Background: an optimization exercise with open tools, aiming at small area and a short achievable clock period. Do not read the settings as production practice.
Where RTL was checked, it was by simulation tests only, not by an equivalence proof against the original.
Some runs may be left out. An edit can pass the tests and still lose a function that they never use.
Only the layout flow was run in runs 2 to 4 and 6; the RTL was not checked for function there.
Power figures rest on the tool's default switching activity, not on a simulated workload.

==> flow/design.v <==
module Adder16 #(
  parameter DATA_WIDTH = 16
  ) (
  output logic [DATA_WIDTH-1:0] sout,
  output logic cout,
  input  logic [DATA_WIDTH-1:0] ain, bin,
  input  logic cin, clk
  );
  logic [DATA_WIDTH-1:0] s_ain,s_bin;
  logic s_cin;
  always_ff @(posedge clk) begin
    s_ain <= ain;
    s_bin <= bin;
    s_cin <= cin;
    {cout,sout} <= s_ain + s_bin + s_cin;
  end
endmodule
module Adder8 #(
  parameter DATA_WIDTH = 8
  ) (
  output logic [DATA_WIDTH-1:0] sout,
  output logic cout,
  input  logic [DATA_WIDTH-1:0] ain, bin,
  input  logic cin, clk
  );
  logic [DATA_WIDTH-1:0] s_ain,s_bin;
  logic s_cin;
  always_ff @(posedge clk) begin
    s_ain <= ain;
    s_bin <= bin;
    s_cin <= cin;
    {cout,sout} <= s_ain + s_bin + s_cin;
  end
endmodule
module Comparator (
  output logic cp_out,
  input  logic [15:0] ain, bin
  );
  assign cp_out = ain < bin;
endmodule
module Counter (
  input  logic clk,
  input  logic rst,
  input  logic start,
  output logic [15:0] count
);
  always_ff @(posedge clk) begin
    if (rst) begin
      count <= 16'd0;
    end else if (start) begin
      count <= 16'd1;
    end else begin
      count <= count + 1;
    end
  end
endmodule
module CascadeMod (
  input  logic [15:0] data1, data2,
  output logic [15:0] s, cnt,
  input  logic clk, cin, rst, start,
  output logic cout, comp_out
);
logic co;
Adder8 u10 (.ain(data1[7:0]), .bin(data2[7:0]), .cin(cin), .clk(clk), 
.sout(s[7:0]), .cout(co));
Adder8 u11 (.ain(data1[15:8]), .bin(data2[15:8]), .cin(co), .clk(clk), 
.sout(s[15:8]), .cout(cout));
Comparator u12 (.ain(s), .bin(cnt), .cp_out(comp_out));
Counter u13 (.count(cnt), .start(start), .clk(clk), .rst(rst));
endmodule
module Multiply8x8 #( 
  parameter DATA_WIDTH = 8
  ) (
  input  logic [DATA_WIDTH-1:0] op1, op2,
  input  logic clk,
  output logic [2*DATA_WIDTH-1:0] res
);
always_ff @(posedge clk) begin
  res <= op1*op2;
end
endmodule
module Multiply16x16 #( 
  parameter DATA_WIDTH = 16
  ) (
  input  logic [DATA_WIDTH-1:0] op1, op2,
  input  logic clk,
  output logic [2*DATA_WIDTH-1:0] res
);
always_ff @(posedge clk) begin
  res <= op1*op2;
end
endmodule
module  MuxMod (
   output logic [15:0] Y_IN,
   input  logic [ 1:0] MUX_CNT,
   input  logic [15:0] D, F, R, UPC
   );
   always_comb begin
    case(MUX_CNT)
      2'b00 : Y_IN = D;
      2'b01 : Y_IN = R;
      2'b10 : Y_IN = F;
      2'b11 : Y_IN = UPC;
    endcase
   end
endmodule
module PathSegment (
  input  logic [15:0] R1, R2, R3, R4,
  input  logic S2, S1, clk,
  input  logic OP,
  output logic [15:0] REGOUT
);
logic [15:0] ADATA, BDATA;
logic MODE;
logic [15:0] product;
always_ff @(posedge clk) begin
  case(S1)
    1'b0 : ADATA <= R1;
    1'b1 : BDATA <= R2;
  endcase
  case(S2)
    1'b0 : ADATA <= R3;
    1'b1 : BDATA <= R4;
  endcase
end
assign product = ADATA[7:0] * BDATA[7:0];
always_ff @(posedge clk) begin
  case(OP)
    1'b0 : REGOUT <= ADATA + BDATA;
    1'b1 : REGOUT <= product;
  endcase
end
endmodule
module ChipLevel (
   input  logic [15:0] data16_a, data16_b, data16_c, data16_d,
   input  logic [7:0] din_a, din_b,
   input  logic [1:0] sel,
   input  logic clk, cin, rst, start,
   input  logic s1, s2, op,
   output logic [15:0] mux_out, regout,
   output logic [31:0] m32_out,
   output logic cout1, cout2, comp_out1, comp_out2
);
logic [15:0] ad16_sout, ad8_sout, m16_out, cnt;
Adder16 u1 (.ain(data16_a), .bin(data16_b), .cin(cin), .cout(cout1),
            .sout(ad16_sout), .clk(clk));
CascadeMod u2 (.data1(data16_a), .data2(data16_b), .cin(cin), .s(ad8_sout),
               .cout(cout2), .clk(clk), .comp_out(comp_out1), .cnt(cnt),
               .rst(rst), .start(start) );
Comparator u3 (.ain(ad16_sout), .bin(ad8_sout), .cp_out(comp_out2));
Multiply8x8 u4 (.op1(din_a), .op2(din_b), .res(m16_out), .clk(clk));
Multiply16x16 u5 (.op1(data16_a), .op2(data16_b), .res(m32_out), .clk(clk));
MuxMod  u6 (.Y_IN(mux_out), .MUX_CNT(sel), .D(ad16_sout), .R(ad8_sout),
            .F(m16_out), .UPC(cnt));
PathSegment u7 (.R1(data16_a), .R2(data16_b), .R3(data16_c), .R4(data16_d),
                .S2(s2), .S1(s1), .OP(op), .REGOUT(regout), .clk(clk));
endmodule
==> flow/run.sh <==
#!/bin/bash
# synth_recipe.tcl (not shown) runs the flow's synth.tcl, then flattens the netlist and writes it again
# the make line also repeats each setting of config.mk as NAME=value (left out here)
make -C /OpenROAD-flow-scripts/flow DESIGN_CONFIG=/design/flow/config.mk WORK_HOME=/design/flow/orfs CLKGATE_MAP_FILE= SYNTH_SCRIPT=/design/flow/synth_recipe.tcl finish
==> flow/config.mk <==
export PLATFORM = sky130hd
export DESIGN_NAME = ChipLevel
export DESIGN_NICKNAME = ChipLevel
export VERILOG_FILES = /design/flow/design.v
export SDC_FILE = /design/flow/constraint.sdc
export NUM_CORES = 4
export LEC_CHECK = 0
export CAP_MARGIN = 20
export CORE_MARGIN = 2
export CORE_UTILIZATION = 40
export SLEW_MARGIN = 20
==> flow/constraint.sdc <==
create_clock -name core_clock -period 8.0 [get_ports {clk}]
set_input_delay 1.6000 -clock core_clock [delete_from_list [all_inputs] [get_ports {clk}]]
set_output_delay 1.6000 -clock core_clock [all_outputs]
set_load 0.01 [all_outputs]
Run 1, pin map:
Drawn at 2 px/um. Pins as bars across the die edge, other pins in gray.
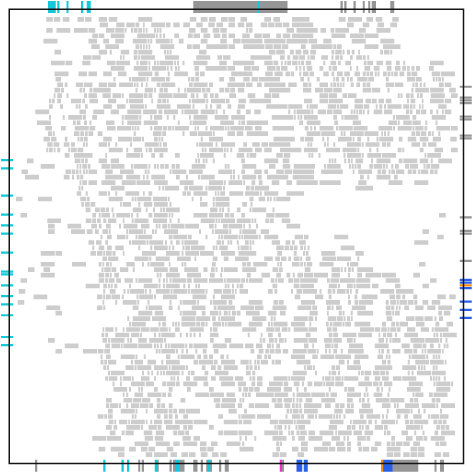
[`m32_out`] cyan | pins: 32 | direction: output | edge: 15 left, 10 top, 7 bottom
[`rst`] magenta | pins: 1 | direction: input | edge: bottom
[`sel`] orange | pins: 2 | direction: input | edge: 1 bottom, 1 right
[`mux_out`] blue | pins: 16 | direction: output | edge: 10 bottom, 6 right
all pins by edge: 69 top, 54 bottom, 19 right, 15 left

Run 1, floorplan with the power grid:
Drawn at 2 px/um. Pins as bars on the die edge. Tap cells in gray.
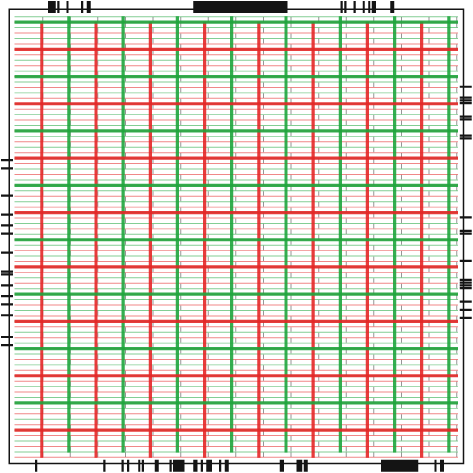
[VSS] red
[VDD] green
met5 straps: 16
met4 straps: 16
met1 rails: 82

==> run summary, run 1 <==
- Hold Path Origin: u2.u10.cout$_DFF_P_
- Non-filler instance count after layout: 2,945
- Synth area leader: fa_1
- Share of cells above drive strength 1: 5.97%
- Vert. Die Dim: about 230 um
- Number of remaining DRC errors: 0
- Ys Warns: 7
- Reg-to-Reg Start: u7.ADATA[4]$_DFFE_PP_
- Outcome: finished clean
- Final Util: 46.9%
- Critical Path, Cell by Cell: clkdlybuf4s50_1 > and2_1 > fa_1 > inv_1 > fa_1 > fa_1 > inv_1 > fa_1 > fa_1 > inv_1 > fa_1 > inv_1 > ha_1 > and3_2 > a221oi_2 > o21a_2 > a21oi_2 > o311ai_4 > mux2i_1 > a2111oi_2
- Largest power group: combinational cells
- Max Fclk: 0.138 GHz
- CP Launch Type: input port
- CP Capture Point: u5.res[31]$_DFF_P_
- Pre-antenna DRT Iters: 5
- Drt initial violations: 667
- Max Cap Viol: 0
- Critical path's top delay family: adder cells
- Mean Syn Cell Area: roughly 9.4 um2
- Slew Viols, Final: 0
- Met3 Wirelength: between 1 and 1.5 mm
- CTS root buf: clkbuf_16
- Place WS: 0.239 ns
- Final GP Congestion: 0.870
- CP max FO: 8
- M1 GR Usage: 25.6%
- GRT busiest layer: met2
- Worst-path clk slew: ~0.080 ns
- Most common cell on crit path: fa_1
- Largest cells by area after synthesis: fa_1 27%, ha_1 15%, dfxtp_1 14%, inv_1 7.0%, and2_1 6.2%
- Clock skew: 0.0126 ns
- Routed via count: 14,400
- Hold path depth: 0
- VDD IR-drop max: 0.379 mV
- Final HPWL DP: 39.5 mm
- Max FFs per register: 32
- Post-Syn Area: 0.0198 mm2
- Worst Setup SP: data16_a[10]
- Sequential power share: approximately 15%
- Final Cycle Share: 90.6%
- Htree depth: 4
- Area grow syn2layout: 15.8%
- Tightest Pin Transition: 1.01 ns
- Comb group: 6.67 mW
- Vias in the first global route: approximately 16,000
- Overall routed net length: 47.1 mm
- Pin count of the biggest net entering global routing: 35
- Post-layout instance area: 0.0229 mm2
- Final setup viols: 0
- Wire length on met1: 21.7 mm
- Setup repair bufs after CTS: 0
- Reg2reg path depth: 15
- Cell Area, Placed: 0.0223 mm2
- Reg-to-reg slack, setup: 2.87 ns
- Global-route usage over all layers: around a fifth
- Pint: 4.53 mW
- Top sig layer: met4
- RSZ-0062 raised after global routing: no
- Main synth FF type: dfxtp_1
- Hold EP: u2.u11.s_cin$_DFF_P_
- NetSw: between 4 and 5 mW
- Core area: 0.0488 mm2
- Total grt overflow: 0
- Clock latency on the worst-skew pair: 0.50 ns
- Min Hold Slack: ~0.33 ns
- Count of final hold-check violations: 0
- Switching Share: between 40% and 50%
- Sequential area share after synthesis: between 10% and 20%
- Final worst slack: 0.752 ns
- Synth cell count leaders: 370 x inv_1, 271 x fa_1, 245 x nand2_1, 230 x ha_1, 195 x and2_1
- Rows: 81
- Global routing met3 resource utilization: 3.40%
- Total Nets Final: roughly 2,900
- Slew HR: between 30% and 40%
- HP Class: reg2reg
- Placed insts: around 2,900
- Resize count post-CTS: 0
- Post-Syn Instances: 2,097
- Hold Buf Count CTS: 0
- Die width: 226 um
- Critical R2R Capture: u7.REGOUT[14]$_DFF_P_
- Worst setup path class: in2reg
- GRT met2 Usage: 33.8%
- CP max stage cell: clkdlybuf4s50_1
- WL met2: roughly 23 mm
- Vias/cell: around 4.9
- CTS tree: yes
- Crit-path max cell delay: between 0.6 and 0.7 ns
- Power Total: about 9 mW
- CTS Buffer Depth: 2
- Worst Path Required: 8.40 ns
- Asr flop ratio synth: 0%
- IO Pins: 157
- Number of synthesized flops with an enable pin: 32
- Post-DRT Antenna Nets: 0
- Sequential power: between 1 and 1.5 mW
- First-pass GRT wire length: 79.9 mm
Run 1, zoomed window:
Region (157, 157) to (182, 182) um. Cells in gray, sequential cells in the stronger gray; small squares are vias.
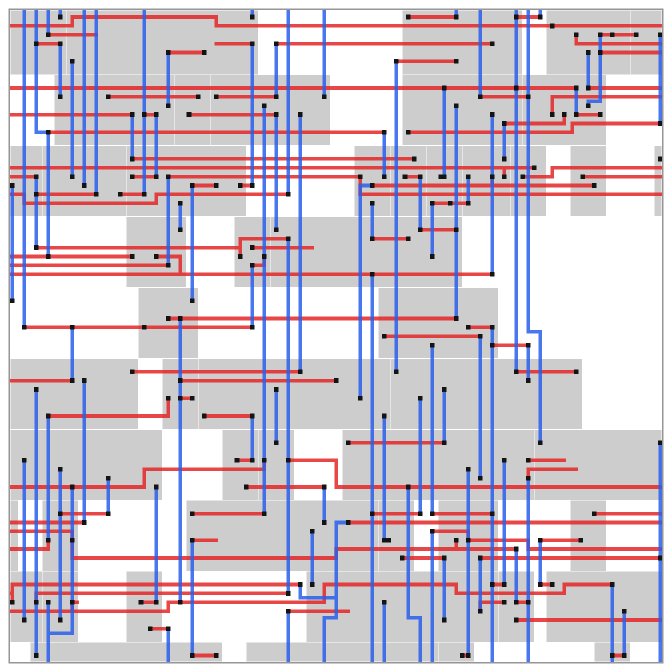
[metal 2] blue
[metal 1] red
most frequent: fa_1 (11), inv_1 (9), nand2_1 (8)
sequential cells in the window: 0
cells with their middle in the window: 41

run 1: cells in the final DEF (no fill, tap or decap), drive strengths merged, types with 8 or more instances in the layout:
cell           synthesis  routed
a31oi                  8       8
o21ai                 40      40
nor2                  80      80
nand3                 24      24
and2                 195     195
a21oi                 74      74
a21o                  40      40
xor2                  21      21
o21a                  12      12
xnor2                 65      65
inv                  370     378
ha                   230     230
nand2                245     245
dfxtp                141     141
mux2i                 12      12
clkdlybuf4s50          0     156
nor3                  14      14
edfxtp                32      32
fa                   271     271
nor2b                 11      11
a211oi                 9       9
mux4                   8       8
mux2                  34      34
and3                  10      10
o21bai                 8       8
buf                    7      50
clkbuf                49      18
run 1: cells by family after synthesis:
logic type               share of synthesized area (%)
AO/OA/AOI/OAI                                     8.36
buffers and inverters                             8.20
multiplexers                                      3.45
adder cells (fa/ha/maj)                           42.0
flip-flops                                        19.1
XOR/XNOR                                          3.81
AND/OR/NAND/NOR                                   15.1
run 1: cell type report:
type | count | area (um2)
fillers | 4664 | 25900
well taps | 664 | 831
clock inverters | 14 | 124
multi-input cells | 1497 | 14400
repair buffers | 206 | 1950
diodes | 2 | 5.00
inverters | 371 | 1390
flip-flops and latches | 173 | 3780
clock buffers | 18 | 439
Run 1, routed metal, one color a layer:
Drawn at 3 px/um. Only two layers are drawn.
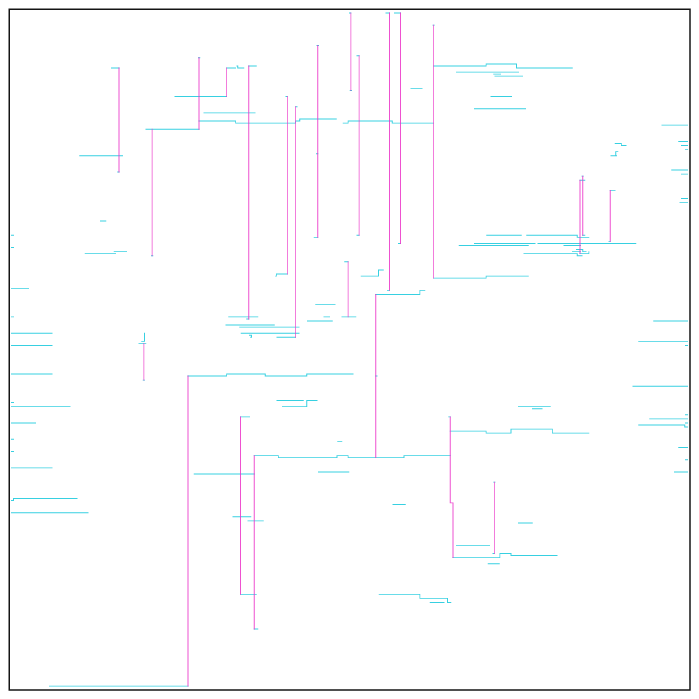

==> run 2, diff against run 1 <==
==> flow/design.v (replaced) <==
module AdderPair (
  input  logic        clk,
  input  logic [15:0] ain, bin,
  input  logic        cin,
  output logic [15:0] ad16,    
  output logic        cout1,
  output logic [15:0] s,       
  output logic        cout2,
  output logic        lt       
);
  logic [8:0] lo1, hi1;        
  logic [7:0] lo2;             
  logic [8:0] hi2;
  logic       c1, c2, c3;      
  always_ff @(posedge clk) begin
    lo1 <= {1'b0, ain[7:0]}  + {1'b0, bin[7:0]} + {8'd0, cin};
    hi1 <= {1'b0, ain[15:8]} + {1'b0, bin[15:8]};
    lo2 <= lo1[7:0];
    hi2 <= hi1;
    c1  <= lo1[8];
    c2  <= c1;
    c3  <= c2;
  end
  assign {cout1, ad16} = {hi2 + {8'd0, c1}, lo2};
  assign {cout2, s}    = {hi2 + {8'd0, c3}, lo2};
  assign lt = (c3 & ~c1 & ~&hi2[7:0]) | (c1 & ~c3 & &hi2[7:0]);
endmodule
module Comparator (
  output logic cp_out,
  input  logic [15:0] ain, bin
  );
  assign cp_out = ain < bin;
endmodule
module Counter (
  input  logic clk,
  input  logic rst,
  input  logic start,
  output logic [15:0] count
);
  always_ff @(posedge clk) begin
    if (rst) begin
      count <= 16'd0;
    end else if (start) begin
      count <= 16'd1;
    end else begin
      count <= count + 1;
    end
  end
endmodule
module Multiply8x8 #(
  parameter DATA_WIDTH = 8
  ) (
  input  logic [DATA_WIDTH-1:0] op1, op2,
  input  logic clk,
  output logic [2*DATA_WIDTH-1:0] res
);
always_ff @(posedge clk) begin
  res <= op1*op2;
end
endmodule
module Multiply16x16 #(
  parameter DATA_WIDTH = 16
  ) (
  input  logic [DATA_WIDTH-1:0] op1, op2,
  input  logic clk,
  output logic [2*DATA_WIDTH-1:0] res
);
always_ff @(posedge clk) begin
  res <= op1*op2;
end
endmodule
module  MuxMod (
   output logic [15:0] Y_IN,
   input  logic [ 1:0] MUX_CNT,
   input  logic [15:0] D, F, R, UPC
   );
   always_comb begin
    case(MUX_CNT)
      2'b00 : Y_IN = D;
      2'b01 : Y_IN = R;
      2'b10 : Y_IN = F;
      2'b11 : Y_IN = UPC;
    endcase
   end
endmodule
module PathSegment (
  input  logic [15:0] R1, R2, R3, R4,
  input  logic S2, S1, clk,
  input  logic OP,
  output logic [15:0] REGOUT
);
logic [15:0] ADATA, BDATA;
always_ff @(posedge clk) begin
  if (!S2)      ADATA <= R3;
  else if (!S1) ADATA <= R1;
  if (S2)       BDATA <= R4;
  else if (S1)  BDATA <= R2;
end
always_ff @(posedge clk) begin
  if (OP) REGOUT <= ADATA[7:0] * BDATA[7:0];
  else    REGOUT <= ADATA + BDATA;
end
endmodule
module ChipLevel (
   input  logic [15:0] data16_a, data16_b, data16_c, data16_d,
   input  logic [7:0] din_a, din_b,
   input  logic [1:0] sel,
   input  logic clk, cin, rst, start,
   input  logic s1, s2, op,
   output logic [15:0] mux_out, regout,
   output logic [31:0] m32_out,
   output logic cout1, cout2, comp_out1, comp_out2
);
logic [15:0] ad16_sout, ad8_sout, m16_out, cnt;
AdderPair u1 (.clk(clk), .ain(data16_a), .bin(data16_b), .cin(cin),
              .ad16(ad16_sout), .cout1(cout1), .s(ad8_sout), .cout2(cout2),
              .lt(comp_out2));
Counter u13 (.count(cnt), .start(start), .clk(clk), .rst(rst));
Comparator u12 (.ain(ad8_sout), .bin(cnt), .cp_out(comp_out1));
Multiply8x8 u4 (.op1(din_a), .op2(din_b), .res(m16_out), .clk(clk));
Multiply16x16 u5 (.op1(data16_a), .op2(data16_b), .res(m32_out), .clk(clk));
MuxMod  u6 (.Y_IN(mux_out), .MUX_CNT(sel), .D(ad16_sout), .R(ad8_sout),
            .F(m16_out), .UPC(cnt));
PathSegment u7 (.R1(data16_a), .R2(data16_b), .R3(data16_c), .R4(data16_d),
                .S2(s2), .S1(s1), .OP(op), .REGOUT(regout), .clk(clk));
endmodule
Run 2, routed metal, one color a layer:
Drawn at 3 px/um. Only two layers are drawn.
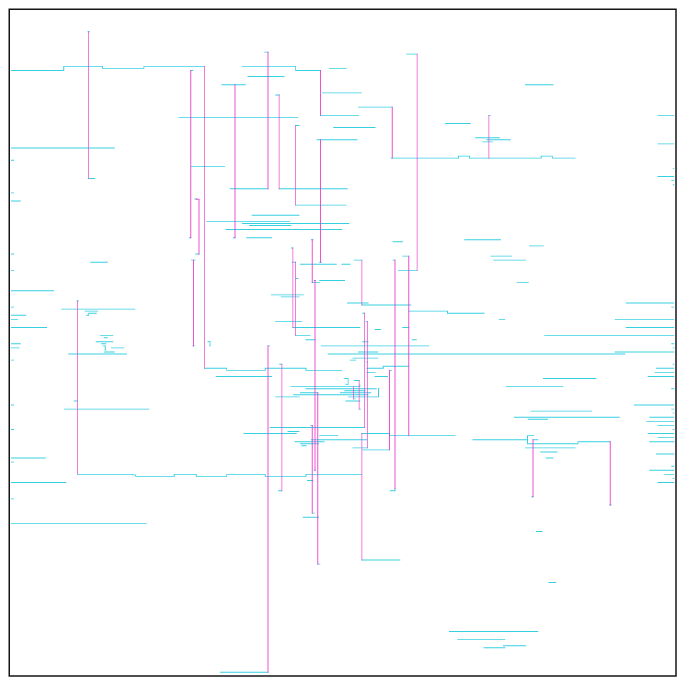
[metal 3] cyan | wire length: 2,120 um
[metal 4] magenta | wire length: 1,340 um
overall routed net length: 47.7 mm
global-route usage over all layers: 20.8%

Run 2, full-chip view from the flow's report step:
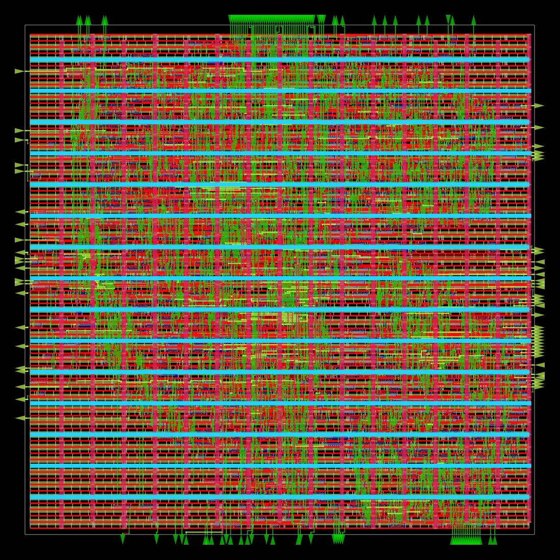
total die area: 0.0492 mm2
Final Util: 47.3%
Rows: 79

==> run summary, run 2 <==
- Outcome: finished clean (unchanged)
- Worst Path Buf+Inv: 6 (was 5)
- Critical Path AT: 7.77 ns (was 7.64 ns)
- Global routing met3 resource utilization: 4.21% (was 3.40%)
- Total Nets Final: 2,801 (was 2,856)
- CTS tree: yes (unchanged)
- Min Hold Slack: 0.323 ns (was 0.332 ns)
- Post-synth top area share: 28.5% (was 27.4%)
- Die width: 222 um (was 226 um)
- Met3 Wirelength: 2.12 mm (was 1.27 mm)
- Vias/cell: 4.98 (was 4.88)
- Max Cap Viol: 0 (unchanged)
- Asr flop ratio synth: 0% (unchanged)
- Final GP Congestion: 0.877 (was 0.870)
- Number of synthesized flops with an enable pin: 32 (unchanged)
- Hold Buf Count CTS: 0 (unchanged)
- Reg2reg path depth: 15 (unchanged)
- Synth area leader: fa_1 (unchanged)
- Ys Warns: 6 (was 7)
- Critical Path, Cell by Cell: clkdlybuf4s50_1 > nand2_1 > fa_1 > inv_1 > fa_1 > inv_1 > fa_1 > inv_1 > fa_1 > fa_1 > inv_1 > fa_1 > inv_1 > ha_1 > a21oi_1 > o21ai_0 > a21oi_1 > a21bo_2 > o31ai_4 > mux2i_1 > and3_1 (was clkdlybuf4s50_1 > and2_1 > fa_1 > inv_1 > fa_1 > fa_1 > inv_1 > fa_1 > fa_1 > inv_1 > fa_1 > inv_1 > ha_1 > and3_2 > a221oi_2 > o21a_2 > a21oi_2 > o311ai_4 > mux2i_1 > a2111oi_2)
- Most common cell on crit path: fa_1 (unchanged)
- Mean Syn Cell Area: 9.28 um2 (was 9.43 um2)
- Vert. Die Dim: 222 um (was 226 um)
- Final setup viols: 0 (unchanged)
- Pint: 4.62 mW (was 4.53 mW)
- Max FFs per register: 32 (unchanged)
- Post-layout instance area: 0.0221 mm2 (was 0.0229 mm2)
- Critical R2R Capture: u7.REGOUT[12]$_DFF_P_ (was u7.REGOUT[14]$_DFF_P_)
- Initial antenna violation count: 1 (was 2)
- NetSw: 4.30 mW (was 4.26 mW)
- Port Buffers: 156 (unchanged)
- Crit-path max cell delay: 0.90 ns (was 0.65 ns)
- Setup repair bufs after CTS: 0 (unchanged)
- Power Total: 8.92 mW (was 8.79 mW)
- CP Launch Type: input port (unchanged)
- Combinational fraction of design power: 77.4% (was 75.9%)
- Total CTS buffers: 17 (unchanged)
- Routed len/inst: 16.8 um (was 16.0 um)
- Initial Util: 40.7% (was 40.5%)
- M1 GR Usage: 27.1% (was 25.6%)
- Clock skew: 0.0126 ns (about the same)
- Sequential area share after synthesis: 17.5% (was 19.1%)
- Pin count of the biggest net entering global routing: 37 (was 35)
- Reg-to-Reg Start: u7.BDATA[4]$_DFFE_PP_ (was u7.ADATA[4]$_DFFE_PP_)
- Setup TNS: 0 ns (unchanged)
- Cell with the most instances after synthesis: inv_1 (unchanged)
- Area grow syn2layout: 16.4% (was 15.8%)
- Place WS: 0.247 ns (was 0.239 ns)
- GRT busiest layer: met2 (unchanged)
- Post-Syn Instances: 2,044 (was 2,097)
- CP max stage cell: clkdlybuf4s50_1 (unchanged)
- IO Pins: 157 (unchanged)
- Placed insts: 2,803 (was 2,911)
- Pre-antenna DRT Iters: 18 (was 5)
- Commonest non-fill, non-tap cells in the layout: 369 x inv_1, 270 x fa_1, 227 x ha_1, 226 x nand2_1, 183 x and2_1 (was 370 x inv_1, 271 x fa_1, 245 x nand2_1, 230 x ha_1, 195 x and2_1)
- WL met2: 22.8 mm (was 23.0 mm)
- Largest register by flop count: u5.res (unchanged)
- RSZ-0062 raised after global routing: no (unchanged)
- Synth cell types: 64 (was 74)
- Critical path depth: 21 (was 20)
- Clock latency on the worst-skew pair: 0.48 ns (was 0.50 ns)
- Final worst slack: 0.656 ns (was 0.752 ns)
- Resize count post-CTS: 0 (unchanged)
- Worst setup path class: in2reg (unchanged)
- Main synth FF type: dfxtp_1 (unchanged)
- Final HPWL DP: 40.0 mm (was 39.5 mm)
- Slew Viols, Final: 0 (unchanged)
- Max Fclk: 0.136 GHz (was 0.138 GHz)
- Wire length on met1: 21.4 mm (was 21.7 mm)
- Number of remaining DRC errors: 0 (unchanged)
- Share of cells above drive strength 1: 6.15% (was 5.97%)
- Routed via count: 14,100 (was 14,400)
- Post-Syn Area: 0.0190 mm2 (was 0.0198 mm2)
- Minimum clock period: 7.34 ns (was 7.25 ns)
- Drt initial violations: 647 (was 667)
- Non-filler instance count after layout: 2,836 (was 2,945)
- Final Cycle Share: 91.8% (was 90.6%)
- Top sig layer: met4 (unchanged)
- CTS Buffer Depth: 2 (unchanged)
- Core area: 0.0467 mm2 (was 0.0488 mm2)
- Vias in the first global route: 15,300 (was 15,600)
- Cell Area, Placed: 0.0215 mm2 (was 0.0223 mm2)
- Switching Share: 48.2% (was 48.5%)
- Tightest Pin Transition: 0.941 ns (was 1.01 ns)
- Sequential power share: 13.1% (was 14.6%)
- Clock share of power: 9.5% (about the same)
- HP Class: reg2reg (unchanged)
- CTS Sinks: 150 (was 173)
- CP Capture Point: u5.res[31]$_DFF_P_ (unchanged)
- Largest power group: combinational cells (unchanged)
- Synthesized flop and latch total: 150 (was 173)
- Hold Path Origin: u1.c2$_DFF_P_ (was u2.u10.cout$_DFF_P_)
- CP Capture Type: flop (unchanged)
- VDD IR-drop max: 0.484 mV (was 0.379 mV)
- Hold path depth: 0 (unchanged)
- Most common cell after layout, fill and taps aside: inv_1 (unchanged)
- Critical path's top delay family: adder cells (unchanged)
- Worst Path Required: 8.43 ns (was 8.40 ns)
- Sequential power: 1.17 mW (was 1.28 mW)
- Reg-to-reg slack, setup: 3.36 ns (was 2.87 ns)
- CP max FO: 11 (was 8)
- First-pass GRT wire length: 80.5 mm (was 79.9 mm)
- Synth cell count leaders: 369 x inv_1, 270 x fa_1, 227 x ha_1, 226 x nand2_1, 183 x and2_1 (was 370 x inv_1, 271 x fa_1, 245 x nand2_1, 230 x ha_1, 195 x and2_1)
- Hold EP: u1.c3$_DFF_P_ (was u2.u11.s_cin$_DFF_P_)
- Largest cells by area after synthesis: fa_1 28%, ha_1 15%, dfxtp_1 12%, inv_1 7.3%, and2_1 6.0% (was fa_1 27%, ha_1 15%, dfxtp_1 14%, inv_1 7.0%, and2_1 6.2%)
- Htree depth: 4 (unchanged)
- Comb group: 6.90 mW (was 6.67 mW)
- Cell Pwr Density: 404 mW/mm2 (was 384 mW/mm2)
- CTS root buf: clkbuf_16 (unchanged)
- P_clk: 0.846 mW (was 0.839 mW)
- Syn_nets: 2,630 (was 2,687)
- Total grt overflow: 0 (unchanged)
- Static leakage: 10.6 nW (was 11.0 nW)
- Slew HR: 37.0% (was 32.2%)
- Post-DRT Antenna Nets: 0 (unchanged)
- Worst Setup SP: data16_b[9] (was data16_a[10])
- Worst-path clk slew: 0.07 ns (was 0.08 ns)
- Count of final hold-check violations: 0 (unchanged)
- GRT met2 Usage: 34.3% (was 33.8%)
==> run 2: cell count changes in the layout (fill, tap and decap cells not counted), sizes merged, moves of 11 or more <==
cell   previous run  this run
and2            195       183
nand2           245       226
a21oi            74        91
xor2             21        32
dfxtp           141       118
a21o             40        27
==> run 2: worst register-to-register path: stages (launching register included) <==
cell and delay, ns:
edfxtp_1 0.53, and2_1 0.25, fa_1 0.46, fa_1 0.55, inv_1 0.05, fa_1 0.47
fa_1 0.56, inv_1 0.05, ha_1 0.33, o21ai_0 0.12, nor2_1 0.09, o41a_1 0.36
a41oi_2 0.24, nand2b_1 0.10, xor2_1 0.14, mux2_2 0.26
==> run 2: logic make-up after synthesis <==
group	share of synthesized area, %
flip-flops	17.5
buffers and inverters	8.52
adder cells (fa/ha/maj)	43.5
XOR/XNOR	4.57
multiplexers	3.30
AO/OA/AOI/OAI	7.23
AND/OR/NAND/NOR	15.4
==> run 2: final cells by class <==
cell class | count | area [um2]
diodes | 1 | 2.50
clock buffers | 21 | 482
clock inverters | 11 | 126
fillers | 4469 | 24600
inverters | 371 | 1390
multi-input cells | 1466 | 14000
flip-flops and latches | 150 | 3320
well taps | 607 | 759
repair buffers | 209 | 1960
Run 2, zoomed window:
Region (154, 154) to (179, 179) um. Cells in gray, sequential cells in the stronger gray; small squares are vias.
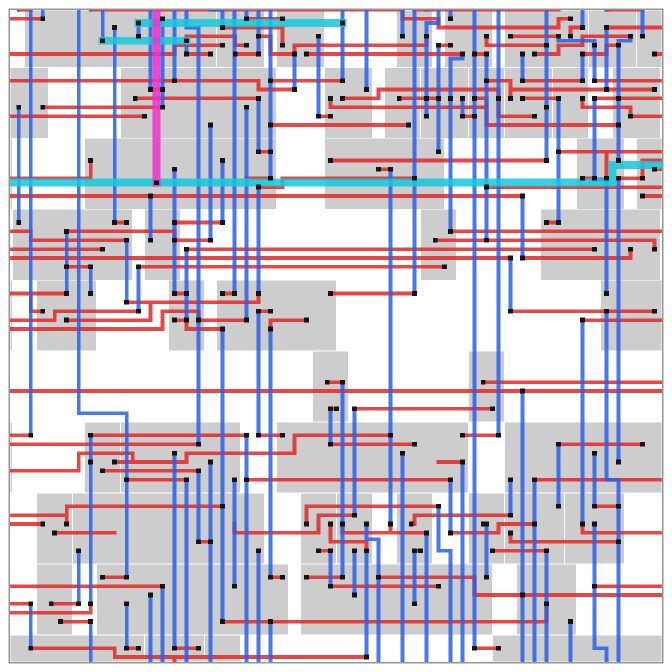

==> run 3: too many edits to list; what changed since run 2 <==
flow/design.v: 126 -> 2074 lines; modules unchanged: 5
  Multiply16x16: edited, 11 -> 1565 lines
  Multiply8x8: edited, 11 -> 405 lines
  ChipLevel: edited, 23 -> 23 lines
==> module ChipLevel as of run 3 <==
module ChipLevel (
   input  logic [15:0] data16_a, data16_b, data16_c, data16_d,
   input  logic [7:0] din_a, din_b,
   input  logic [1:0] sel,
   input  logic clk, cin, rst, start,
   input  logic s1, s2, op,
   output logic [15:0] mux_out, regout,
   output logic [31:0] m32_out,
   output logic cout1, cout2, comp_out1, comp_out2
);
logic [15:0] ad16_sout, ad8_sout, m16_out, cnt;
AdderPair u1 (.clk(clk), .ain(data16_a), .bin(data16_b), .cin(cin),
              .ad16(ad16_sout), .cout1(cout1), .s(ad8_sout), .cout2(cout2),
              .lt(comp_out2));
Counter u13 (.count(cnt), .start(start), .clk(clk), .rst(rst));
Comparator u12 (.ain(ad8_sout), .bin(cnt), .cp_out(comp_out1));
Multiply8x8 u4 (.a(din_a), .b(din_b), .p(m16_out), .clk(clk));
Multiply16x16 u5 (.a(data16_a), .b(data16_b), .p(m32_out), .clk(clk));
MuxMod  u6 (.Y_IN(mux_out), .MUX_CNT(sel), .D(ad16_sout), .R(ad8_sout),
            .F(m16_out), .UPC(cnt));
PathSegment u7 (.R1(data16_a), .R2(data16_b), .R3(data16_c), .R4(data16_d),
                .S2(s2), .S1(s1), .OP(op), .REGOUT(regout), .clk(clk));
endmodule
==> module Multiply8x8 as of run 3 <==
module Multiply8x8 (
  input  logic clk,
  input  logic [7:0] a,
  input  logic [7:0] b,
  output logic [15:0] p
);
logic pp0_0;
logic pp0_1;
logic pp0_2;
logic pp0_3;
logic pp0_4;
logic pp0_5;
logic pp0_6;
logic pp0_7;
logic pp1_0;
logic pp1_1;
logic pp1_2;
logic pp1_3;
logic pp1_4;
logic pp1_5;
logic pp1_6;
logic pp1_7;
logic pp2_0;
logic pp2_1;
logic pp2_2;
logic pp2_3;
logic pp2_4;
logic pp2_5;
logic pp2_6;
logic pp2_7;
logic pp3_0;
logic pp3_1;
logic pp3_2;
logic pp3_3;
logic pp3_4;
logic pp3_5;
logic pp3_6;
logic pp3_7;
logic pp4_0;
logic pp4_1;
logic pp4_2;
logic pp4_3;
logic pp4_4;
logic pp4_5;
logic pp4_6;
logic pp4_7;
logic pp5_0;
logic pp5_1;
logic pp5_2;
logic pp5_3;
logic pp5_4;
logic pp5_5;
logic pp5_6;
logic pp5_7;
logic pp6_0;
logic pp6_1;
logic pp6_2;
logic pp6_3;
logic pp6_4;
logic pp6_5;
logic pp6_6;
logic pp6_7;
logic pp7_0;
logic pp7_1;
logic pp7_2;
logic pp7_3;
logic pp7_4;
logic pp7_5;
logic pp7_6;
logic pp7_7;
logic t1;
logic t2;
logic t3;
logic t4;
logic t5;
logic t6;
logic t7;
logic t8;
logic t9;
logic t10;
logic t11;
logic t12;
logic t13;
logic t14;
logic t15;
logic t16;
logic t17;
logic t18;
logic t19;
logic t20;
logic t21;
logic t22;
logic t23;
logic t24;
logic t25;
logic t26;
logic t27;
logic t28;
logic t29;
logic t30;
logic t31;
logic t32;
logic t33;
logic t34;
logic t35;
logic t36;
logic t37;
logic t38;
logic t39;
logic t40;
logic t41;
logic t42;
logic t43;
logic t44;
logic t45;
logic t46;
logic t47;
logic t48;
logic t49;
logic t50;
logic t51;
logic t52;
logic t53;
logic t54;
logic t55;
logic t56;
logic t57;
logic t58;
logic t59;
logic t60;
logic t61;
logic t62;
logic t63;
logic t64;
logic t65;
logic t66;
logic t67;
logic t68;
logic t69;
logic t70;
logic t71;
logic t72;
logic t73;
logic t74;
logic t75;
logic t76;
logic t77;
logic t78;
logic t79;
logic t80;
logic t81;
logic t82;
logic t83;
logic t84;
logic t85;
logic t86;
logic t87;
logic t88;
logic t89;
logic t90;
assign pp0_0 = a[0] & b[0];
assign pp0_1 = a[0] & b[1];
assign pp0_2 = a[0] & b[2];
assign pp0_3 = a[0] & b[3];
assign pp0_4 = a[0] & b[4];
assign pp0_5 = a[0] & b[5];
assign pp0_6 = a[0] & b[6];
assign pp0_7 = a[0] & b[7];
assign pp1_0 = a[1] & b[0];
assign pp1_1 = a[1] & b[1];
assign pp1_2 = a[1] & b[2];
assign pp1_3 = a[1] & b[3];
assign pp1_4 = a[1] & b[4];
assign pp1_5 = a[1] & b[5];
assign pp1_6 = a[1] & b[6];
assign pp1_7 = a[1] & b[7];
assign pp2_0 = a[2] & b[0];
assign pp2_1 = a[2] & b[1];
assign pp2_2 = a[2] & b[2];
assign pp2_3 = a[2] & b[3];
assign pp2_4 = a[2] & b[4];
assign pp2_5 = a[2] & b[5];
assign pp2_6 = a[2] & b[6];
assign pp2_7 = a[2] & b[7];
assign pp3_0 = a[3] & b[0];
assign pp3_1 = a[3] & b[1];
assign pp3_2 = a[3] & b[2];
assign pp3_3 = a[3] & b[3];
assign pp3_4 = a[3] & b[4];
assign pp3_5 = a[3] & b[5];
assign pp3_6 = a[3] & b[6];
assign pp3_7 = a[3] & b[7];
assign pp4_0 = a[4] & b[0];
assign pp4_1 = a[4] & b[1];
assign pp4_2 = a[4] & b[2];
assign pp4_3 = a[4] & b[3];
assign pp4_4 = a[4] & b[4];
assign pp4_5 = a[4] & b[5];
assign pp4_6 = a[4] & b[6];
assign pp4_7 = a[4] & b[7];
assign pp5_0 = a[5] & b[0];
assign pp5_1 = a[5] & b[1];
assign pp5_2 = a[5] & b[2];
assign pp5_3 = a[5] & b[3];
assign pp5_4 = a[5] & b[4];
assign pp5_5 = a[5] & b[5];
assign pp5_6 = a[5] & b[6];
assign pp5_7 = a[5] & b[7];
assign pp6_0 = a[6] & b[0];
assign pp6_1 = a[6] & b[1];
assign pp6_2 = a[6] & b[2];
assign pp6_3 = a[6] & b[3];
assign pp6_4 = a[6] & b[4];
assign pp6_5 = a[6] & b[5];
assign pp6_6 = a[6] & b[6];
assign pp6_7 = a[6] & b[7];
assign pp7_0 = a[7] & b[0];
assign pp7_1 = a[7] & b[1];
assign pp7_2 = a[7] & b[2];
assign pp7_3 = a[7] & b[3];
assign pp7_4 = a[7] & b[4];
assign pp7_5 = a[7] & b[5];
assign pp7_6 = a[7] & b[6];
assign pp7_7 = a[7] & b[7];
assign t1 = pp0_1 ^ pp1_0;
assign t2 = pp0_1 & pp1_0;
assign t3 = pp0_2 ^ pp1_1 ^ pp2_0;
assign t4 = (pp0_2 & pp1_1) | (pp2_0 & (pp0_2 | pp1_1));
assign t5 = t2 ^ t3;
assign t6 = t2 & t3;
assign t7 = pp0_3 ^ pp1_2 ^ pp2_1;
assign t8 = (pp0_3 & pp1_2) | (pp2_1 & (pp0_3 | pp1_2));
assign t9 = pp3_0 ^ t4 ^ t7;
assign t10 = (pp3_0 & t4) | (t7 & (pp3_0 | t4));
assign t11 = t6 ^ t9;
assign t12 = t6 & t9;
assign t13 = pp0_4 ^ pp1_3 ^ pp2_2;
assign t14 = (pp0_4 & pp1_3) | (pp2_2 & (pp0_4 | pp1_3));
assign t15 = pp3_1 ^ pp4_0 ^ t8;
assign t16 = (pp3_1 & pp4_0) | (t8 & (pp3_1 | pp4_0));
assign t17 = t13 ^ t15 ^ t10;
assign t18 = (t13 & t15) | (t10 & (t13 | t15));
assign t19 = pp0_5 ^ pp1_4 ^ pp2_3;
assign t20 = (pp0_5 & pp1_4) | (pp2_3 & (pp0_5 | pp1_4));
assign t21 = pp3_2 ^ pp4_1 ^ pp5_0;
assign t22 = (pp3_2 & pp4_1) | (pp5_0 & (pp3_2 | pp4_1));
assign t23 = t14 ^ t19 ^ t21;
assign t24 = (t14 & t19) | (t21 & (t14 | t19));
assign t25 = t16 ^ t23;
assign t26 = t16 & t23;
assign t27 = pp0_6 ^ pp1_5 ^ pp2_4;
assign t28 = (pp0_6 & pp1_5) | (pp2_4 & (pp0_6 | pp1_5));
assign t29 = pp3_3 ^ pp4_2 ^ pp5_1;
assign t30 = (pp3_3 & pp4_2) | (pp5_1 & (pp3_3 | pp4_2));
assign t31 = pp6_0 ^ t20 ^ t22;
assign t32 = (pp6_0 & t20) | (t22 & (pp6_0 | t20));
assign t33 = t27 ^ t29 ^ t31;
assign t34 = (t27 & t29) | (t31 & (t27 | t29));
assign t35 = t24 ^ t26;
assign t36 = t24 & t26;
assign t37 = pp0_7 ^ pp1_6 ^ pp2_5;
assign t38 = (pp0_7 & pp1_6) | (pp2_5 & (pp0_7 | pp1_6));
assign t39 = pp3_4 ^ pp4_3 ^ pp5_2;
assign t40 = (pp3_4 & pp4_3) | (pp5_2 & (pp3_4 | pp4_3));
assign t41 = pp6_1 ^ pp7_0 ^ t28;
assign t42 = (pp6_1 & pp7_0) | (t28 & (pp6_1 | pp7_0));
assign t43 = t30 ^ t37 ^ t39;
assign t44 = (t30 & t37) | (t39 & (t30 | t37));
assign t45 = t32 ^ t41 ^ t43;
assign t46 = (t32 & t41) | (t43 & (t32 | t41));
assign t47 = t34 ^ t36;
assign t48 = t34 & t36;
assign t49 = pp1_7 ^ pp2_6 ^ pp3_5;
assign t50 = (pp1_7 & pp2_6) | (pp3_5 & (pp1_7 | pp2_6));
assign t51 = pp4_4 ^ pp5_3 ^ pp6_2;
assign t52 = (pp4_4 & pp5_3) | (pp6_2 & (pp4_4 | pp5_3));
assign t53 = pp7_1 ^ t38 ^ t40;
assign t54 = (pp7_1 & t38) | (t40 & (pp7_1 | t38));
assign t55 = t49 ^ t51 ^ t42;
assign t56 = (t49 & t51) | (t42 & (t49 | t51));
assign t57 = t53 ^ t44 ^ t55;
assign t58 = (t53 & t44) | (t55 & (t53 | t44));
assign t59 = t46 ^ t48;
assign t60 = t46 & t48;
assign t61 = pp2_7 ^ pp3_6 ^ pp4_5;
assign t62 = (pp2_7 & pp3_6) | (pp4_5 & (pp2_7 | pp3_6));
assign t63 = pp5_4 ^ pp6_3 ^ pp7_2;
assign t64 = (pp5_4 & pp6_3) | (pp7_2 & (pp5_4 | pp6_3));
assign t65 = t50 ^ t52 ^ t61;
assign t66 = (t50 & t52) | (t61 & (t50 | t52));
assign t67 = t63 ^ t54 ^ t65;
assign t68 = (t63 & t54) | (t65 & (t63 | t54));
assign t69 = t56 ^ t67 ^ t58;
assign t70 = (t56 & t67) | (t58 & (t56 | t67));
assign t71 = pp3_7 ^ pp4_6 ^ pp5_5;
assign t72 = (pp3_7 & pp4_6) | (pp5_5 & (pp3_7 | pp4_6));
assign t73 = pp6_4 ^ pp7_3 ^ t62;
assign t74 = (pp6_4 & pp7_3) | (t62 & (pp6_4 | pp7_3));
assign t75 = t64 ^ t71 ^ t73;
assign t76 = (t64 & t71) | (t73 & (t64 | t71));
assign t77 = t66 ^ t75 ^ t68;
assign t78 = (t66 & t75) | (t68 & (t66 | t75));
assign t79 = pp4_7 ^ pp5_6 ^ pp6_5;
assign t80 = (pp4_7 & pp5_6) | (pp6_5 & (pp4_7 | pp5_6));
assign t81 = pp7_4 ^ t72 ^ t79;
assign t82 = (pp7_4 & t72) | (t79 & (pp7_4 | t72));
assign t83 = t74 ^ t81 ^ t76;
assign t84 = (t74 & t81) | (t76 & (t74 | t81));
assign t85 = pp5_7 ^ pp6_6 ^ pp7_5;
assign t86 = (pp5_7 & pp6_6) | (pp7_5 & (pp5_7 | pp6_6));
assign t87 = t80 ^ t85 ^ t82;
assign t88 = (t80 & t85) | (t82 & (t80 | t85));
assign t89 = pp6_7 ^ pp7_6 ^ t86;
assign t90 = (pp6_7 & pp7_6) | (t86 & (pp6_7 | pp7_6));
logic q0_0;
logic q0_1;
logic q0_2;
logic q0_3;
logic q0_4;
logic q0_5;
logic q0_6;
logic q0_7;
logic q0_8;
logic q0_9;
logic q0_10;
logic q0_11;
logic q0_12;
logic q0_13;
logic q0_14;
logic q1_4;
logic q1_5;
logic q1_6;
logic q1_7;
logic q1_8;
logic q1_9;
logic q1_10;
logic q1_11;
logic q1_12;
logic q1_13;
logic q1_14;
always_ff @(posedge clk) begin
  q0_0 <= pp0_0;
  q0_1 <= t1;
  q0_2 <= t5;
  q0_3 <= t11;
  q0_4 <= t12;
  q1_4 <= t17;
  q0_5 <= t18;
  q1_5 <= t25;
  q0_6 <= t33;
  q1_6 <= t35;
  q0_7 <= t45;
  q1_7 <= t47;
  q0_8 <= t57;
  q1_8 <= t59;
  q0_9 <= t60;
  q1_9 <= t69;
  q0_10 <= t70;
  q1_10 <= t77;
  q0_11 <= t78;
  q1_11 <= t83;
  q0_12 <= t84;
  q1_12 <= t87;
  q0_13 <= t88;
  q1_13 <= t89;
  q0_14 <= pp7_7;
  q1_14 <= t90;
end
logic [15:0] x, y;
assign x[0] = q0_0;
assign y[0] = 1'b0;
assign x[1] = q0_1;
assign y[1] = 1'b0;
assign x[2] = q0_2;
assign y[2] = 1'b0;
assign x[3] = q0_3;
assign y[3] = 1'b0;
assign x[4] = q0_4;
assign y[4] = q1_4;
assign x[5] = q0_5;
assign y[5] = q1_5;
assign x[6] = q0_6;
assign y[6] = q1_6;
assign x[7] = q0_7;
assign y[7] = q1_7;
assign x[8] = q0_8;
assign y[8] = q1_8;
assign x[9] = q0_9;
assign y[9] = q1_9;
assign x[10] = q0_10;
assign y[10] = q1_10;
assign x[11] = q0_11;
assign y[11] = q1_11;
assign x[12] = q0_12;
assign y[12] = q1_12;
assign x[13] = q0_13;
assign y[13] = q1_13;
assign x[14] = q0_14;
assign y[14] = q1_14;
assign x[15] = 1'b0;
assign y[15] = 1'b0;
logic [15:0] sum;
assign sum = x + y;
assign p = sum[15:0];
endmodule
--- a/flow/config.mk
+++ b/flow/config.mk
@@ -8,4 +8,5 @@
 export CAP_MARGIN = 20
 export CORE_MARGIN = 2
-export CORE_UTILIZATION = 40
+export CORE_UTILIZATION = 60
+export SETUP_SLACK_MARGIN = 4.0
 export SLEW_MARGIN = 20
Run 3, zoomed window:
Region (121, 121) to (146, 146) um. Cells in gray, sequential cells in the stronger gray; small squares are vias.
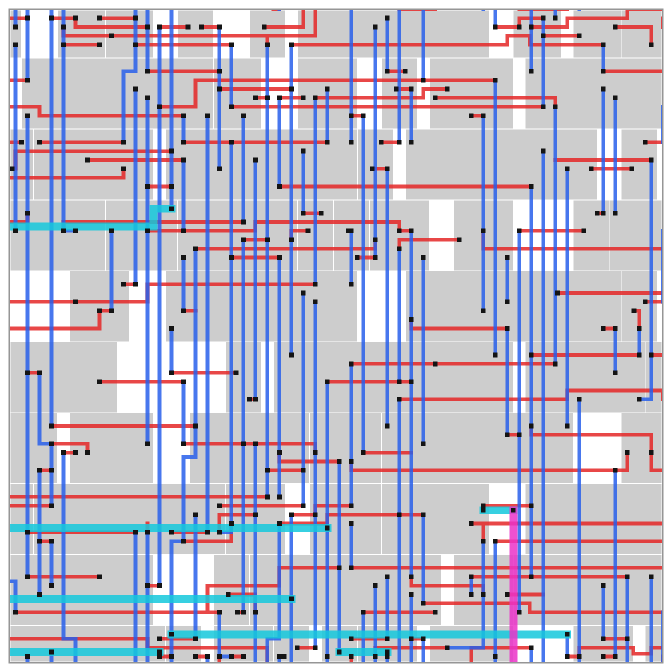
[metal 2] blue
[metal 1] red
[metal 3] cyan
[metal 4] magenta
most frequent: inv_1 (13), fa_1 (12), and2_1 (9)
cells with their middle in the window: 59
sequential cells in the window: 0

==> run summary, run 3 <==
- NetSw: 3.01 mW (was 4.30 mW)
- Resize count post-CTS: 657 (was 0)
- Routed len/inst: 20.2 um (was 16.8 um)
- GRT met2 Usage: 56.3% (was 34.3%)
- Total die area: 0.0319 mm2 (was 0.0492 mm2)
- Synth cell types: 73 (was 64)
- Switching Share: 43.0% (was 48.2%)
- Drt initial violations: 1,222 (was 647)
- Cell Pwr Density: 293 mW/mm2 (was 404 mW/mm2)
- Ys Warns: 6 (unchanged)
- Main synth FF type: dfxtp_1 (unchanged)
- Combinational fraction of design power: 68.9% (was 77.4%)
- Worst-path clk slew: 0.07 ns (about the same)
- Commonest non-fill, non-tap cells in the layout: 231 x inv_1, 212 x nand2_1, 177 x fa_1, 132 x dfxtp_1, 120 x and2_1 (was 369 x inv_1, 270 x fa_1, 227 x ha_1, 226 x nand2_1, 183 x and2_1)
- Initial antenna violation count: 1 (unchanged)
- CP Capture Type: flop (unchanged)
- Outcome: finished clean (unchanged)
- Synth area leader: fa_1 (unchanged)
- Sequential area share after synthesis: 21.7% (was 17.5%)
- IO Pins: 157 (unchanged)
- Htree depth: 4 (unchanged)
- Critical Path AT: 4.92 ns (was 7.77 ns)
- Crit-path max cell delay: 0.50 ns (was 0.90 ns)
- Initial Util: 61.4% (was 40.7%)
- Syn_nets: 2,393 (was 2,630)
- Hold EP: u1.hi2[3]$_DFF_P_ (was u1.c3$_DFF_P_)
- RSZ-0062 raised after global routing: yes (was no)
- Count of final hold-check violations: 0 (unchanged)
- Worst Path Buf+Inv: 7 (was 6)
- Worst Path Required: 8.34 ns (was 8.43 ns)
- Minimum clock period: 4.58 ns (was 7.34 ns)
- Core area: 0.0298 mm2 (was 0.0467 mm2)
- Pre-antenna DRT Iters: 6 (was 18)
- Post-Syn Area: 0.0183 mm2 (was 0.0190 mm2)
- Final GP Congestion: 0.948 (was 0.877)
- Overall routed net length: 51.5 mm (was 47.7 mm)
- Largest power group: combinational cells (unchanged)
- Total grt overflow: 0 (unchanged)
- Routed via count: 14,700 (was 14,100)
- Tightest Pin Transition: 0.869 ns (was 0.941 ns)
- Reg-to-Reg Start: u7.ADATA[4]$_DFFE_PP_ (was u7.BDATA[4]$_DFFE_PP_)
- Worst setup path class: in2reg (unchanged)
- Area grow syn2layout: 30.8% (was 16.4%)
- Share of cells above drive strength 1: 31.4% (was 6.15%)
- Worst Setup SP: data16_b[13] (was data16_b[9])
- Post-Syn Instances: 1,879 (was 2,044)
- VDD IR-drop max: 0.379 mV (was 0.484 mV)
- M1 GR Usage: 40.1% (was 27.1%)
- Synthesized flop and latch total: 182 (was 150)
- CP max stage cell: fa_1 (was clkdlybuf4s50_1)
- CP max FO: 7 (was 11)
- Top sig layer: met4 (unchanged)
- Setup repair bufs after CTS: 105 (was 0)
- Comb group: 4.82 mW (was 6.90 mW)
- Final setup viols: 0 (unchanged)
- Setup TNS: 0 ns (unchanged)
- Port Buffers: 156 (unchanged)
- Clock latency on the worst-skew pair: 0.44 ns (was 0.48 ns)
- CP Launch Type: input port (unchanged)
- Final Cycle Share: 57.2% (was 91.8%)
- Largest cells by area after synthesis: fa_1 31%, dfxtp_1 16%, ha_1 9.8%, inv_1 5.9%, and2_1 5.4% (was fa_1 28%, ha_1 15%, dfxtp_1 12%, inv_1 7.3%, and2_1 6.0%)
- Critical R2R Capture: u7.REGOUT[15]$_DFF_P_ (was u7.REGOUT[12]$_DFF_P_)
- Max Fclk: 0.218 GHz (was 0.136 GHz)
- Met3 Wirelength: 3.28 mm (was 2.12 mm)
- Total CTS buffers: 17 (unchanged)
- Cell Area, Placed: 0.0207 mm2 (was 0.0215 mm2)
- Critical Path, Cell by Cell: buf_6 > buf_12 > buf_8 > and2_4 > fa_2 > inv_2 > fa_2 > fa_2 > fa_1 > inv_1 > fa_1 > inv_1 > fa_1 > inv_1 (was clkdlybuf4s50_1 > nand2_1 > fa_1 > inv_1 > fa_1 > inv_1 > fa_1 > inv_1 > fa_1 > fa_1 > inv_1 > fa_1 > inv_1 > ha_1 > a21oi_1 > o21ai_0 > a21oi_1 > a21bo_2 > o31ai_4 > mux2i_1 > and3_1)
- Place WS: 1.95 ns (was 0.247 ns)
- Asr flop ratio synth: 0% (unchanged)
- Placed insts: 2,380 (was 2,803)
- CTS Buffer Depth: 2 (unchanged)
- HP Class: reg2reg (unchanged)
- Critical path depth: 14 (was 21)
- Sequential power share: 19.3% (was 13.1%)
- Clock skew: 0.0109 ns (was 0.0126 ns)
- CTS Sinks: 182 (was 150)
- First-pass GRT wire length: 79.1 mm (was 80.5 mm)
- Most common cell after layout, fill and taps aside: inv_1 (unchanged)
Run 3, full-chip view from the flow's report step:
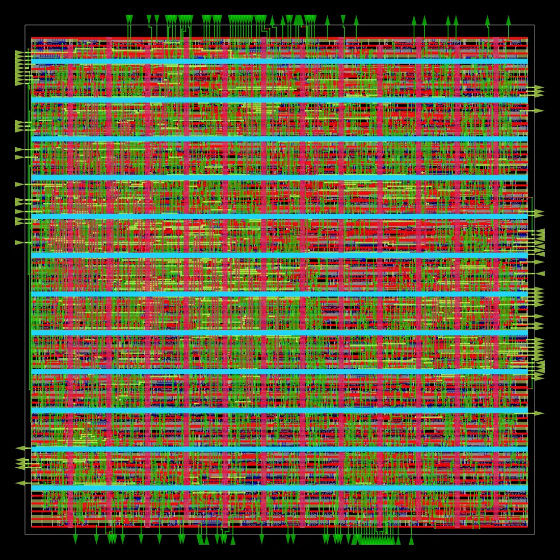
non-filler instance count after layout: 2,556
Final Util: 80.3%
post-layout instance area: 0.0239 mm2
die width: 179 um

[run 3: cell types whose count changed in the layout (fill, tap and decap cells not counted), moves of 45 or more]
cell,delta
and2_1,-63
fa_1,-93
inv_1,-138
buf_6,+71
inv_2,+52
fa_2,+105
clkdlybuf4s50_1,-85
ha_1,-130
a21oi_1,-45
[run 3: metrics by stage]
step	hold WS [ns]	total power [mW]	utilization [%]
global placement	0.311	5.36	69.4
floorplan	0.310	4.06	-
global route	0.333	7.58	80.3
CTS	0.328	6.70	77.7
finish	0.322	7.01	80.3
detailed placement	0.312	5.42	69.4
[run 3: cell type report]
type / instances / area [um2]
multi-input cells: 1350 / 14400
fillers: 1898 / 5870
flip-flops and latches: 182 / 4000
repair buffers: 315 / 3350
inverters: 287 / 1080
well taps: 390 / 488
clock buffers: 18 / 439
clock inverters: 14 / 136
[run 3: cell families after synthesis]
logic type | synth area share [%]
AO/OA/AOI/OAI | 7.95
multiplexers | 3.29
buffers and inverters | 7.31
AND/OR/NAND/NOR | 15.5
adder cells (fa/ha/maj) | 40.6
XOR/XNOR | 3.69
flip-flops | 21.7
Run 3, pin map:
Drawn at 3 px/um. Pins as bars across the die edge, other pins in gray.
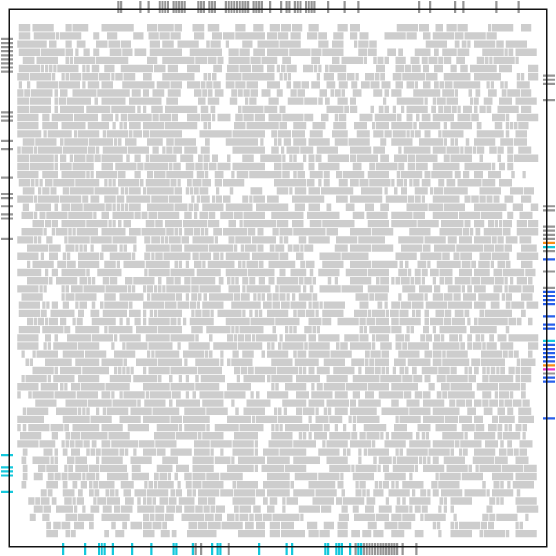

==> run 4, diff against run 3 <==
--- a/flow/config.mk
+++ b/flow/config.mk
@@ -9,4 +9,3 @@
 export CORE_MARGIN = 2
 export CORE_UTILIZATION = 60
-export SETUP_SLACK_MARGIN = 4.0
 export SLEW_MARGIN = 20
Run 4, pin map:
Drawn at 3 px/um. Pins as bars across the die edge, other pins in gray.
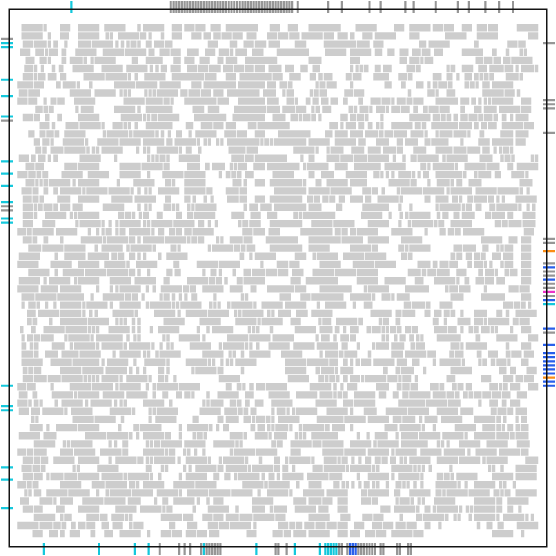
[`m32_out`] cyan | pins: 32 | direction: output | edge: 17 left, 13 bottom, 1 right, 1 top
[`mux_out`] blue | pins: 16 | direction: output | edge: 13 right, 3 bottom
[`rst`] magenta | pins: 1 | direction: input | edge: right
[`sel`] orange | pins: 2 | direction: input | edge: right
all pins by edge: 59 top, 46 bottom, 31 right, 21 left

Run 4, floorplan with the power grid:
Drawn at 3 px/um. Pins as bars on the die edge. Tap cells in gray.
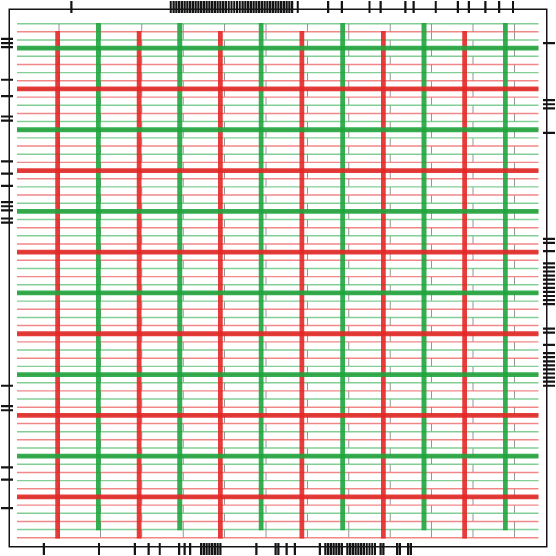
[VSS] red
[VDD] green
tap cells: 390
met4 straps: 12
met5 straps: 12
VDD IR-drop max: 0.327 mV
Vert. Die Dim: 179 um
core area: 0.0298 mm2

==> run summary, run 4 <==
- Outcome: finished clean (unchanged)
- Mean Syn Cell Area: 9.74 um2 (unchanged)
- CP Capture Type: primary output (was flop)
- CP max FO: 21 (was 7)
- Clock share of power: 14.8% (was 11.8%)
- Clock skew: 0.00763 ns (was 0.0109 ns)
- CTS Buffer Depth: 2 (unchanged)
- Post-synth top area share: 30.9% (unchanged)
- CTS Sinks: 182 (unchanged)
- Setup repair bufs after CTS: 0 (was 105)
- Minimum clock period: 5.96 ns (was 4.58 ns)
- Hold path depth: 0 (unchanged)
- Synth Area in XOR/XNOR: 3.69% (unchanged)
- Post-Syn Area: 0.0183 mm2 (unchanged)
- NetSw: 2.62 mW (was 3.01 mW)
- Reg2reg path depth: 14 (was 15)
- Slew HR: 30.1% (was 41.9%)
- Syn_nets: 2,393 (unchanged)
- Cell Pwr Density: 293 mW/mm2 (about the same)
- Pin count of the biggest net entering global routing: 37 (unchanged)
- Count of final hold-check violations: 0 (unchanged)
- Total die area: 0.0319 mm2 (unchanged)
- Worst-path clk slew: 0.08 ns (was 0.07 ns)
- Vias/cell: 5.61 (was 5.76)
- Hold EP: u1.hi2[2]$_DFF_P_ (was u1.hi2[3]$_DFF_P_)
- Cell Area, Placed: 0.0202 mm2 (was 0.0207 mm2)
- Cell with the most instances after synthesis: inv_1 (unchanged)
- GRT busiest layer: met2 (unchanged)
- Die width: 179 um (unchanged)
- Reg-to-reg slack, setup: 3.30 ns (was 3.69 ns)
- Reg-to-Reg Start: u7.ADATA[2]$_DFFE_PP_ (was u7.ADATA[4]$_DFFE_PP_)
- Hold Path Origin: u1.hi1[2]$_DFF_P_ (was u1.hi1[3]$_DFF_P_)
- Main synth FF type: dfxtp_1 (unchanged)
- Asr flop ratio synth: 0% (unchanged)
- Number of remaining DRC errors: 0 (unchanged)
- Number of synthesized flops with an enable pin: 32 (unchanged)
- Final HPWL DP: 34.4 mm (was 35.9 mm)
- Drt initial violations: 981 (was 1,222)
- Routed via count: 13,500 (was 14,700)
- Post-DRT Antenna Nets: 0 (unchanged)
- Static leakage: 9.25 nW (was 10.5 nW)
- First-pass GRT wire length: 73.4 mm (was 79.1 mm)
- Area grow syn2layout: 13.8% (was 30.8%)
- Initial antenna violation count: 3 (was 1)
- Rows: 63 (unchanged)
- Post-layout instance area: 0.0208 mm2 (was 0.0239 mm2)
- Total grt overflow: 0 (unchanged)
- Initial Util: 61.4% (unchanged)
- Worst setup path class: in2out (was in2reg)
- Global routing met3 resource utilization: 4.48% (was 4.28%)
- Post-synthesis adder-cell area fraction: 40.6% (unchanged)
- IO Pins: 157 (unchanged)
- Mux share of post-synthesis cell area: 3.29% (unchanged)
- Port Buffers: 156 (unchanged)
- Wire length on met1: 19.1 mm (was 19.2 mm)
- Most common cell after layout, fill and taps aside: inv_1 (unchanged)
- Resize count post-CTS: 0 (was 657)
- Pre-antenna DRT Iters: 5 (was 6)
- Min Hold Slack: 0.331 ns (was 0.322 ns)
- Worst Path Required: 6.40 ns (was 8.34 ns)
- Commonest non-fill, non-tap cells in the layout: 287 x inv_1, 282 x fa_1, 254 x nand2_1, 157 x and2_1, 156 x clkdlybuf4s50_1 (was 231 x inv_1, 212 x nand2_1, 177 x fa_1, 132 x dfxtp_1, 120 x and2_1)
- M1 GR Usage: 40.3% (was 40.1%)
- Overall routed net length: 44.7 mm (was 51.5 mm)
- HP Class: reg2reg (unchanged)
- Synth area leader: fa_1 (unchanged)
- Final setup viols: 0 (unchanged)
- Final Util: 69.9% (was 80.3%)
- RSZ-0062 raised after global routing: no (was yes)
- Clock latency on the worst-skew pair: 0.46 ns (was 0.44 ns)
- Synth cell types: 73 (unchanged)
- Share of cells above drive strength 1: 5.05% (was 31.4%)
- GRT met2 Usage: 49.7% (was 56.3%)
- Worst Setup SP: sel[0] (was data16_b[13])
- CTS root buf: clkbuf_16 (unchanged)
- Final Cycle Share: 74.5% (was 57.2%)
- CP Capture Point: mux_out[13] (was u5.q1_17$_DFF_P_)
- Sequential power share: 21.7% (was 19.3%)
- Synthesized flop and latch total: 182 (unchanged)
- Routed len/inst: 18.5 um (was 20.2 um)
- Post-Syn Instances: 1,879 (unchanged)
- Combinational fraction of design power: 63.5% (was 68.9%)
- Pint: 3.48 mW (was 3.99 mW)
- Tightest Pin Transition: 1.04 ns (was 0.869 ns)
- Max Cap Viol: 0 (unchanged)
- Synth Area in Compound Gates: 7.95% (unchanged)
- Top sig layer: met4 (unchanged)
- Post-synthesis simple-gate area fraction: 15.5% (unchanged)
- Synth cell count leaders: 287 x inv_1, 282 x fa_1, 254 x nand2_1, 157 x and2_1, 150 x dfxtp_1 (unchanged)
- CP Launch Type: input port (unchanged)
- Met3 Wirelength: 2.40 mm (was 3.28 mm)
- Htree depth: 4 (unchanged)
- Vias in the first global route: 14,200 (was 15,500)
- Slew Viols, Final: 0 (unchanged)
- Sequential area share after synthesis: 21.7% (unchanged)
- Ys Warns: 6 (unchanged)
- Largest cells by area after synthesis: fa_1 31%, dfxtp_1 16%, ha_1 9.8%, inv_1 5.9%, and2_1 5.4% (unchanged)
- Total Nets Final: 2,520 (was 2,667)
- WL met2: 21.8 mm (was 26.0 mm)
- Total CTS buffers: 17 (unchanged)
- Switching Share: 42.9% (was 43.0%)
- Power Total: 6.10 mW (was 7.01 mW)
- Setup TNS: 0 ns (unchanged)
- Final GP Congestion: 0.866 (was 0.948)
- Critical R2R Capture: u7.REGOUT[15]$_DFF_P_ (unchanged)
- Largest family of logic cells by synthesized area: adder cells (unchanged)
- Global-route usage over all layers: 30.0% (was 32.8%)
- CTS tree: yes (unchanged)
- Critical Path AT: 4.36 ns (was 4.92 ns)
- Hold Buf Count CTS: 0 (unchanged)
- Max Fclk: 0.168 GHz (was 0.218 GHz)
-- run 4: power by group through the flow --
stage	clock network (mW)	logic [mW]	registers, mW
final	0.905	3.87	1.32
after detailed placement	0	3.83	1.34
after global routing	0.955	4.37	1.35
after floorplan	0	2.59	1.32
after global placement	0	3.79	1.34
after CTS	0.921	3.90	1.33
-- run 4: through the flow --
stage | cells | setup WS (ns)
after floorplan | 1879 | 2.71
after global placement | 2377 | 1.90
after detailed placement | 2377 | 1.83
after CTS | 2409 | 2.04
after global routing | 2412 | 1.85
final | 2413 | 2.04
-- run 4: layout make-up --
| class | count | area (um2) |
|---|---|---|
| inverter | 287 | 1080 |
| clock inverter | 15 | 218 |
| antenna | 4 | 10.0 |
| sequential | 182 | 3960 |
| multi-input combinational | 1350 | 13000 |
| fill | 2371 | 8960 |
| tap | 390 | 488 |
| timing repair buffer | 168 | 1650 |
| clock buffer | 17 | 425 |
-- run 4: critical path, stage by stage --
cell and delay [ns]:
clkdlybuf4s50_1 1.16, mux2_2 0.42, nand3_1 0.10, xnor2_1 0.12
nor2_1 0.06, a31oi_1 0.19, o211a_1 0.19, clkdlybuf4s50_1 0.53
Run 4, zoomed window:
Region (121, 121) to (146, 146) um. Cells in gray, sequential cells in the stronger gray; small squares are vias.
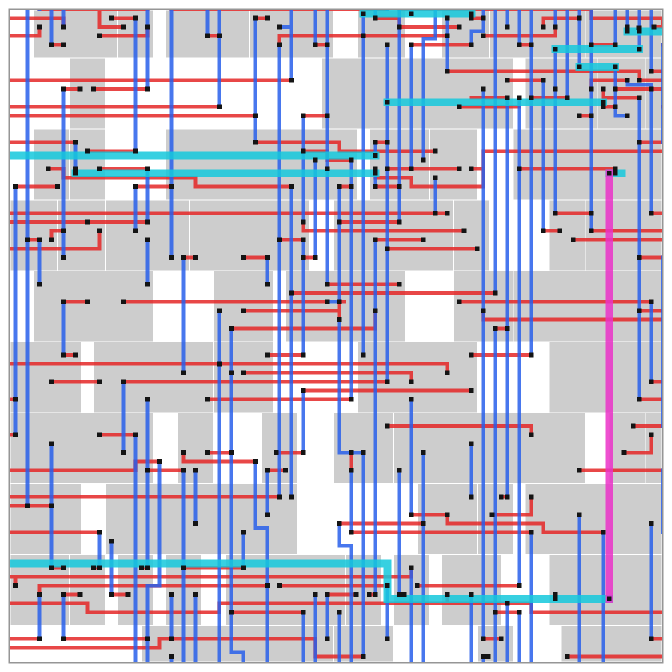

--- run 5: outline of the changes from run 4 ---
flow/design.v: 2074 -> 2141 lines; modules unchanged: 4
  AdderPair: edited, 27 -> 24 lines
  FA: new, 7 lines
  Multiply16x16: edited, 1565 -> 1363 lines
  Multiply8x8: edited, 405 -> 369 lines
  Tree8x8: new, 299 lines
  PathSegment: edited, 18 -> 20 lines
==> module AdderPair as of run 5 <==
module AdderPair (
  input  logic        clk,
  input  logic [15:0] ain, bin,
  input  logic        cin,
  output logic [15:0] ad16,    
  output logic        cout1,
  output logic [15:0] s,       
  output logic        cout2,
  output logic        lt       
);
  logic [8:0] lo1, hi1;        
  logic       c1, c2;          
  logic [7:0] s_hi;
  always_ff @(posedge clk) begin
    lo1 <= {1'b0, ain[7:0]}  + {1'b0, bin[7:0]} + {8'd0, cin};
    hi1 <= {1'b0, ain[15:8]} + {1'b0, bin[15:8]};
    c1  <= lo1[8];
    c2  <= c1;
    {cout1, ad16} <= {hi1 + {8'd0, lo1[8]}, lo1[7:0]};
    {cout2, s_hi} <= hi1 + {8'd0, c2};
    lt <= (c2 & ~lo1[8] & ~&hi1[7:0]) | (lo1[8] & ~c2 & &hi1[7:0]);
  end
  assign s = {s_hi, ad16[7:0]};
endmodule
==> module PathSegment as of run 5 <==
module PathSegment (
  input  logic [15:0] R1, R2, R3, R4,
  input  logic S2, S1, clk,
  input  logic OP,
  output logic [15:0] REGOUT
);
logic [15:0] ADATA, BDATA;
logic [15:0] px, py;
always_ff @(posedge clk) begin
  if (!S2)      ADATA <= R3;
  else if (!S1) ADATA <= R1;
  if (S2)       BDATA <= R4;
  else if (S1)  BDATA <= R2;
end
Tree8x8 u_tree (.a(ADATA[7:0]), .b(BDATA[7:0]), .x(px), .y(py));
always_ff @(posedge clk) begin
  if (OP) REGOUT <= px + py;
  else    REGOUT <= ADATA + BDATA;
end
endmodule
==> module Multiply8x8 as of run 5 <==
module Multiply8x8 (
  input  logic clk,
  input  logic [7:0] a,
  input  logic [7:0] b,
  output logic [15:0] p
);
logic pp0_0;
logic pp0_1;
logic pp0_2;
logic pp0_3;
logic pp0_4;
logic pp0_5;
logic pp0_6;
logic pp0_7;
logic pp1_0;
logic pp1_1;
logic pp1_2;
logic pp1_3;
logic pp1_4;
logic pp1_5;
logic pp1_6;
logic pp1_7;
logic pp2_0;
logic pp2_1;
logic pp2_2;
logic pp2_3;
logic pp2_4;
logic pp2_5;
logic pp2_6;
logic pp2_7;
logic pp3_0;
logic pp3_1;
logic pp3_2;
logic pp3_3;
logic pp3_4;
logic pp3_5;
logic pp3_6;
logic pp3_7;
logic pp4_0;
logic pp4_1;
logic pp4_2;
logic pp4_3;
logic pp4_4;
logic pp4_5;
logic pp4_6;
logic pp4_7;
logic pp5_0;
logic pp5_1;
logic pp5_2;
logic pp5_3;
logic pp5_4;
logic pp5_5;
logic pp5_6;
logic pp5_7;
logic pp6_0;
logic pp6_1;
logic pp6_2;
logic pp6_3;
logic pp6_4;
logic pp6_5;
logic pp6_6;
logic pp6_7;
logic pp7_0;
logic pp7_1;
logic pp7_2;
logic pp7_3;
logic pp7_4;
logic pp7_5;
logic pp7_6;
logic pp7_7;
logic t1;
logic t2;
logic t3;
logic t4;
logic t5;
logic t6;
logic t7;
logic t8;
logic t9;
logic t10;
logic t11;
logic t12;
logic t13;
logic t14;
logic t15;
logic t16;
logic t17;
logic t18;
logic t19;
logic t20;
logic t21;
logic t22;
logic t23;
logic t24;
logic t25;
logic t26;
logic t27;
logic t28;
logic t29;
logic t30;
logic t31;
logic t32;
logic t33;
logic t34;
logic t35;
logic t36;
logic t37;
logic t38;
logic t39;
logic t40;
logic t41;
logic t42;
logic t43;
logic t44;
logic t45;
logic t46;
logic t47;
logic t48;
logic t49;
logic t50;
logic t51;
logic t52;
logic t53;
logic t54;
logic t55;
logic t56;
logic t57;
logic t58;
logic t59;
logic t60;
logic t61;
logic t62;
logic t63;
logic t64;
logic t65;
logic t66;
logic t67;
logic t68;
logic t69;
logic t70;
logic t71;
logic t72;
logic t73;
logic t74;
logic t75;
logic t76;
logic t77;
logic t78;
logic t79;
logic t80;
logic t81;
logic t82;
logic t83;
logic t84;
logic t85;
logic t86;
logic t87;
logic t88;
logic t89;
logic t90;
logic t91;
logic t92;
logic t93;
logic t94;
assign pp0_0 = ~(a[0] & b[0]);
assign pp0_1 = ~(a[0] & b[1]);
assign pp0_2 = ~(a[0] & b[2]);
assign pp0_3 = ~(a[0] & b[3]);
assign pp0_4 = ~(a[0] & b[4]);
assign pp0_5 = ~(a[0] & b[5]);
assign pp0_6 = ~(a[0] & b[6]);
assign pp0_7 = ~(a[0] & b[7]);
assign pp1_0 = ~(a[1] & b[0]);
assign pp1_1 = ~(a[1] & b[1]);
assign pp1_2 = ~(a[1] & b[2]);
assign pp1_3 = ~(a[1] & b[3]);
assign pp1_4 = ~(a[1] & b[4]);
assign pp1_5 = ~(a[1] & b[5]);
assign pp1_6 = ~(a[1] & b[6]);
assign pp1_7 = ~(a[1] & b[7]);
assign pp2_0 = ~(a[2] & b[0]);
assign pp2_1 = ~(a[2] & b[1]);
assign pp2_2 = ~(a[2] & b[2]);
assign pp2_3 = ~(a[2] & b[3]);
assign pp2_4 = ~(a[2] & b[4]);
assign pp2_5 = ~(a[2] & b[5]);
assign pp2_6 = ~(a[2] & b[6]);
assign pp2_7 = ~(a[2] & b[7]);
assign pp3_0 = ~(a[3] & b[0]);
assign pp3_1 = ~(a[3] & b[1]);
assign pp3_2 = ~(a[3] & b[2]);
assign pp3_3 = ~(a[3] & b[3]);
assign pp3_4 = ~(a[3] & b[4]);
assign pp3_5 = ~(a[3] & b[5]);
assign pp3_6 = ~(a[3] & b[6]);
assign pp3_7 = ~(a[3] & b[7]);
assign pp4_0 = ~(a[4] & b[0]);
assign pp4_1 = ~(a[4] & b[1]);
assign pp4_2 = ~(a[4] & b[2]);
assign pp4_3 = ~(a[4] & b[3]);
assign pp4_4 = ~(a[4] & b[4]);
assign pp4_5 = ~(a[4] & b[5]);
assign pp4_6 = ~(a[4] & b[6]);
assign pp4_7 = ~(a[4] & b[7]);
assign pp5_0 = ~(a[5] & b[0]);
assign pp5_1 = ~(a[5] & b[1]);
assign pp5_2 = ~(a[5] & b[2]);
assign pp5_3 = ~(a[5] & b[3]);
assign pp5_4 = ~(a[5] & b[4]);
assign pp5_5 = ~(a[5] & b[5]);
assign pp5_6 = ~(a[5] & b[6]);
assign pp5_7 = ~(a[5] & b[7]);
assign pp6_0 = ~(a[6] & b[0]);
assign pp6_1 = ~(a[6] & b[1]);
assign pp6_2 = ~(a[6] & b[2]);
assign pp6_3 = ~(a[6] & b[3]);
assign pp6_4 = ~(a[6] & b[4]);
assign pp6_5 = ~(a[6] & b[5]);
assign pp6_6 = ~(a[6] & b[6]);
assign pp6_7 = ~(a[6] & b[7]);
assign pp7_0 = ~(a[7] & b[0]);
assign pp7_1 = ~(a[7] & b[1]);
assign pp7_2 = ~(a[7] & b[2]);
assign pp7_3 = ~(a[7] & b[3]);
assign pp7_4 = ~(a[7] & b[4]);
assign pp7_5 = ~(a[7] & b[5]);
assign pp7_6 = ~(a[7] & b[6]);
assign pp7_7 = ~(a[7] & b[7]);
assign t1 = ~(pp0_1 ^ pp1_0);
assign t2 = pp0_1 | pp1_0;
FA fa203 (.A(pp0_2), .B(pp1_1), .CIN(pp2_0), .COUT(t4), .SUM(t3));
assign t5 = ~(t2 ^ t3);
assign t6 = t2 | t3;
FA fa204 (.A(pp0_3), .B(pp1_2), .CIN(pp2_1), .COUT(t8), .SUM(t7));
FA fa205 (.A(pp3_0), .B(t4), .CIN(t7), .COUT(t10), .SUM(t9));
assign t11 = ~(t6 ^ t9);
assign t12 = t6 | t9;
FA fa206 (.A(pp0_4), .B(pp1_3), .CIN(pp2_2), .COUT(t14), .SUM(t13));
FA fa207 (.A(pp3_1), .B(pp4_0), .CIN(t8), .COUT(t16), .SUM(t15));
FA fa208 (.A(t13), .B(t15), .CIN(t10), .COUT(t18), .SUM(t17));
assign t19 = ~(t12 ^ t17);
assign t20 = t12 | t17;
FA fa209 (.A(pp0_5), .B(pp1_4), .CIN(pp2_3), .COUT(t22), .SUM(t21));
FA fa210 (.A(pp3_2), .B(pp4_1), .CIN(pp5_0), .COUT(t24), .SUM(t23));
FA fa211 (.A(t14), .B(t21), .CIN(t23), .COUT(t26), .SUM(t25));
FA fa212 (.A(t16), .B(t25), .CIN(t18), .COUT(t28), .SUM(t27));
assign t29 = ~(t20 ^ t27);
assign t30 = t20 | t27;
FA fa213 (.A(pp0_6), .B(pp1_5), .CIN(pp2_4), .COUT(t32), .SUM(t31));
FA fa214 (.A(pp3_3), .B(pp4_2), .CIN(pp5_1), .COUT(t34), .SUM(t33));
FA fa215 (.A(pp6_0), .B(t22), .CIN(t24), .COUT(t36), .SUM(t35));
FA fa216 (.A(t31), .B(t33), .CIN(t35), .COUT(t38), .SUM(t37));
FA fa217 (.A(t26), .B(t37), .CIN(t28), .COUT(t40), .SUM(t39));
FA fa218 (.A(pp0_7), .B(pp1_6), .CIN(pp2_5), .COUT(t42), .SUM(t41));
FA fa219 (.A(pp3_4), .B(pp4_3), .CIN(pp5_2), .COUT(t44), .SUM(t43));
FA fa220 (.A(pp6_1), .B(pp7_0), .CIN(t32), .COUT(t46), .SUM(t45));
FA fa221 (.A(t34), .B(t41), .CIN(t43), .COUT(t48), .SUM(t47));
FA fa222 (.A(t36), .B(t45), .CIN(t47), .COUT(t50), .SUM(t49));
assign t51 = ~(t38 ^ t49);
assign t52 = t38 | t49;
FA fa223 (.A(pp1_7), .B(pp2_6), .CIN(pp3_5), .COUT(t54), .SUM(t53));
FA fa224 (.A(pp4_4), .B(pp5_3), .CIN(pp6_2), .COUT(t56), .SUM(t55));
FA fa225 (.A(pp7_1), .B(t42), .CIN(t44), .COUT(t58), .SUM(t57));
FA fa226 (.A(t53), .B(t55), .CIN(t46), .COUT(t60), .SUM(t59));
FA fa227 (.A(t57), .B(t48), .CIN(t59), .COUT(t62), .SUM(t61));
assign t63 = ~(t50 ^ t52);
assign t64 = t50 | t52;
FA fa228 (.A(pp2_7), .B(pp3_6), .CIN(pp4_5), .COUT(t66), .SUM(t65));
FA fa229 (.A(pp5_4), .B(pp6_3), .CIN(pp7_2), .COUT(t68), .SUM(t67));
FA fa230 (.A(t54), .B(t56), .CIN(t65), .COUT(t70), .SUM(t69));
FA fa231 (.A(t67), .B(t58), .CIN(t69), .COUT(t72), .SUM(t71));
FA fa232 (.A(t60), .B(t71), .CIN(t62), .COUT(t74), .SUM(t73));
FA fa233 (.A(pp3_7), .B(pp4_6), .CIN(pp5_5), .COUT(t76), .SUM(t75));
FA fa234 (.A(pp6_4), .B(pp7_3), .CIN(t66), .COUT(t78), .SUM(t77));
FA fa235 (.A(t68), .B(t75), .CIN(t77), .COUT(t80), .SUM(t79));
FA fa236 (.A(t70), .B(t79), .CIN(t72), .COUT(t82), .SUM(t81));
FA fa237 (.A(pp4_7), .B(pp5_6), .CIN(pp6_5), .COUT(t84), .SUM(t83));
FA fa238 (.A(pp7_4), .B(t76), .CIN(t83), .COUT(t86), .SUM(t85));
FA fa239 (.A(t78), .B(t85), .CIN(t80), .COUT(t88), .SUM(t87));
FA fa240 (.A(pp5_7), .B(pp6_6), .CIN(pp7_5), .COUT(t90), .SUM(t89));
FA fa241 (.A(t84), .B(t89), .CIN(t86), .COUT(t92), .SUM(t91));
FA fa242 (.A(pp6_7), .B(pp7_6), .CIN(t90), .COUT(t94), .SUM(t93));
logic q0_0;
logic q0_1;
logic q0_2;
logic q0_3;
logic q0_4;
logic q0_5;
logic q0_6;
logic q0_7;
logic q0_8;
logic q0_9;
logic q0_10;
logic q0_11;
logic q0_12;
logic q0_13;
logic q0_14;
logic q1_6;
logic q1_7;
logic q1_8;
logic q1_9;
logic q1_10;
logic q1_11;
logic q1_12;
logic q1_13;
logic q1_14;
always_ff @(posedge clk) begin
  q0_0 <= pp0_0;
  q0_1 <= t1;
  q0_2 <= t5;
  q0_3 <= t11;
  q0_4 <= t19;
  q0_5 <= t29;
  q0_6 <= t30;
  q1_6 <= t39;
  q0_7 <= t40;
  q1_7 <= t51;
  q0_8 <= t61;
  q1_8 <= t63;
  q0_9 <= t64;
  q1_9 <= t73;
  q0_10 <= t74;
  q1_10 <= t81;
  q0_11 <= t82;
  q1_11 <= t87;
  q0_12 <= t88;
  q1_12 <= t91;
  q0_13 <= t92;
  q1_13 <= t93;
  q0_14 <= pp7_7;
  q1_14 <= t94;
end
logic [15:0] x, y;
assign x[0] = ~q0_0;
assign y[0] = 1'b0;
assign x[1] = ~q0_1;
assign y[1] = 1'b0;
assign x[2] = ~q0_2;
assign y[2] = 1'b0;
assign x[3] = ~q0_3;
assign y[3] = 1'b0;
assign x[4] = ~q0_4;
assign y[4] = 1'b0;
assign x[5] = ~q0_5;
assign y[5] = 1'b0;
assign x[6] = ~q0_6;
assign y[6] = ~q1_6;
assign x[7] = ~q0_7;
assign y[7] = ~q1_7;
assign x[8] = ~q0_8;
assign y[8] = ~q1_8;
assign x[9] = ~q0_9;
assign y[9] = ~q1_9;
assign x[10] = ~q0_10;
assign y[10] = ~q1_10;
assign x[11] = ~q0_11;
assign y[11] = ~q1_11;
assign x[12] = ~q0_12;
assign y[12] = ~q1_12;
assign x[13] = ~q0_13;
assign y[13] = ~q1_13;
assign x[14] = ~q0_14;
assign y[14] = ~q1_14;
assign x[15] = 1'b0;
assign y[15] = 1'b0;
logic [15:0] sum;
assign sum = x + y;
assign p = sum[15:0];
endmodule
==> module FA as of run 5 <==
module FA (
  input  logic A, B, CIN,
  output logic COUT, SUM
);
  assign SUM  = A ^ B ^ CIN;
  assign COUT = (A & B) | (CIN & (A | B));
endmodule
==> flow/flow/run.sh (new file) <==
#!/bin/bash
# Layout flow: the standard one, except that synthesis keeps the design's FA
# modules as the library's full-adder cell (flow/synth_fa.tcl) and leaves the
# remaining logic to ABC without re-extracting adders from it.  The
# registers must come out exactly as in the standard synthesis (same names
# and cell types); if they do not, the standard synthesis is used instead.
set -uo pipefail
R=orfs/results/$FLOW_PLATFORM/ChipLevel/base

bash standard.sh synth > std_synth.log 2>&1 || exit 1
cp $R/1_2_yosys.v std_1_2_yosys.v

# 2. the synthesis with full-adder cells, in a work folder of its own
MK=$(sed -n 's/^make -C \S* \(.*\) "\${@:-finish}"$/\1/p' standard.sh | sed 's|WORK_HOME=\S*||; s|SYNTH_SCRIPT=\S*||')
eval make -C "$FLOW_HOME" $MK WORK_HOME="$PWD/orfs_fa" SYNTH_SCRIPT="$PWD/flow/synth_fa.tcl" \
  "SYNTH_KEEP_MODULES=FA" "ADDER_MAP_FILE=" synth > fa_synth.log 2>&1
ok=$?
if [[ $ok -eq 0 ]] && python3 flow/same_regs.py std_1_2_yosys.v orfs_fa/results/$FLOW_PLATFORM/ChipLevel/base/1_2_yosys.v > regs_check.log 2>&1; then
  echo "using the full-adder synthesis" > synth_choice.log
  cp orfs_fa/results/$FLOW_PLATFORM/ChipLevel/base/1_2_yosys.v $R/1_2_yosys.v
  rm -f $R/1_synth.odb $R/1_synth.sdc
else
  echo "using the standard synthesis (fa synth exit $ok)" > synth_choice.log
fi

# 3. the rest of the standard flow
bash standard.sh finish > std_finish.log 2>&1
==> flow/flow/same_regs.py (new file) <==
"""Exit 0 if two netlists have the same flip-flops (instance names and cell types)."""
import re, sys

def regs(path):
    txt = open(path).read()
    return sorted(re.findall(r'(sky130_fd_sc_hd__(?:df|edf|sdf|dl)\w*)\s+(\S+)\s*\(', txt))

a, b = regs(sys.argv[1]), regs(sys.argv[2])
print(len(a), "registers in the standard synthesis,", len(b), "in the other")
if a != b or not a:
    print("differ:", sorted(set(a) ^ set(b))[:20])
    sys.exit(1)
print("same")
==> flow/flow/synth_fa.tcl (new file) <==
# synth_recipe.tcl with one change: the FA (and HA) modules, kept as hierarchy
# through SYNTH_KEEP_MODULES, become the library's full (and half) adder
# cells instead of being flattened and re-extracted.
proc synth {args} { yosys synth -nofsm -noshare {*}$args }
source $::env(SCRIPTS_DIR)/synth.tcl
foreach {m c} {FA sky130_fd_sc_hd__fa_1 HA sky130_fd_sc_hd__ha_1} {
  if {[lsearch -exact $::env(SYNTH_KEEP_MODULES) $m] >= 0} {
    chtype -set $c t:$m
    delete $m
  }
}
# left out here: clear keep_hierarchy, flatten, clean up, hide names made inside functions
tee -o $::env(REPORTS_DIR)/synth_stat_fa.txt stat {*}$lib_args
# left out here: write 1_2_yosys.v
==> flow/standard.sh (new file) <==
#!/bin/bash
# synth_recipe.tcl (not shown) runs the flow's synth.tcl, then flattens the netlist and writes it again
# the make line also repeats each setting of config.mk as NAME=value (left out here)
make -C /OpenROAD-flow-scripts/flow DESIGN_CONFIG=/design/flow/config.mk WORK_HOME=/design/flow/orfs CLKGATE_MAP_FILE= SYNTH_SCRIPT=/design/flow/synth_recipe.tcl "${@:-finish}"
--- a/flow/config.mk
+++ b/flow/config.mk
@@ -9,3 +9,4 @@
 export CORE_MARGIN = 2
 export CORE_UTILIZATION = 60
+export SETUP_SLACK_MARGIN = 4.0
 export SLEW_MARGIN = 20
removed: flow/run.sh
Run 5, zoomed window:
Region (116, 116) to (141, 141) um. Cells in gray, sequential cells in the stronger gray; small squares are vias.
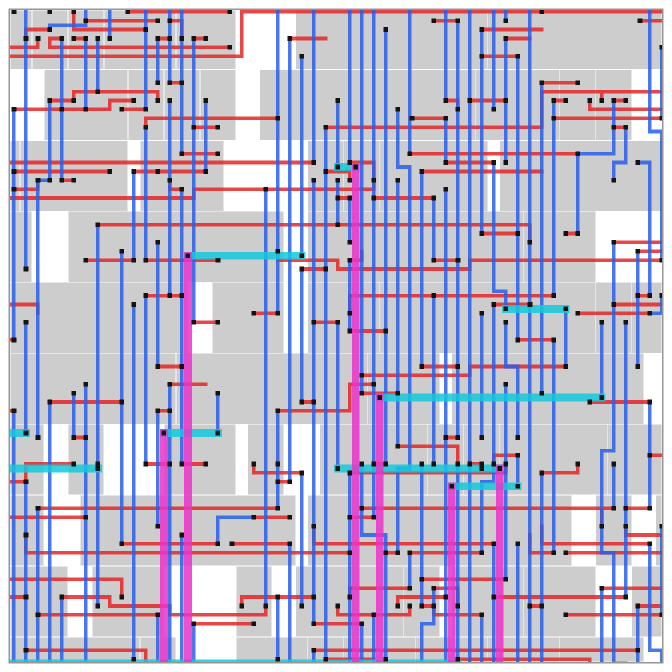
[metal 1] red
[metal 4] magenta
[metal 2] blue
[metal 3] cyan
cells with their middle in the window: 52
sequential cells in the window: 0
most frequent: nand2_1 (15), buf_4 (11), fa_1 (7)

==> run summary, run 5 <==
- RSZ-0062 raised after global routing: yes (was no)
- Post-layout instance area: 0.0225 mm2 (was 0.0208 mm2)
- CTS Sinks: 189 (was 182)
- Commonest non-fill, non-tap cells in the layout: 385 x nand2_1, 172 x buf_4, 152 x fa_1, 144 x dfxtp_1, 125 x fa_2 (was 287 x inv_1, 282 x fa_1, 254 x nand2_1, 157 x and2_1, 156 x clkdlybuf4s50_1)
- CP Capture Type: primary output (unchanged)
- Max Cap Viol: 0 (unchanged)
- Crit-path max cell delay: 0.49 ns (was 1.16 ns)
- Hold Path Origin: u1.lo1[6]$_DFF_P_ (was u1.hi1[2]$_DFF_P_)
- Outcome: finished clean (unchanged)
- Cell Pwr Density: 307 mW/mm2 (was 293 mW/mm2)
- Sequential cell area: 0.00414 mm2 (was 0.00396 mm2)
- Worst Path Buf+Inv: 1 (was 2)
- Worst setup path class: reg2out (was in2out)
- Post-DRT Antenna Nets: 0 (unchanged)
- Pre-antenna DRT Iters: 9 (was 5)
- Reg2reg path depth: 17 (was 14)
- CP Launch Type: flop (was input port)
- Routed via count: 14,100 (was 13,500)
- Htree depth: 4 (unchanged)
- Clock latency on the worst-skew pair: 0.45 ns (was 0.46 ns)
- Total grt overflow: 0 (unchanged)
- Non-filler instance count after layout: 2,391 (was 2,413)
- Worst Path Required: 6.40 ns (about the same)
- Slew Viols, Final: 0 (unchanged)
- Hold Buf Count CTS: 0 (unchanged)
- Global-route usage over all layers: 35.0% (was 30.0%)
- Vias/cell: 5.89 (was 5.61)
- Final setup viols: 0 (unchanged)
- Worst-path clk slew: 0.07 ns (was 0.08 ns)
- Final Cycle Share: 66.1% (was 74.5%)
- Slew HR: 48.5% (was 30.1%)
- Reg-to-Reg Start: u7.ADATA[2]$_DFFE_PP_ (unchanged)
- Static leakage: 8.51 nW (was 9.25 nW)
- Final Util: 81.6% (was 69.9%)
- Clock skew: 0.00829 ns (was 0.00763 ns)
- Rows: 61 (was 63)
- First-pass GRT wire length: 77.3 mm (was 73.4 mm)
- Most common cell after layout, fill and taps aside: nand2_1 (was inv_1)
- Critical Path, Cell by Cell: nor2_4 > a21oi_2 > maj3_2 > maj3_2 > maj3_2 > maj3_2 > maj3_2 > maj3_2 > xnor2_2 > mux4_2 > buf_6 (was clkdlybuf4s50_1 > mux2_2 > nand3_1 > xnor2_1 > nor2_1 > a31oi_1 > o211a_1 > clkdlybuf4s50_1)
- Initial Util: 60.5% (was 61.4%)
- Final HPWL DP: 30.6 mm (was 34.4 mm)
- Drt initial violations: 1,255 (was 981)
- Critical Path AT: 3.69 ns (was 4.36 ns)
- Resize count post-CTS: 547 (was 0)
- Most common cell on crit path: maj3_2 (was clkdlybuf4s50_1)
- Hold EP: u1.ad16[6]$_DFF_P_ (was u1.hi2[2]$_DFF_P_)
- CTS tree: yes (unchanged)
- Vert. Die Dim: 171 um (was 179 um)
- Pin count of the biggest net entering global routing: 35 (was 37)
- Total Nets Final: 2,365 (was 2,520)
- Ys Warns: 6 (unchanged)
- CTS Buffer Depth: 2 (unchanged)
- Port Buffers: 156 (unchanged)
- Cell Area, Placed: 0.0189 mm2 (was 0.0202 mm2)
- Share of cells above drive strength 1: 35.8% (was 5.05%)
- Power Total: 6.92 mW (was 6.10 mW)
- CP max FO: 2 (was 21)
- Critical path's top delay family: adder cells (was buffers and inverters)
- Syn_nets: 2,057 (was 2,393)
- Total CTS buffers: 17 (unchanged)
- Routed len/inst: 21.4 um (was 18.5 um)
- Overall routed net length: 51.3 mm (was 44.7 mm)
- Fillers: 1,678 (was 2,371)
- Initial antenna violation count: 1 (was 3)
- Place WS: 2.00 ns (was 1.83 ns)
- IO Pins: 157 (unchanged)
- Count of final hold-check violations: 0 (unchanged)
- Number of remaining DRC errors: 0 (unchanged)
- Minimum clock period: 5.29 ns (was 5.96 ns)
- HP Class: reg2reg (unchanged)
- Post-Syn Instances: 1,691 (was 1,879)
- Multi-input gate area: 0.0131 mm2 (was 0.0130 mm2)
- Final GP Congestion: 0.867 (was 0.866)
- Mean Syn Cell Area: 9.88 um2 (was 9.74 um2)
- Area grow syn2layout: 34.9% (was 13.8%)
- Min Hold Slack: 0.331 ns (about the same)
- Max Fclk: 0.189 GHz (was 0.168 GHz)
- Hold path depth: 0 (unchanged)
- CP max stage cell: mux4_2 (was clkdlybuf4s50_1)
- Placed insts: 2,124 (was 2,377)
- Vias in the first global route: 14,400 (was 14,200)
- Setup repair bufs after CTS: 178 (was 0)
- Critical R2R Capture: u7.REGOUT[14]$_DFF_P_ (was u7.REGOUT[15]$_DFF_P_)
- Setup TNS: 0 ns (unchanged)
- Tightest Pin Transition: 0.770 ns (was 1.04 ns)
- CTS root buf: clkbuf_16 (unchanged)
- VDD IR-drop max: 0.323 mV (was 0.327 mV)
- Reg-to-reg slack, setup: 3.78 ns (was 3.30 ns)
- Die width: 171 um (was 179 um)
- Core area: 0.0276 mm2 (was 0.0298 mm2)
- Final worst slack: 2.71 ns (was 2.04 ns)
- Total die area: 0.0292 mm2 (was 0.0319 mm2)
- Post-Syn Area: 0.0167 mm2 (was 0.0183 mm2)
Run 5, routed metal, one color a layer:
Drawn at 4 px/um. Only two layers are drawn.
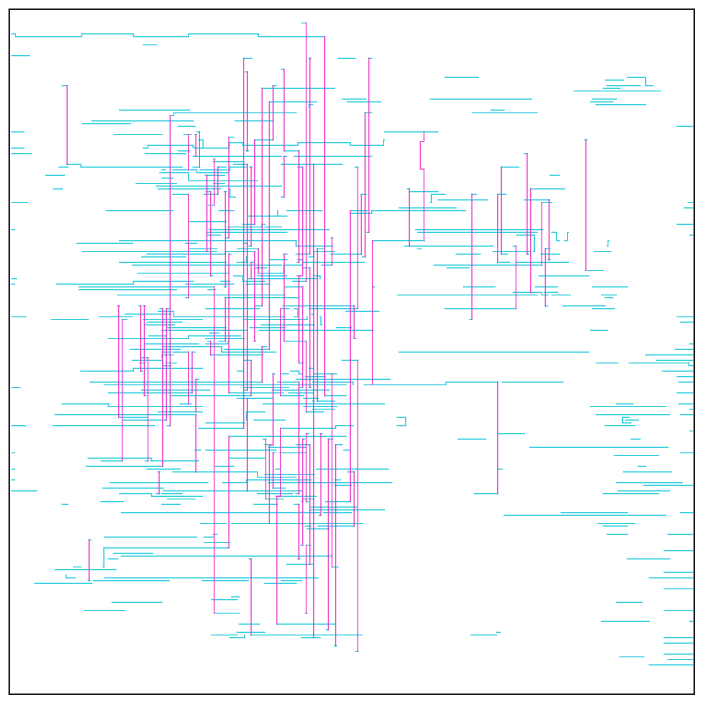
[metal 4] magenta | wire length: 2,720 um
[metal 3] cyan | wire length: 4,420 um

-- run 5: metal layers --
layer / share of wire, % / GRT usage [%] / vias up
met1: 37 / 44.4 / 6993
met4: 5.3 / 17.5 / 0
li1: - / - / 6078
met3: 8.6 / 6.89 / 213
met2: 49 / 57.6 / 790
met5: 0 / 0 / -
-- run 5: how the worst max path moves through the flow --
stage          slack, ns               end            start  depth (start not counted)
3_3_place_gp        2.12  u5.q1_17$_DFF_P_      data16_b[3]                          8
6_report            2.71       mux_out[14]  u4.q0_6$_DFF_P_                         11
2_1_floorplan       3.19  u5.q1_17$_DFF_P_     data16_b[12]                          9
5_1_grt             2.62       mux_out[14]  u4.q0_6$_DFF_P_                         11
4_1_cts             2.71       mux_out[14]  u4.q1_6$_DFF_P_                         11
3_5_place_dp        2.00  u5.q1_17$_DFF_P_      data16_b[3]                          8
-- run 5: final cells by class --
class                   count  area share [%]
diodes                      1          0.0111
well taps                 378            2.10
flip-flops and latches    189            18.3
multi-input cells        1346            58.1
repair buffers            416            18.3
clock buffers              19            2.01
inverters                  29           0.483
clock inverters            13           0.616
-- run 5: report_power, final --
part,switching (mW),internal (mW)
clock,0.429,0.435
combinational,2.18,2.36
sequential,0.251,1.26
total,2.86,4.06
Run 5, full-chip view from the flow's report step:
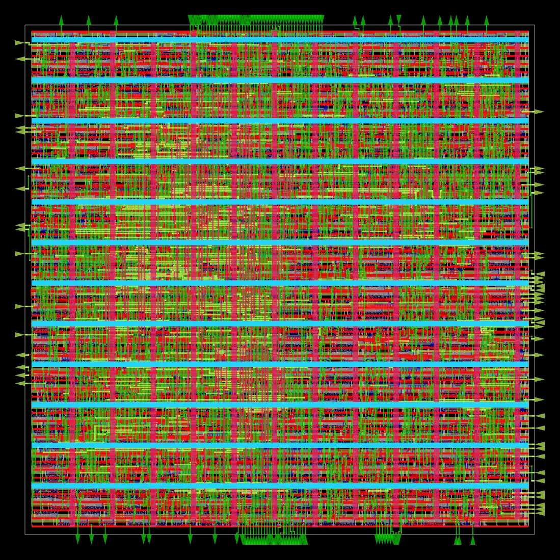

==> run 6, diff against run 5 <==
--- a/flow/design.v
+++ b/flow/design.v
@@ -12,7 +12,11 @@
   logic       c1, c2;          
   logic [7:0] s_hi;
+  logic [7:0] lo_s, hi_s;
+  logic       lo_c, hi_c;
+  PAdd #(.W(8)) u_lo (.a(ain[7:0]),  .b(bin[7:0]),  .ci(cin),  .s(lo_s), .co(lo_c));
+  PAdd #(.W(8)) u_hi (.a(ain[15:8]), .b(bin[15:8]), .ci(1'b0), .s(hi_s), .co(hi_c));
   always_ff @(posedge clk) begin
-    lo1 <= {1'b0, ain[7:0]}  + {1'b0, bin[7:0]} + {8'd0, cin};
-    hi1 <= {1'b0, ain[15:8]} + {1'b0, bin[15:8]};
+    lo1 <= {lo_c, lo_s};
+    hi1 <= {hi_c, hi_s};
     c1  <= lo1[8];
     c2  <= c1;
@@ -29,4 +33,34 @@
   assign cp_out = ain < bin;
 endmodule
+module PAdd #(
+  parameter int W = 16
+  ) (
+  input  logic [W-1:0] a, b,
+  input  logic         ci,
+  output logic [W-1:0] s,
+  output logic         co
+  );
+  localparam int N = W + 1;           
+  localparam int L = $clog2(N);
+  logic [N*(L+1)-1:0] g, p;
+  assign g[N-1:0] = {a & b, ci};
+  assign p[N-1:0] = {a ^ b, 1'b0};
+  for (genvar l = 0; l < L; l++) begin : lvl
+    for (genvar i = 0; i < N; i++) begin : bit_
+      if ((i >> l) & 1) begin : merge
+        localparam int J = ((i >> l) << l) - 1;
+        assign g[(l+1)*N+i] = g[l*N+i] | (p[l*N+i] & g[l*N+J]);
+        assign p[(l+1)*N+i] = p[l*N+i] & p[l*N+J];
+      end else begin : pass
+        assign g[(l+1)*N+i] = g[l*N+i];
+        assign p[(l+1)*N+i] = p[l*N+i];
+      end
+    end
+  end
+  for (genvar i = 1; i < N; i++) begin : sum
+    assign s[i-1] = p[i] ^ g[L*N+i-1];
+  end
+  assign co = g[L*N+N-1];
+endmodule
 module Counter (
   input  logic clk,
@@ -1412,5 +1446,5 @@
 assign y[31] = 1'b0;
 logic [31:0] sum;
-assign sum = x + y;
+PAdd #(.W(32)) u_add (.a(x), .b(y), .ci(1'b0), .s(sum), .co());
 assign p = sum[31:0];
 endmodule
@@ -1781,5 +1815,5 @@
 assign y[15] = 1'b0;
 logic [15:0] sum;
-assign sum = x + y;
+PAdd #(.W(16)) u_add (.a(x), .b(y), .ci(1'b0), .s(sum), .co());
 assign p = sum[15:0];
 endmodule
@@ -2104,5 +2138,5 @@
 );
 logic [15:0] ADATA, BDATA;
-logic [15:0] px, py;
+logic [15:0] px, py, sa, sb, sum;
 always_ff @(posedge clk) begin
   if (!S2)      ADATA <= R3;
@@ -2112,7 +2146,9 @@
 end
 Tree8x8 u_tree (.a(ADATA[7:0]), .b(BDATA[7:0]), .x(px), .y(py));
+assign sa = OP ? px : ADATA;
+assign sb = OP ? py : BDATA;
+PAdd #(.W(16)) u_add (.a(sa), .b(sb), .ci(1'b0), .s(sum), .co());
 always_ff @(posedge clk) begin
-  if (OP) REGOUT <= px + py;
-  else    REGOUT <= ADATA + BDATA;
+  REGOUT <= sum;
 end
 endmodule
Run 6, full-chip view from the flow's report step:
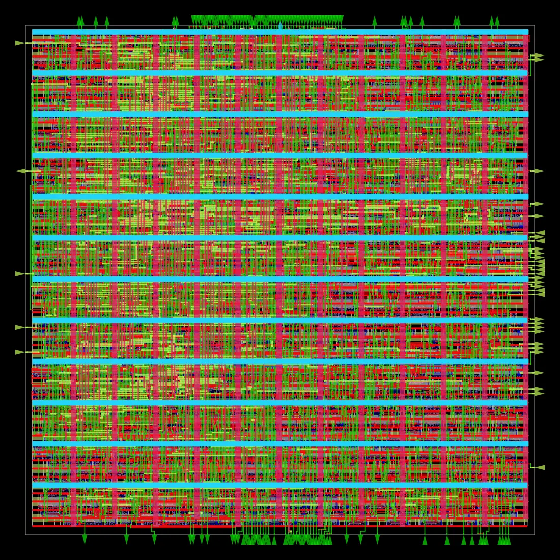
Vert. Die Dim: 168 um
die width: 168 um
post-layout instance area: 0.0228 mm2

==> run summary, run 6 <==
- Hold Path Origin: u1.lo1[5]$_DFF_P_ (was u1.lo1[6]$_DFF_P_)
- Count of final hold-check violations: 0 (unchanged)
- CP Launch Type: flop (unchanged)
- Number of remaining DRC errors: 0 (unchanged)
- Worst setup path class: reg2out (unchanged)
- Syn_nets: 1,966 (was 2,057)
- Static leakage: 8.72 nW (was 8.51 nW)
- Reg-to-reg slack, setup: 3.94 ns (was 3.78 ns)
- Minimum clock period: 5.33 ns (was 5.29 ns)
- Clock skew: 0.00820 ns (was 0.00829 ns)
- Initial antenna violation count: 1 (unchanged)
- Total grt overflow: 0 (unchanged)
- Outcome: finished clean (unchanged)
- Final GP Congestion: 0.890 (was 0.867)
- Core area: 0.0267 mm2 (was 0.0276 mm2)
- Crit-path max cell delay: 0.45 ns (was 0.49 ns)
- Hold path depth: 0 (unchanged)
- CP max stage cell: dfxtp_1 (was mux4_2)
- Critical path depth: 11 (unchanged)
- Cell Area, Placed: 0.0184 mm2 (was 0.0189 mm2)
- Commonest non-fill, non-tap cells in the layout: 377 x nand2_1, 160 x buf_4, 150 x fa_1, 137 x dfxtp_1, 127 x fa_2 (was 385 x nand2_1, 172 x buf_4, 152 x fa_1, 144 x dfxtp_1, 125 x fa_2)
- Most common cell on crit path: maj3_2 (unchanged)
- Worst Setup SP: u5.q0_19$_DFF_P_ (was u4.q0_6$_DFF_P_)
- Rows: 60 (was 61)
- Total Nets Final: 2,308 (was 2,365)
- Initial Util: 60.6% (was 60.5%)
- Max Cap Viol: 0 (unchanged)
- Global-route usage over all layers: 37.5% (was 35.0%)
- Power Total: 6.85 mW (was 6.92 mW)
- Clock latency on the worst-skew pair: 0.44 ns (was 0.45 ns)
- Ys Warns: 6 (unchanged)
- Slew Viols, Final: 0 (unchanged)
- Post-Syn Area: 0.0161 mm2 (was 0.0167 mm2)
- Max Fclk: 0.188 GHz (was 0.189 GHz)
- CP Capture Point: m32_out[31] (was mux_out[14])
- Min Hold Slack: 0.324 ns (was 0.331 ns)
- IO Pins: 157 (unchanged)
- Post-DRT Antenna Nets: 0 (unchanged)
- Cell Pwr Density: 300 mW/mm2 (was 307 mW/mm2)
- Slew HR: 48.7% (was 48.5%)
- Drt initial violations: 1,573 (was 1,255)
- Placed insts: 2,010 (was 2,124)
- Pin count of the biggest net entering global routing: 35 (unchanged)
- Worst Path Required: 6.40 ns (about the same)
- Final Cycle Share: 66.6% (was 66.1%)
- Total CTS buffers: 17 (unchanged)
- Reg-to-Reg Start: u7.BDATA[6]$_DFFE_PP_ (was u7.ADATA[2]$_DFFE_PP_)
- Worst Path Buf+Inv: 1 (unchanged)
- Share of cells above drive strength 1: 40.0% (was 35.8%)
- Most common cell after layout, fill and taps aside: nand2_1 (unchanged)
- CP Capture Type: primary output (unchanged)
- RSZ-0062 raised after global routing: yes (unchanged)
- First-pass GRT wire length: 80.2 mm (was 77.3 mm)
- Pre-antenna DRT Iters: 6 (was 9)
- CTS Sinks: 189 (unchanged)
- Final HPWL DP: 30.2 mm (was 30.6 mm)
- Reg2reg path depth: 13 (was 17)
- Critical Path AT: 3.73 ns (was 3.69 ns)
- Htree depth: 4 (unchanged)
- CTS tree: yes (unchanged)
- Mean Syn Cell Area: 10.1 um2 (was 9.88 um2)
- CTS Buffer Depth: 2 (unchanged)
- Total die area: 0.0282 mm2 (was 0.0292 mm2)
- Final setup viols: 0 (unchanged)
- CTS root buf: clkbuf_16 (unchanged)
- Area grow syn2layout: 41.4% (was 34.9%)
- Post-Syn Instances: 1,600 (was 1,691)
- VDD IR-drop max: 0.335 mV (was 0.323 mV)
- Critical Path, Cell by Cell: xor2_1 > nand3_1 > nor2_2 > a31oi_4 > maj3_2 > a2bb2oi_2 > nor3_4 > a311oi_4 > maj3_2 > o21ai_2 > clkdlybuf4s15_1 (was nor2_4 > a21oi_2 > maj3_2 > maj3_2 > maj3_2 > maj3_2 > maj3_2 > maj3_2 > xnor2_2 > mux4_2 > buf_6)
- Hold Buf Count CTS: 0 (unchanged)
- Non-filler instance count after layout: 2,298 (was 2,391)
- Routed len/inst: 25.1 um (was 21.4 um)
- Hold EP: u1.ad16[5]$_DFF_P_ (was u1.ad16[6]$_DFF_P_)
- Critical path's top delay family: simple AND/OR/NAND/NOR gates (was adder cells)
- Tightest Pin Transition: 0.768 ns (was 0.770 ns)
- Vias/cell: 6.16 (was 5.89)
- Worst-path clk slew: 0.09 ns (was 0.07 ns)
- Place WS: 2.10 ns (was 2.00 ns)
- CP max FO: 4 (was 2)
- Routed via count: 14,200 (was 14,100)
- Port Buffers: 156 (unchanged)
- Overall routed net length: 57.8 mm (was 51.3 mm)
- Final Util: 85.6% (was 81.6%)
- Vias in the first global route: 14,500 (was 14,400)
- Final worst slack: 2.67 ns (was 2.71 ns)
- Critical R2R Capture: u7.REGOUT[12]$_DFF_P_ (was u7.REGOUT[14]$_DFF_P_)
- HP Class: reg2reg (unchanged)
- Setup TNS: 0 ns (unchanged)
Run 6, pin map:
Drawn at 3 px/um. Pins as bars across the die edge, other pins in gray.
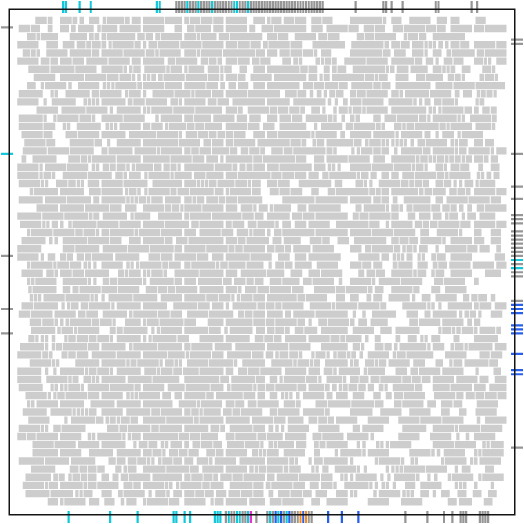
[`sel`] orange | pins: 2 | direction: input | edge: bottom
[`m32_out`] cyan | pins: 32 | direction: output | edge: 17 bottom, 12 top, 2 right, 1 left
[`mux_out`] blue | pins: 16 | direction: output | edge: 9 right, 7 bottom
[`rst`] magenta | pins: 1 | direction: input | edge: bottom

## run 6: cell count changes in the layout (fill, tap and decap cells not counted), sizes merged, moves of 4 or more
cell,delta
and3,-11
nor4,-4
bufbuf,+5
o21ai,+4
o2bb2ai,-4
xnor2,-13
a21oi,-11
clkbuf,-6
clkinv,+5
buf,+26
a21boi,-4
a211oi,-6
maj3,-8
nor2,-11
## run 6: report_power, final
group          switching (mW)  internal, mW
clock                   0.454         0.455
combinational            2.14          2.28
sequential              0.248          1.27
## run 6: timing repair
item	4_1_cts	5_1_grt
gates resized for setup	617	195
cloned	11	0
setup buffers	171	72
endpoints found under the setup margin	106	80
pin swaps	129	142
## run 6: routing by layer
layer | GRT usage (%) | up-vias | wire length [um]
met1 | 46.1 | 6971 | 20100
met2 | 61.2 | 1033 | 27400
met3 | 8.27 | 365 | 5780
met4 | 22.3 | 0 | 4580
met5 | 0 | - | 0
li1 | - | 5793 | -
## run 6: layout make-up
type                    instances  area, um2
flip-flops and latches        189       4140
diodes                          2       5.00
clock buffers                  17        425
repair buffers                441       4760
clock inverters                15        198
inverters                      29        148
multi-input cells            1264      12700
fillers                      1307       3830
well taps                     341        427
Run 6, floorplan with the power grid:
Drawn at 3 px/um. Pins as bars on the die edge. Tap cells in gray.
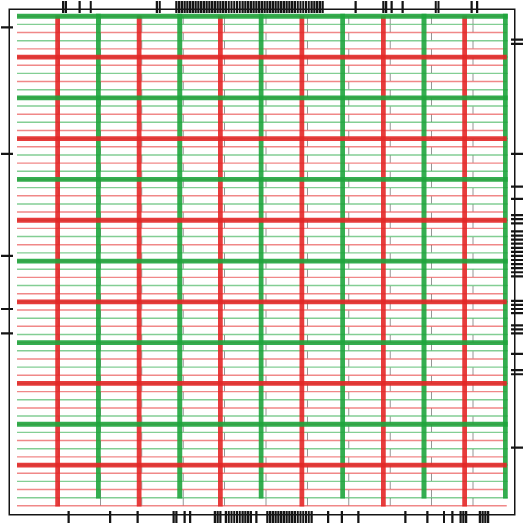

==> run 7, diff against run 6 <==
--- a/flow/design.v
+++ b/flow/design.v
@@ -12,11 +12,7 @@
   logic       c1, c2;          
   logic [7:0] s_hi;
-  logic [7:0] lo_s, hi_s;
-  logic       lo_c, hi_c;
-  PAdd #(.W(8)) u_lo (.a(ain[7:0]),  .b(bin[7:0]),  .ci(cin),  .s(lo_s), .co(lo_c));
-  PAdd #(.W(8)) u_hi (.a(ain[15:8]), .b(bin[15:8]), .ci(1'b0), .s(hi_s), .co(hi_c));
   always_ff @(posedge clk) begin
-    lo1 <= {lo_c, lo_s};
-    hi1 <= {hi_c, hi_s};
+    lo1 <= {1'b0, ain[7:0]}  + {1'b0, bin[7:0]} + {8'd0, cin};
+    hi1 <= {1'b0, ain[15:8]} + {1'b0, bin[15:8]};
     c1  <= lo1[8];
     c2  <= c1;
@@ -33,34 +29,4 @@
   assign cp_out = ain < bin;
 endmodule
-module PAdd #(
-  parameter int W = 16
-  ) (
-  input  logic [W-1:0] a, b,
-  input  logic         ci,
-  output logic [W-1:0] s,
-  output logic         co
-  );
-  localparam int N = W + 1;           
-  localparam int L = $clog2(N);
-  logic [N*(L+1)-1:0] g, p;
-  assign g[N-1:0] = {a & b, ci};
-  assign p[N-1:0] = {a ^ b, 1'b0};
-  for (genvar l = 0; l < L; l++) begin : lvl
-    for (genvar i = 0; i < N; i++) begin : bit_
-      if ((i >> l) & 1) begin : merge
-        localparam int J = ((i >> l) << l) - 1;
-        assign g[(l+1)*N+i] = g[l*N+i] | (p[l*N+i] & g[l*N+J]);
-        assign p[(l+1)*N+i] = p[l*N+i] & p[l*N+J];
-      end else begin : pass
-        assign g[(l+1)*N+i] = g[l*N+i];
-        assign p[(l+1)*N+i] = p[l*N+i];
-      end
-    end
-  end
-  for (genvar i = 1; i < N; i++) begin : sum
-    assign s[i-1] = p[i] ^ g[L*N+i-1];
-  end
-  assign co = g[L*N+N-1];
-endmodule
 module Counter (
   input  logic clk,
@@ -1446,5 +1412,5 @@
 assign y[31] = 1'b0;
 logic [31:0] sum;
-PAdd #(.W(32)) u_add (.a(x), .b(y), .ci(1'b0), .s(sum), .co());
+assign sum = x + y;
 assign p = sum[31:0];
 endmodule
@@ -1815,5 +1781,5 @@
 assign y[15] = 1'b0;
 logic [15:0] sum;
-PAdd #(.W(16)) u_add (.a(x), .b(y), .ci(1'b0), .s(sum), .co());
+assign sum = x + y;
 assign p = sum[15:0];
 endmodule
@@ -2138,5 +2104,5 @@
 );
 logic [15:0] ADATA, BDATA;
-logic [15:0] px, py, sa, sb, sum;
+logic [15:0] px, py;
 always_ff @(posedge clk) begin
   if (!S2)      ADATA <= R3;
@@ -2146,9 +2112,7 @@
 end
 Tree8x8 u_tree (.a(ADATA[7:0]), .b(BDATA[7:0]), .x(px), .y(py));
-assign sa = OP ? px : ADATA;
-assign sb = OP ? py : BDATA;
-PAdd #(.W(16)) u_add (.a(sa), .b(sb), .ci(1'b0), .s(sum), .co());
 always_ff @(posedge clk) begin
-  REGOUT <= sum;
+  if (OP) REGOUT <= px + py;
+  else    REGOUT <= ADATA + BDATA;
 end
 endmodule
==> flow/run.sh (new file) <==
#!/bin/bash
# synth_recipe.tcl (not shown) runs the flow's synth.tcl, then flattens the netlist and writes it again
# the make line also repeats each setting of config.mk as NAME=value (left out here)
make -C /OpenROAD-flow-scripts/flow DESIGN_CONFIG=/design/flow/config.mk WORK_HOME=/design/flow/orfs CLKGATE_MAP_FILE= SYNTH_SCRIPT=/design/flow/synth_recipe.tcl finish
removed: flow/flow/run.sh
removed: flow/flow/same_regs.py
removed: flow/flow/synth_fa.tcl
removed: flow/standard.sh
Run 7, floorplan with the power grid:
Drawn at 3 px/um. Pins as bars on the die edge. Tap cells in gray.
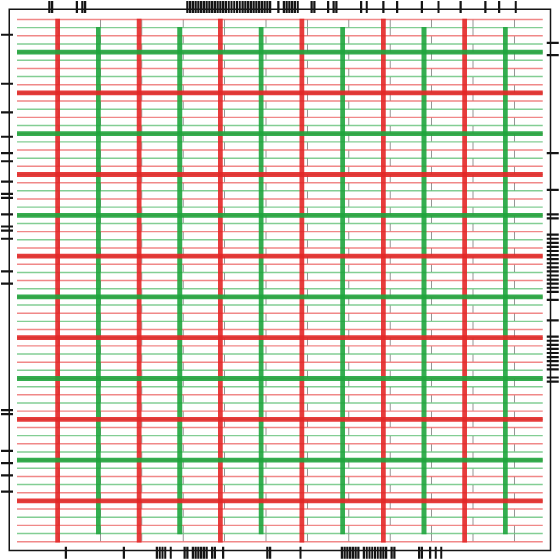
[VDD] green
[VSS] red
rows: 64
met5 straps: 12
core area: 0.0305 mm2
VDD IR-drop max: 0.348 mV
Vert. Die Dim: 180 um

==> run summary, run 7 <==
- Drt initial violations: 918 (was 1,573)
- Max Cap Viol: 0 (unchanged)
- Pre-antenna DRT Iters: 6 (unchanged)
- Placed insts: 2,390 (was 2,010)
- Number of remaining DRC errors: 0 (unchanged)
- Post-Syn Area: 0.0186 mm2 (was 0.0161 mm2)
- Post-layout instance area: 0.0236 mm2 (was 0.0228 mm2)
- Number of synthesized flops with an enable pin: 32
- RSZ-0062 raised after global routing: yes (unchanged)
- Setup TNS: 0 ns (unchanged)
- Critical Path, Cell by Cell: buf_12 > and2_4 > fa_2 > fa_1 > inv_2 > fa_1 > inv_2 > fa_1 > inv_1 > fa_1 > inv_1 > fa_2 > inv_2 (was xor2_1 > nand3_1 > nor2_2 > a31oi_4 > maj3_2 > a2bb2oi_2 > nor3_4 > a311oi_4 > maj3_2 > o21ai_2 > clkdlybuf4s15_1)
- Cell with the most instances after synthesis: inv_1
- Vias/cell: 5.49 (was 6.16)
- Initial Util: 60.9% (was 60.6%)
- Vias in the first global route: 15,200 (was 14,500)
- Min Hold Slack: 0.325 ns (was 0.324 ns)
- Reg-to-reg slack, setup: 3.82 ns (was 3.94 ns)
- Mean Syn Cell Area: 9.86 um2 (was 10.1 um2)
- Post-Syn Instances: 1,884 (was 1,600)
- Critical path's top delay family: adder cells (was simple AND/OR/NAND/NOR gates)
- Routed via count: 14,000 (was 14,200)
- Reg-to-Reg Start: u7.ADATA[4]$_DFFE_PP_ (was u7.BDATA[6]$_DFFE_PP_)
- Hold Buf Count CTS: 0 (unchanged)
- First-pass GRT wire length: 78.5 mm (was 80.2 mm)
- Worst setup path class: in2reg (was reg2out)
- Asr flop ratio synth: 0%
- Die width: 180 um (was 168 um)
- CP max stage cell: fa_1 (was dfxtp_1)
- Minimum clock period: 4.62 ns (was 5.33 ns)
- Main synth FF type: dfxtp_1
- CP max FO: 6 (was 4)
- Critical R2R Capture: u7.REGOUT[13]$_DFF_P_ (was u7.REGOUT[12]$_DFF_P_)
- Post-synth top area share: 30.5%
- Most common cell after layout, fill and taps aside: inv_1 (was nand2_1)
- Clock latency on the worst-skew pair: 0.45 ns (was 0.44 ns)
- Synth area leader: fa_1
- Synth cell count leaders: 322 x inv_1, 283 x fa_1, 281 x and2_1, 157 x dfxtp_1, 139 x nand2_1
- Final Util: 77.2% (was 85.6%)
- Initial antenna violation count: 6 (was 1)
- Syn_nets: 2,384 (was 1,966)
- Port Buffers: 156 (unchanged)
- Ys Warns: 6 (unchanged)
- Hold path depth: 0 (unchanged)
- Critical path depth: 13 (was 11)
- CP Capture Type: flop (was primary output)
- Crit-path max cell delay: 0.52 ns (was 0.45 ns)
- Total CTS buffers: 17 (unchanged)
- Cell Pwr Density: 298 mW/mm2 (was 300 mW/mm2)
- CTS Buffer Depth: 2 (unchanged)
- CTS tree: yes (unchanged)
- Max Fclk: 0.216 GHz (was 0.188 GHz)
- Hold Path Origin: u1.lo1[7]$_DFF_P_ (was u1.lo1[5]$_DFF_P_)
- CP Launch Type: input port (was flop)
- Commonest non-fill, non-tap cells in the layout: 260 x inv_1, 238 x and2_1, 182 x fa_1, 141 x dfxtp_1, 122 x nand2_1 (was 377 x nand2_1, 160 x buf_4, 150 x fa_1, 137 x dfxtp_1, 127 x fa_2)
- Outcome: finished clean (unchanged)
- Hold EP: u1.ad16[7]$_DFF_P_ (was u1.ad16[5]$_DFF_P_)
- Total grt overflow: 0 (unchanged)
- Power Total: 7.02 mW (was 6.85 mW)
- Place WS: 1.85 ns (was 2.10 ns)
- Static leakage: 10.8 nW (was 8.72 nW)
- CTS root buf: clkbuf_16 (unchanged)
- Final worst slack: 3.38 ns (was 2.67 ns)
- HP Class: reg2reg (unchanged)
- Critical Path AT: 4.98 ns (was 3.73 ns)
- Htree depth: 4 (unchanged)
- Overall routed net length: 48.8 mm (was 57.8 mm)
- Reg2reg path depth: 13 (unchanged)
- Worst-path clk slew: 0.09 ns (about the same)
- Synth cell types: 64
- Post-DRT Antenna Nets: 0 (unchanged)
- Rows: 64 (was 60)
- Slew Viols, Final: 0 (unchanged)
- Worst Setup SP: data16_a[10] (was u5.q0_19$_DFF_P_)
- Share of cells above drive strength 1: 28.7% (was 40.0%)
- Non-filler instance count after layout: 2,552 (was 2,298)
- Clock skew: 0.00765 ns (was 0.00820 ns)
- Count of final hold-check violations: 0 (unchanged)
- Worst Path Buf+Inv: 6 (was 1)
- IO Pins: 157 (unchanged)
- Final setup viols: 0 (unchanged)
- Cell Area, Placed: 0.0208 mm2 (was 0.0184 mm2)
- Area grow syn2layout: 26.8% (was 41.4%)
- Most common cell on crit path: fa_1 (was maj3_2)
- Sequential area share after synthesis: 22.1%
- Pin count of the biggest net entering global routing: 37 (was 35)
- Final HPWL DP: 35.0 mm (was 30.2 mm)
- Total die area: 0.0324 mm2 (was 0.0282 mm2)
- Final Cycle Share: 57.8% (was 66.6%)
- Worst Path Required: 8.36 ns (was 6.40 ns)
- Final GP Congestion: 0.888 (was 0.890)
- CTS Sinks: 189 (unchanged)
- Largest cells by area after synthesis: fa_1 30%, dfxtp_1 17%, and2_1 9.5%, ha_1 8.6%, inv_1 6.5%
- Slew HR: 52.3% (was 48.7%)
- Routed len/inst: 19.1 um (was 25.1 um)
- Global-route usage over all layers: 31.0% (was 37.5%)
- CP Capture Point: u5.q1_17$_DFF_P_ (was m32_out[31])
- Total Nets Final: 2,638 (was 2,308)
- Tightest Pin Transition: 0.714 ns (was 0.768 ns)
- Synthesized flop and latch total: around 190
Run 7, pin map:
Drawn at 3 px/um. Pins as bars across the die edge, other pins in gray.
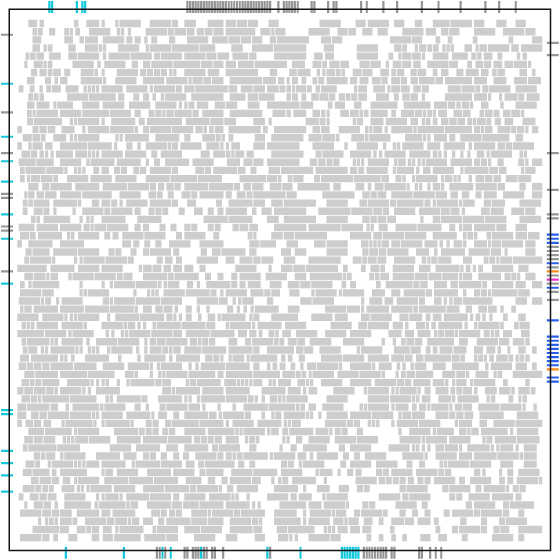
[`rst`] magenta | pins: 1 | direction: input | edge: right
[`m32_out`] cyan | pins: 32 | direction: output | edge: 14 bottom, 13 left, 5 top
[`sel`] orange | pins: 2 | direction: input | edge: right
[`mux_out`] blue | pins: 16 | direction: output | edge: right
all pins by edge: 58 top, 44 bottom, 34 right, 21 left

## run 7: report_power, final
group	leakage (nW)	internal, mW	switching, mW
sequential	1.64	1.26	0.119
combinational	8.87	2.28	2.44
clock	0.305	0.440	0.471
## run 7: kinds of logic (layout without fill, tap and decap cells)
family | after synthesis | in the layout | share of synthesized area (%)
AOI/OAI and AO/OA | 202 | 202 | 6.94
xor gates and xnor gates | 84 | 84 | 3.96
adders and majority gates | 411 | 411 | 39.1
buffers and inverters | 375 | 642 | 7.59
DFF | 189 | 189 | 22.1
muxes | 55 | 55 | 3.71
other | 0 | 5 | 0
and+or+nand+nor | 568 | 568 | 16.6
## run 7: layout make-up
cell class	instances	area [um2]
fillers	2077	6960
well taps	396	495
flip-flops and latches	189	4130
multi-input cells	1320	14200
inverters	323	1210
clock inverters	15	211
repair buffers	287	2850
clock buffers	17	425
diodes	5	12.5
## run 7: per-layer routing
layer	GRT usage [%]	wire length [um]	up-vias
met4	13.2	1710	2
met2	52.6	24500	444
met3	5.47	2770	106
li1	-	-	6445
met5	0	13	-
met1	39.3	19800	7008
## run 7: what timing repair did
action	in CTS	in global routing
setup buffers	79	43
gates resized for setup	570	175
gates cloned	2	1
pin swaps	129	104
setup endpoints to repair	95	74

[separate check: timing with driven ports]
No port has a modelled driver above. Below, the same layouts with a new extraction and two added sets of constraints.
Step 1, drivers: a clkbuf_16 drives clk and a buf_2 each remaining input, both assumed.
Step 2 times the ports against the registers' clock, not the clock port: input delays grow and output delays shrink by t, the midpoint of the rising clock arrivals with the driver on.
a / b / c = ideal / step 1 / step 2; a / b = the first two.
run	t (ns)	setup WS [ns]	worst setup path after step 2	worst data-port slew with drivers (ns)	pins driven straight from the clock port
run 1	0.544	0.752 / 0.781 / 0.237	input to register	0.10	1
run 2	0.530	0.656 / 0.692 / 0.162	input to register	0.12	1
run 3	0.490	3.421 / 3.415 / 2.925	input to register	0.16	1
run 4	0.499	2.041 / 2.016 / 1.786	input to register	0.11	1
run 5	0.499	2.714 / 2.659 / 2.957	input to register	0.17	1
run 6	0.489	2.673 / 2.625 / 2.803	input to register	0.10	1
run 7	0.510	3.376 / 3.346 / 2.836	input to register	0.17	1
After both steps setup and hold are still met in every run listed. For run 7, which loses most, drivers alone change the setup slack by -0.030 ns; drivers and shift together by -0.540 ns.
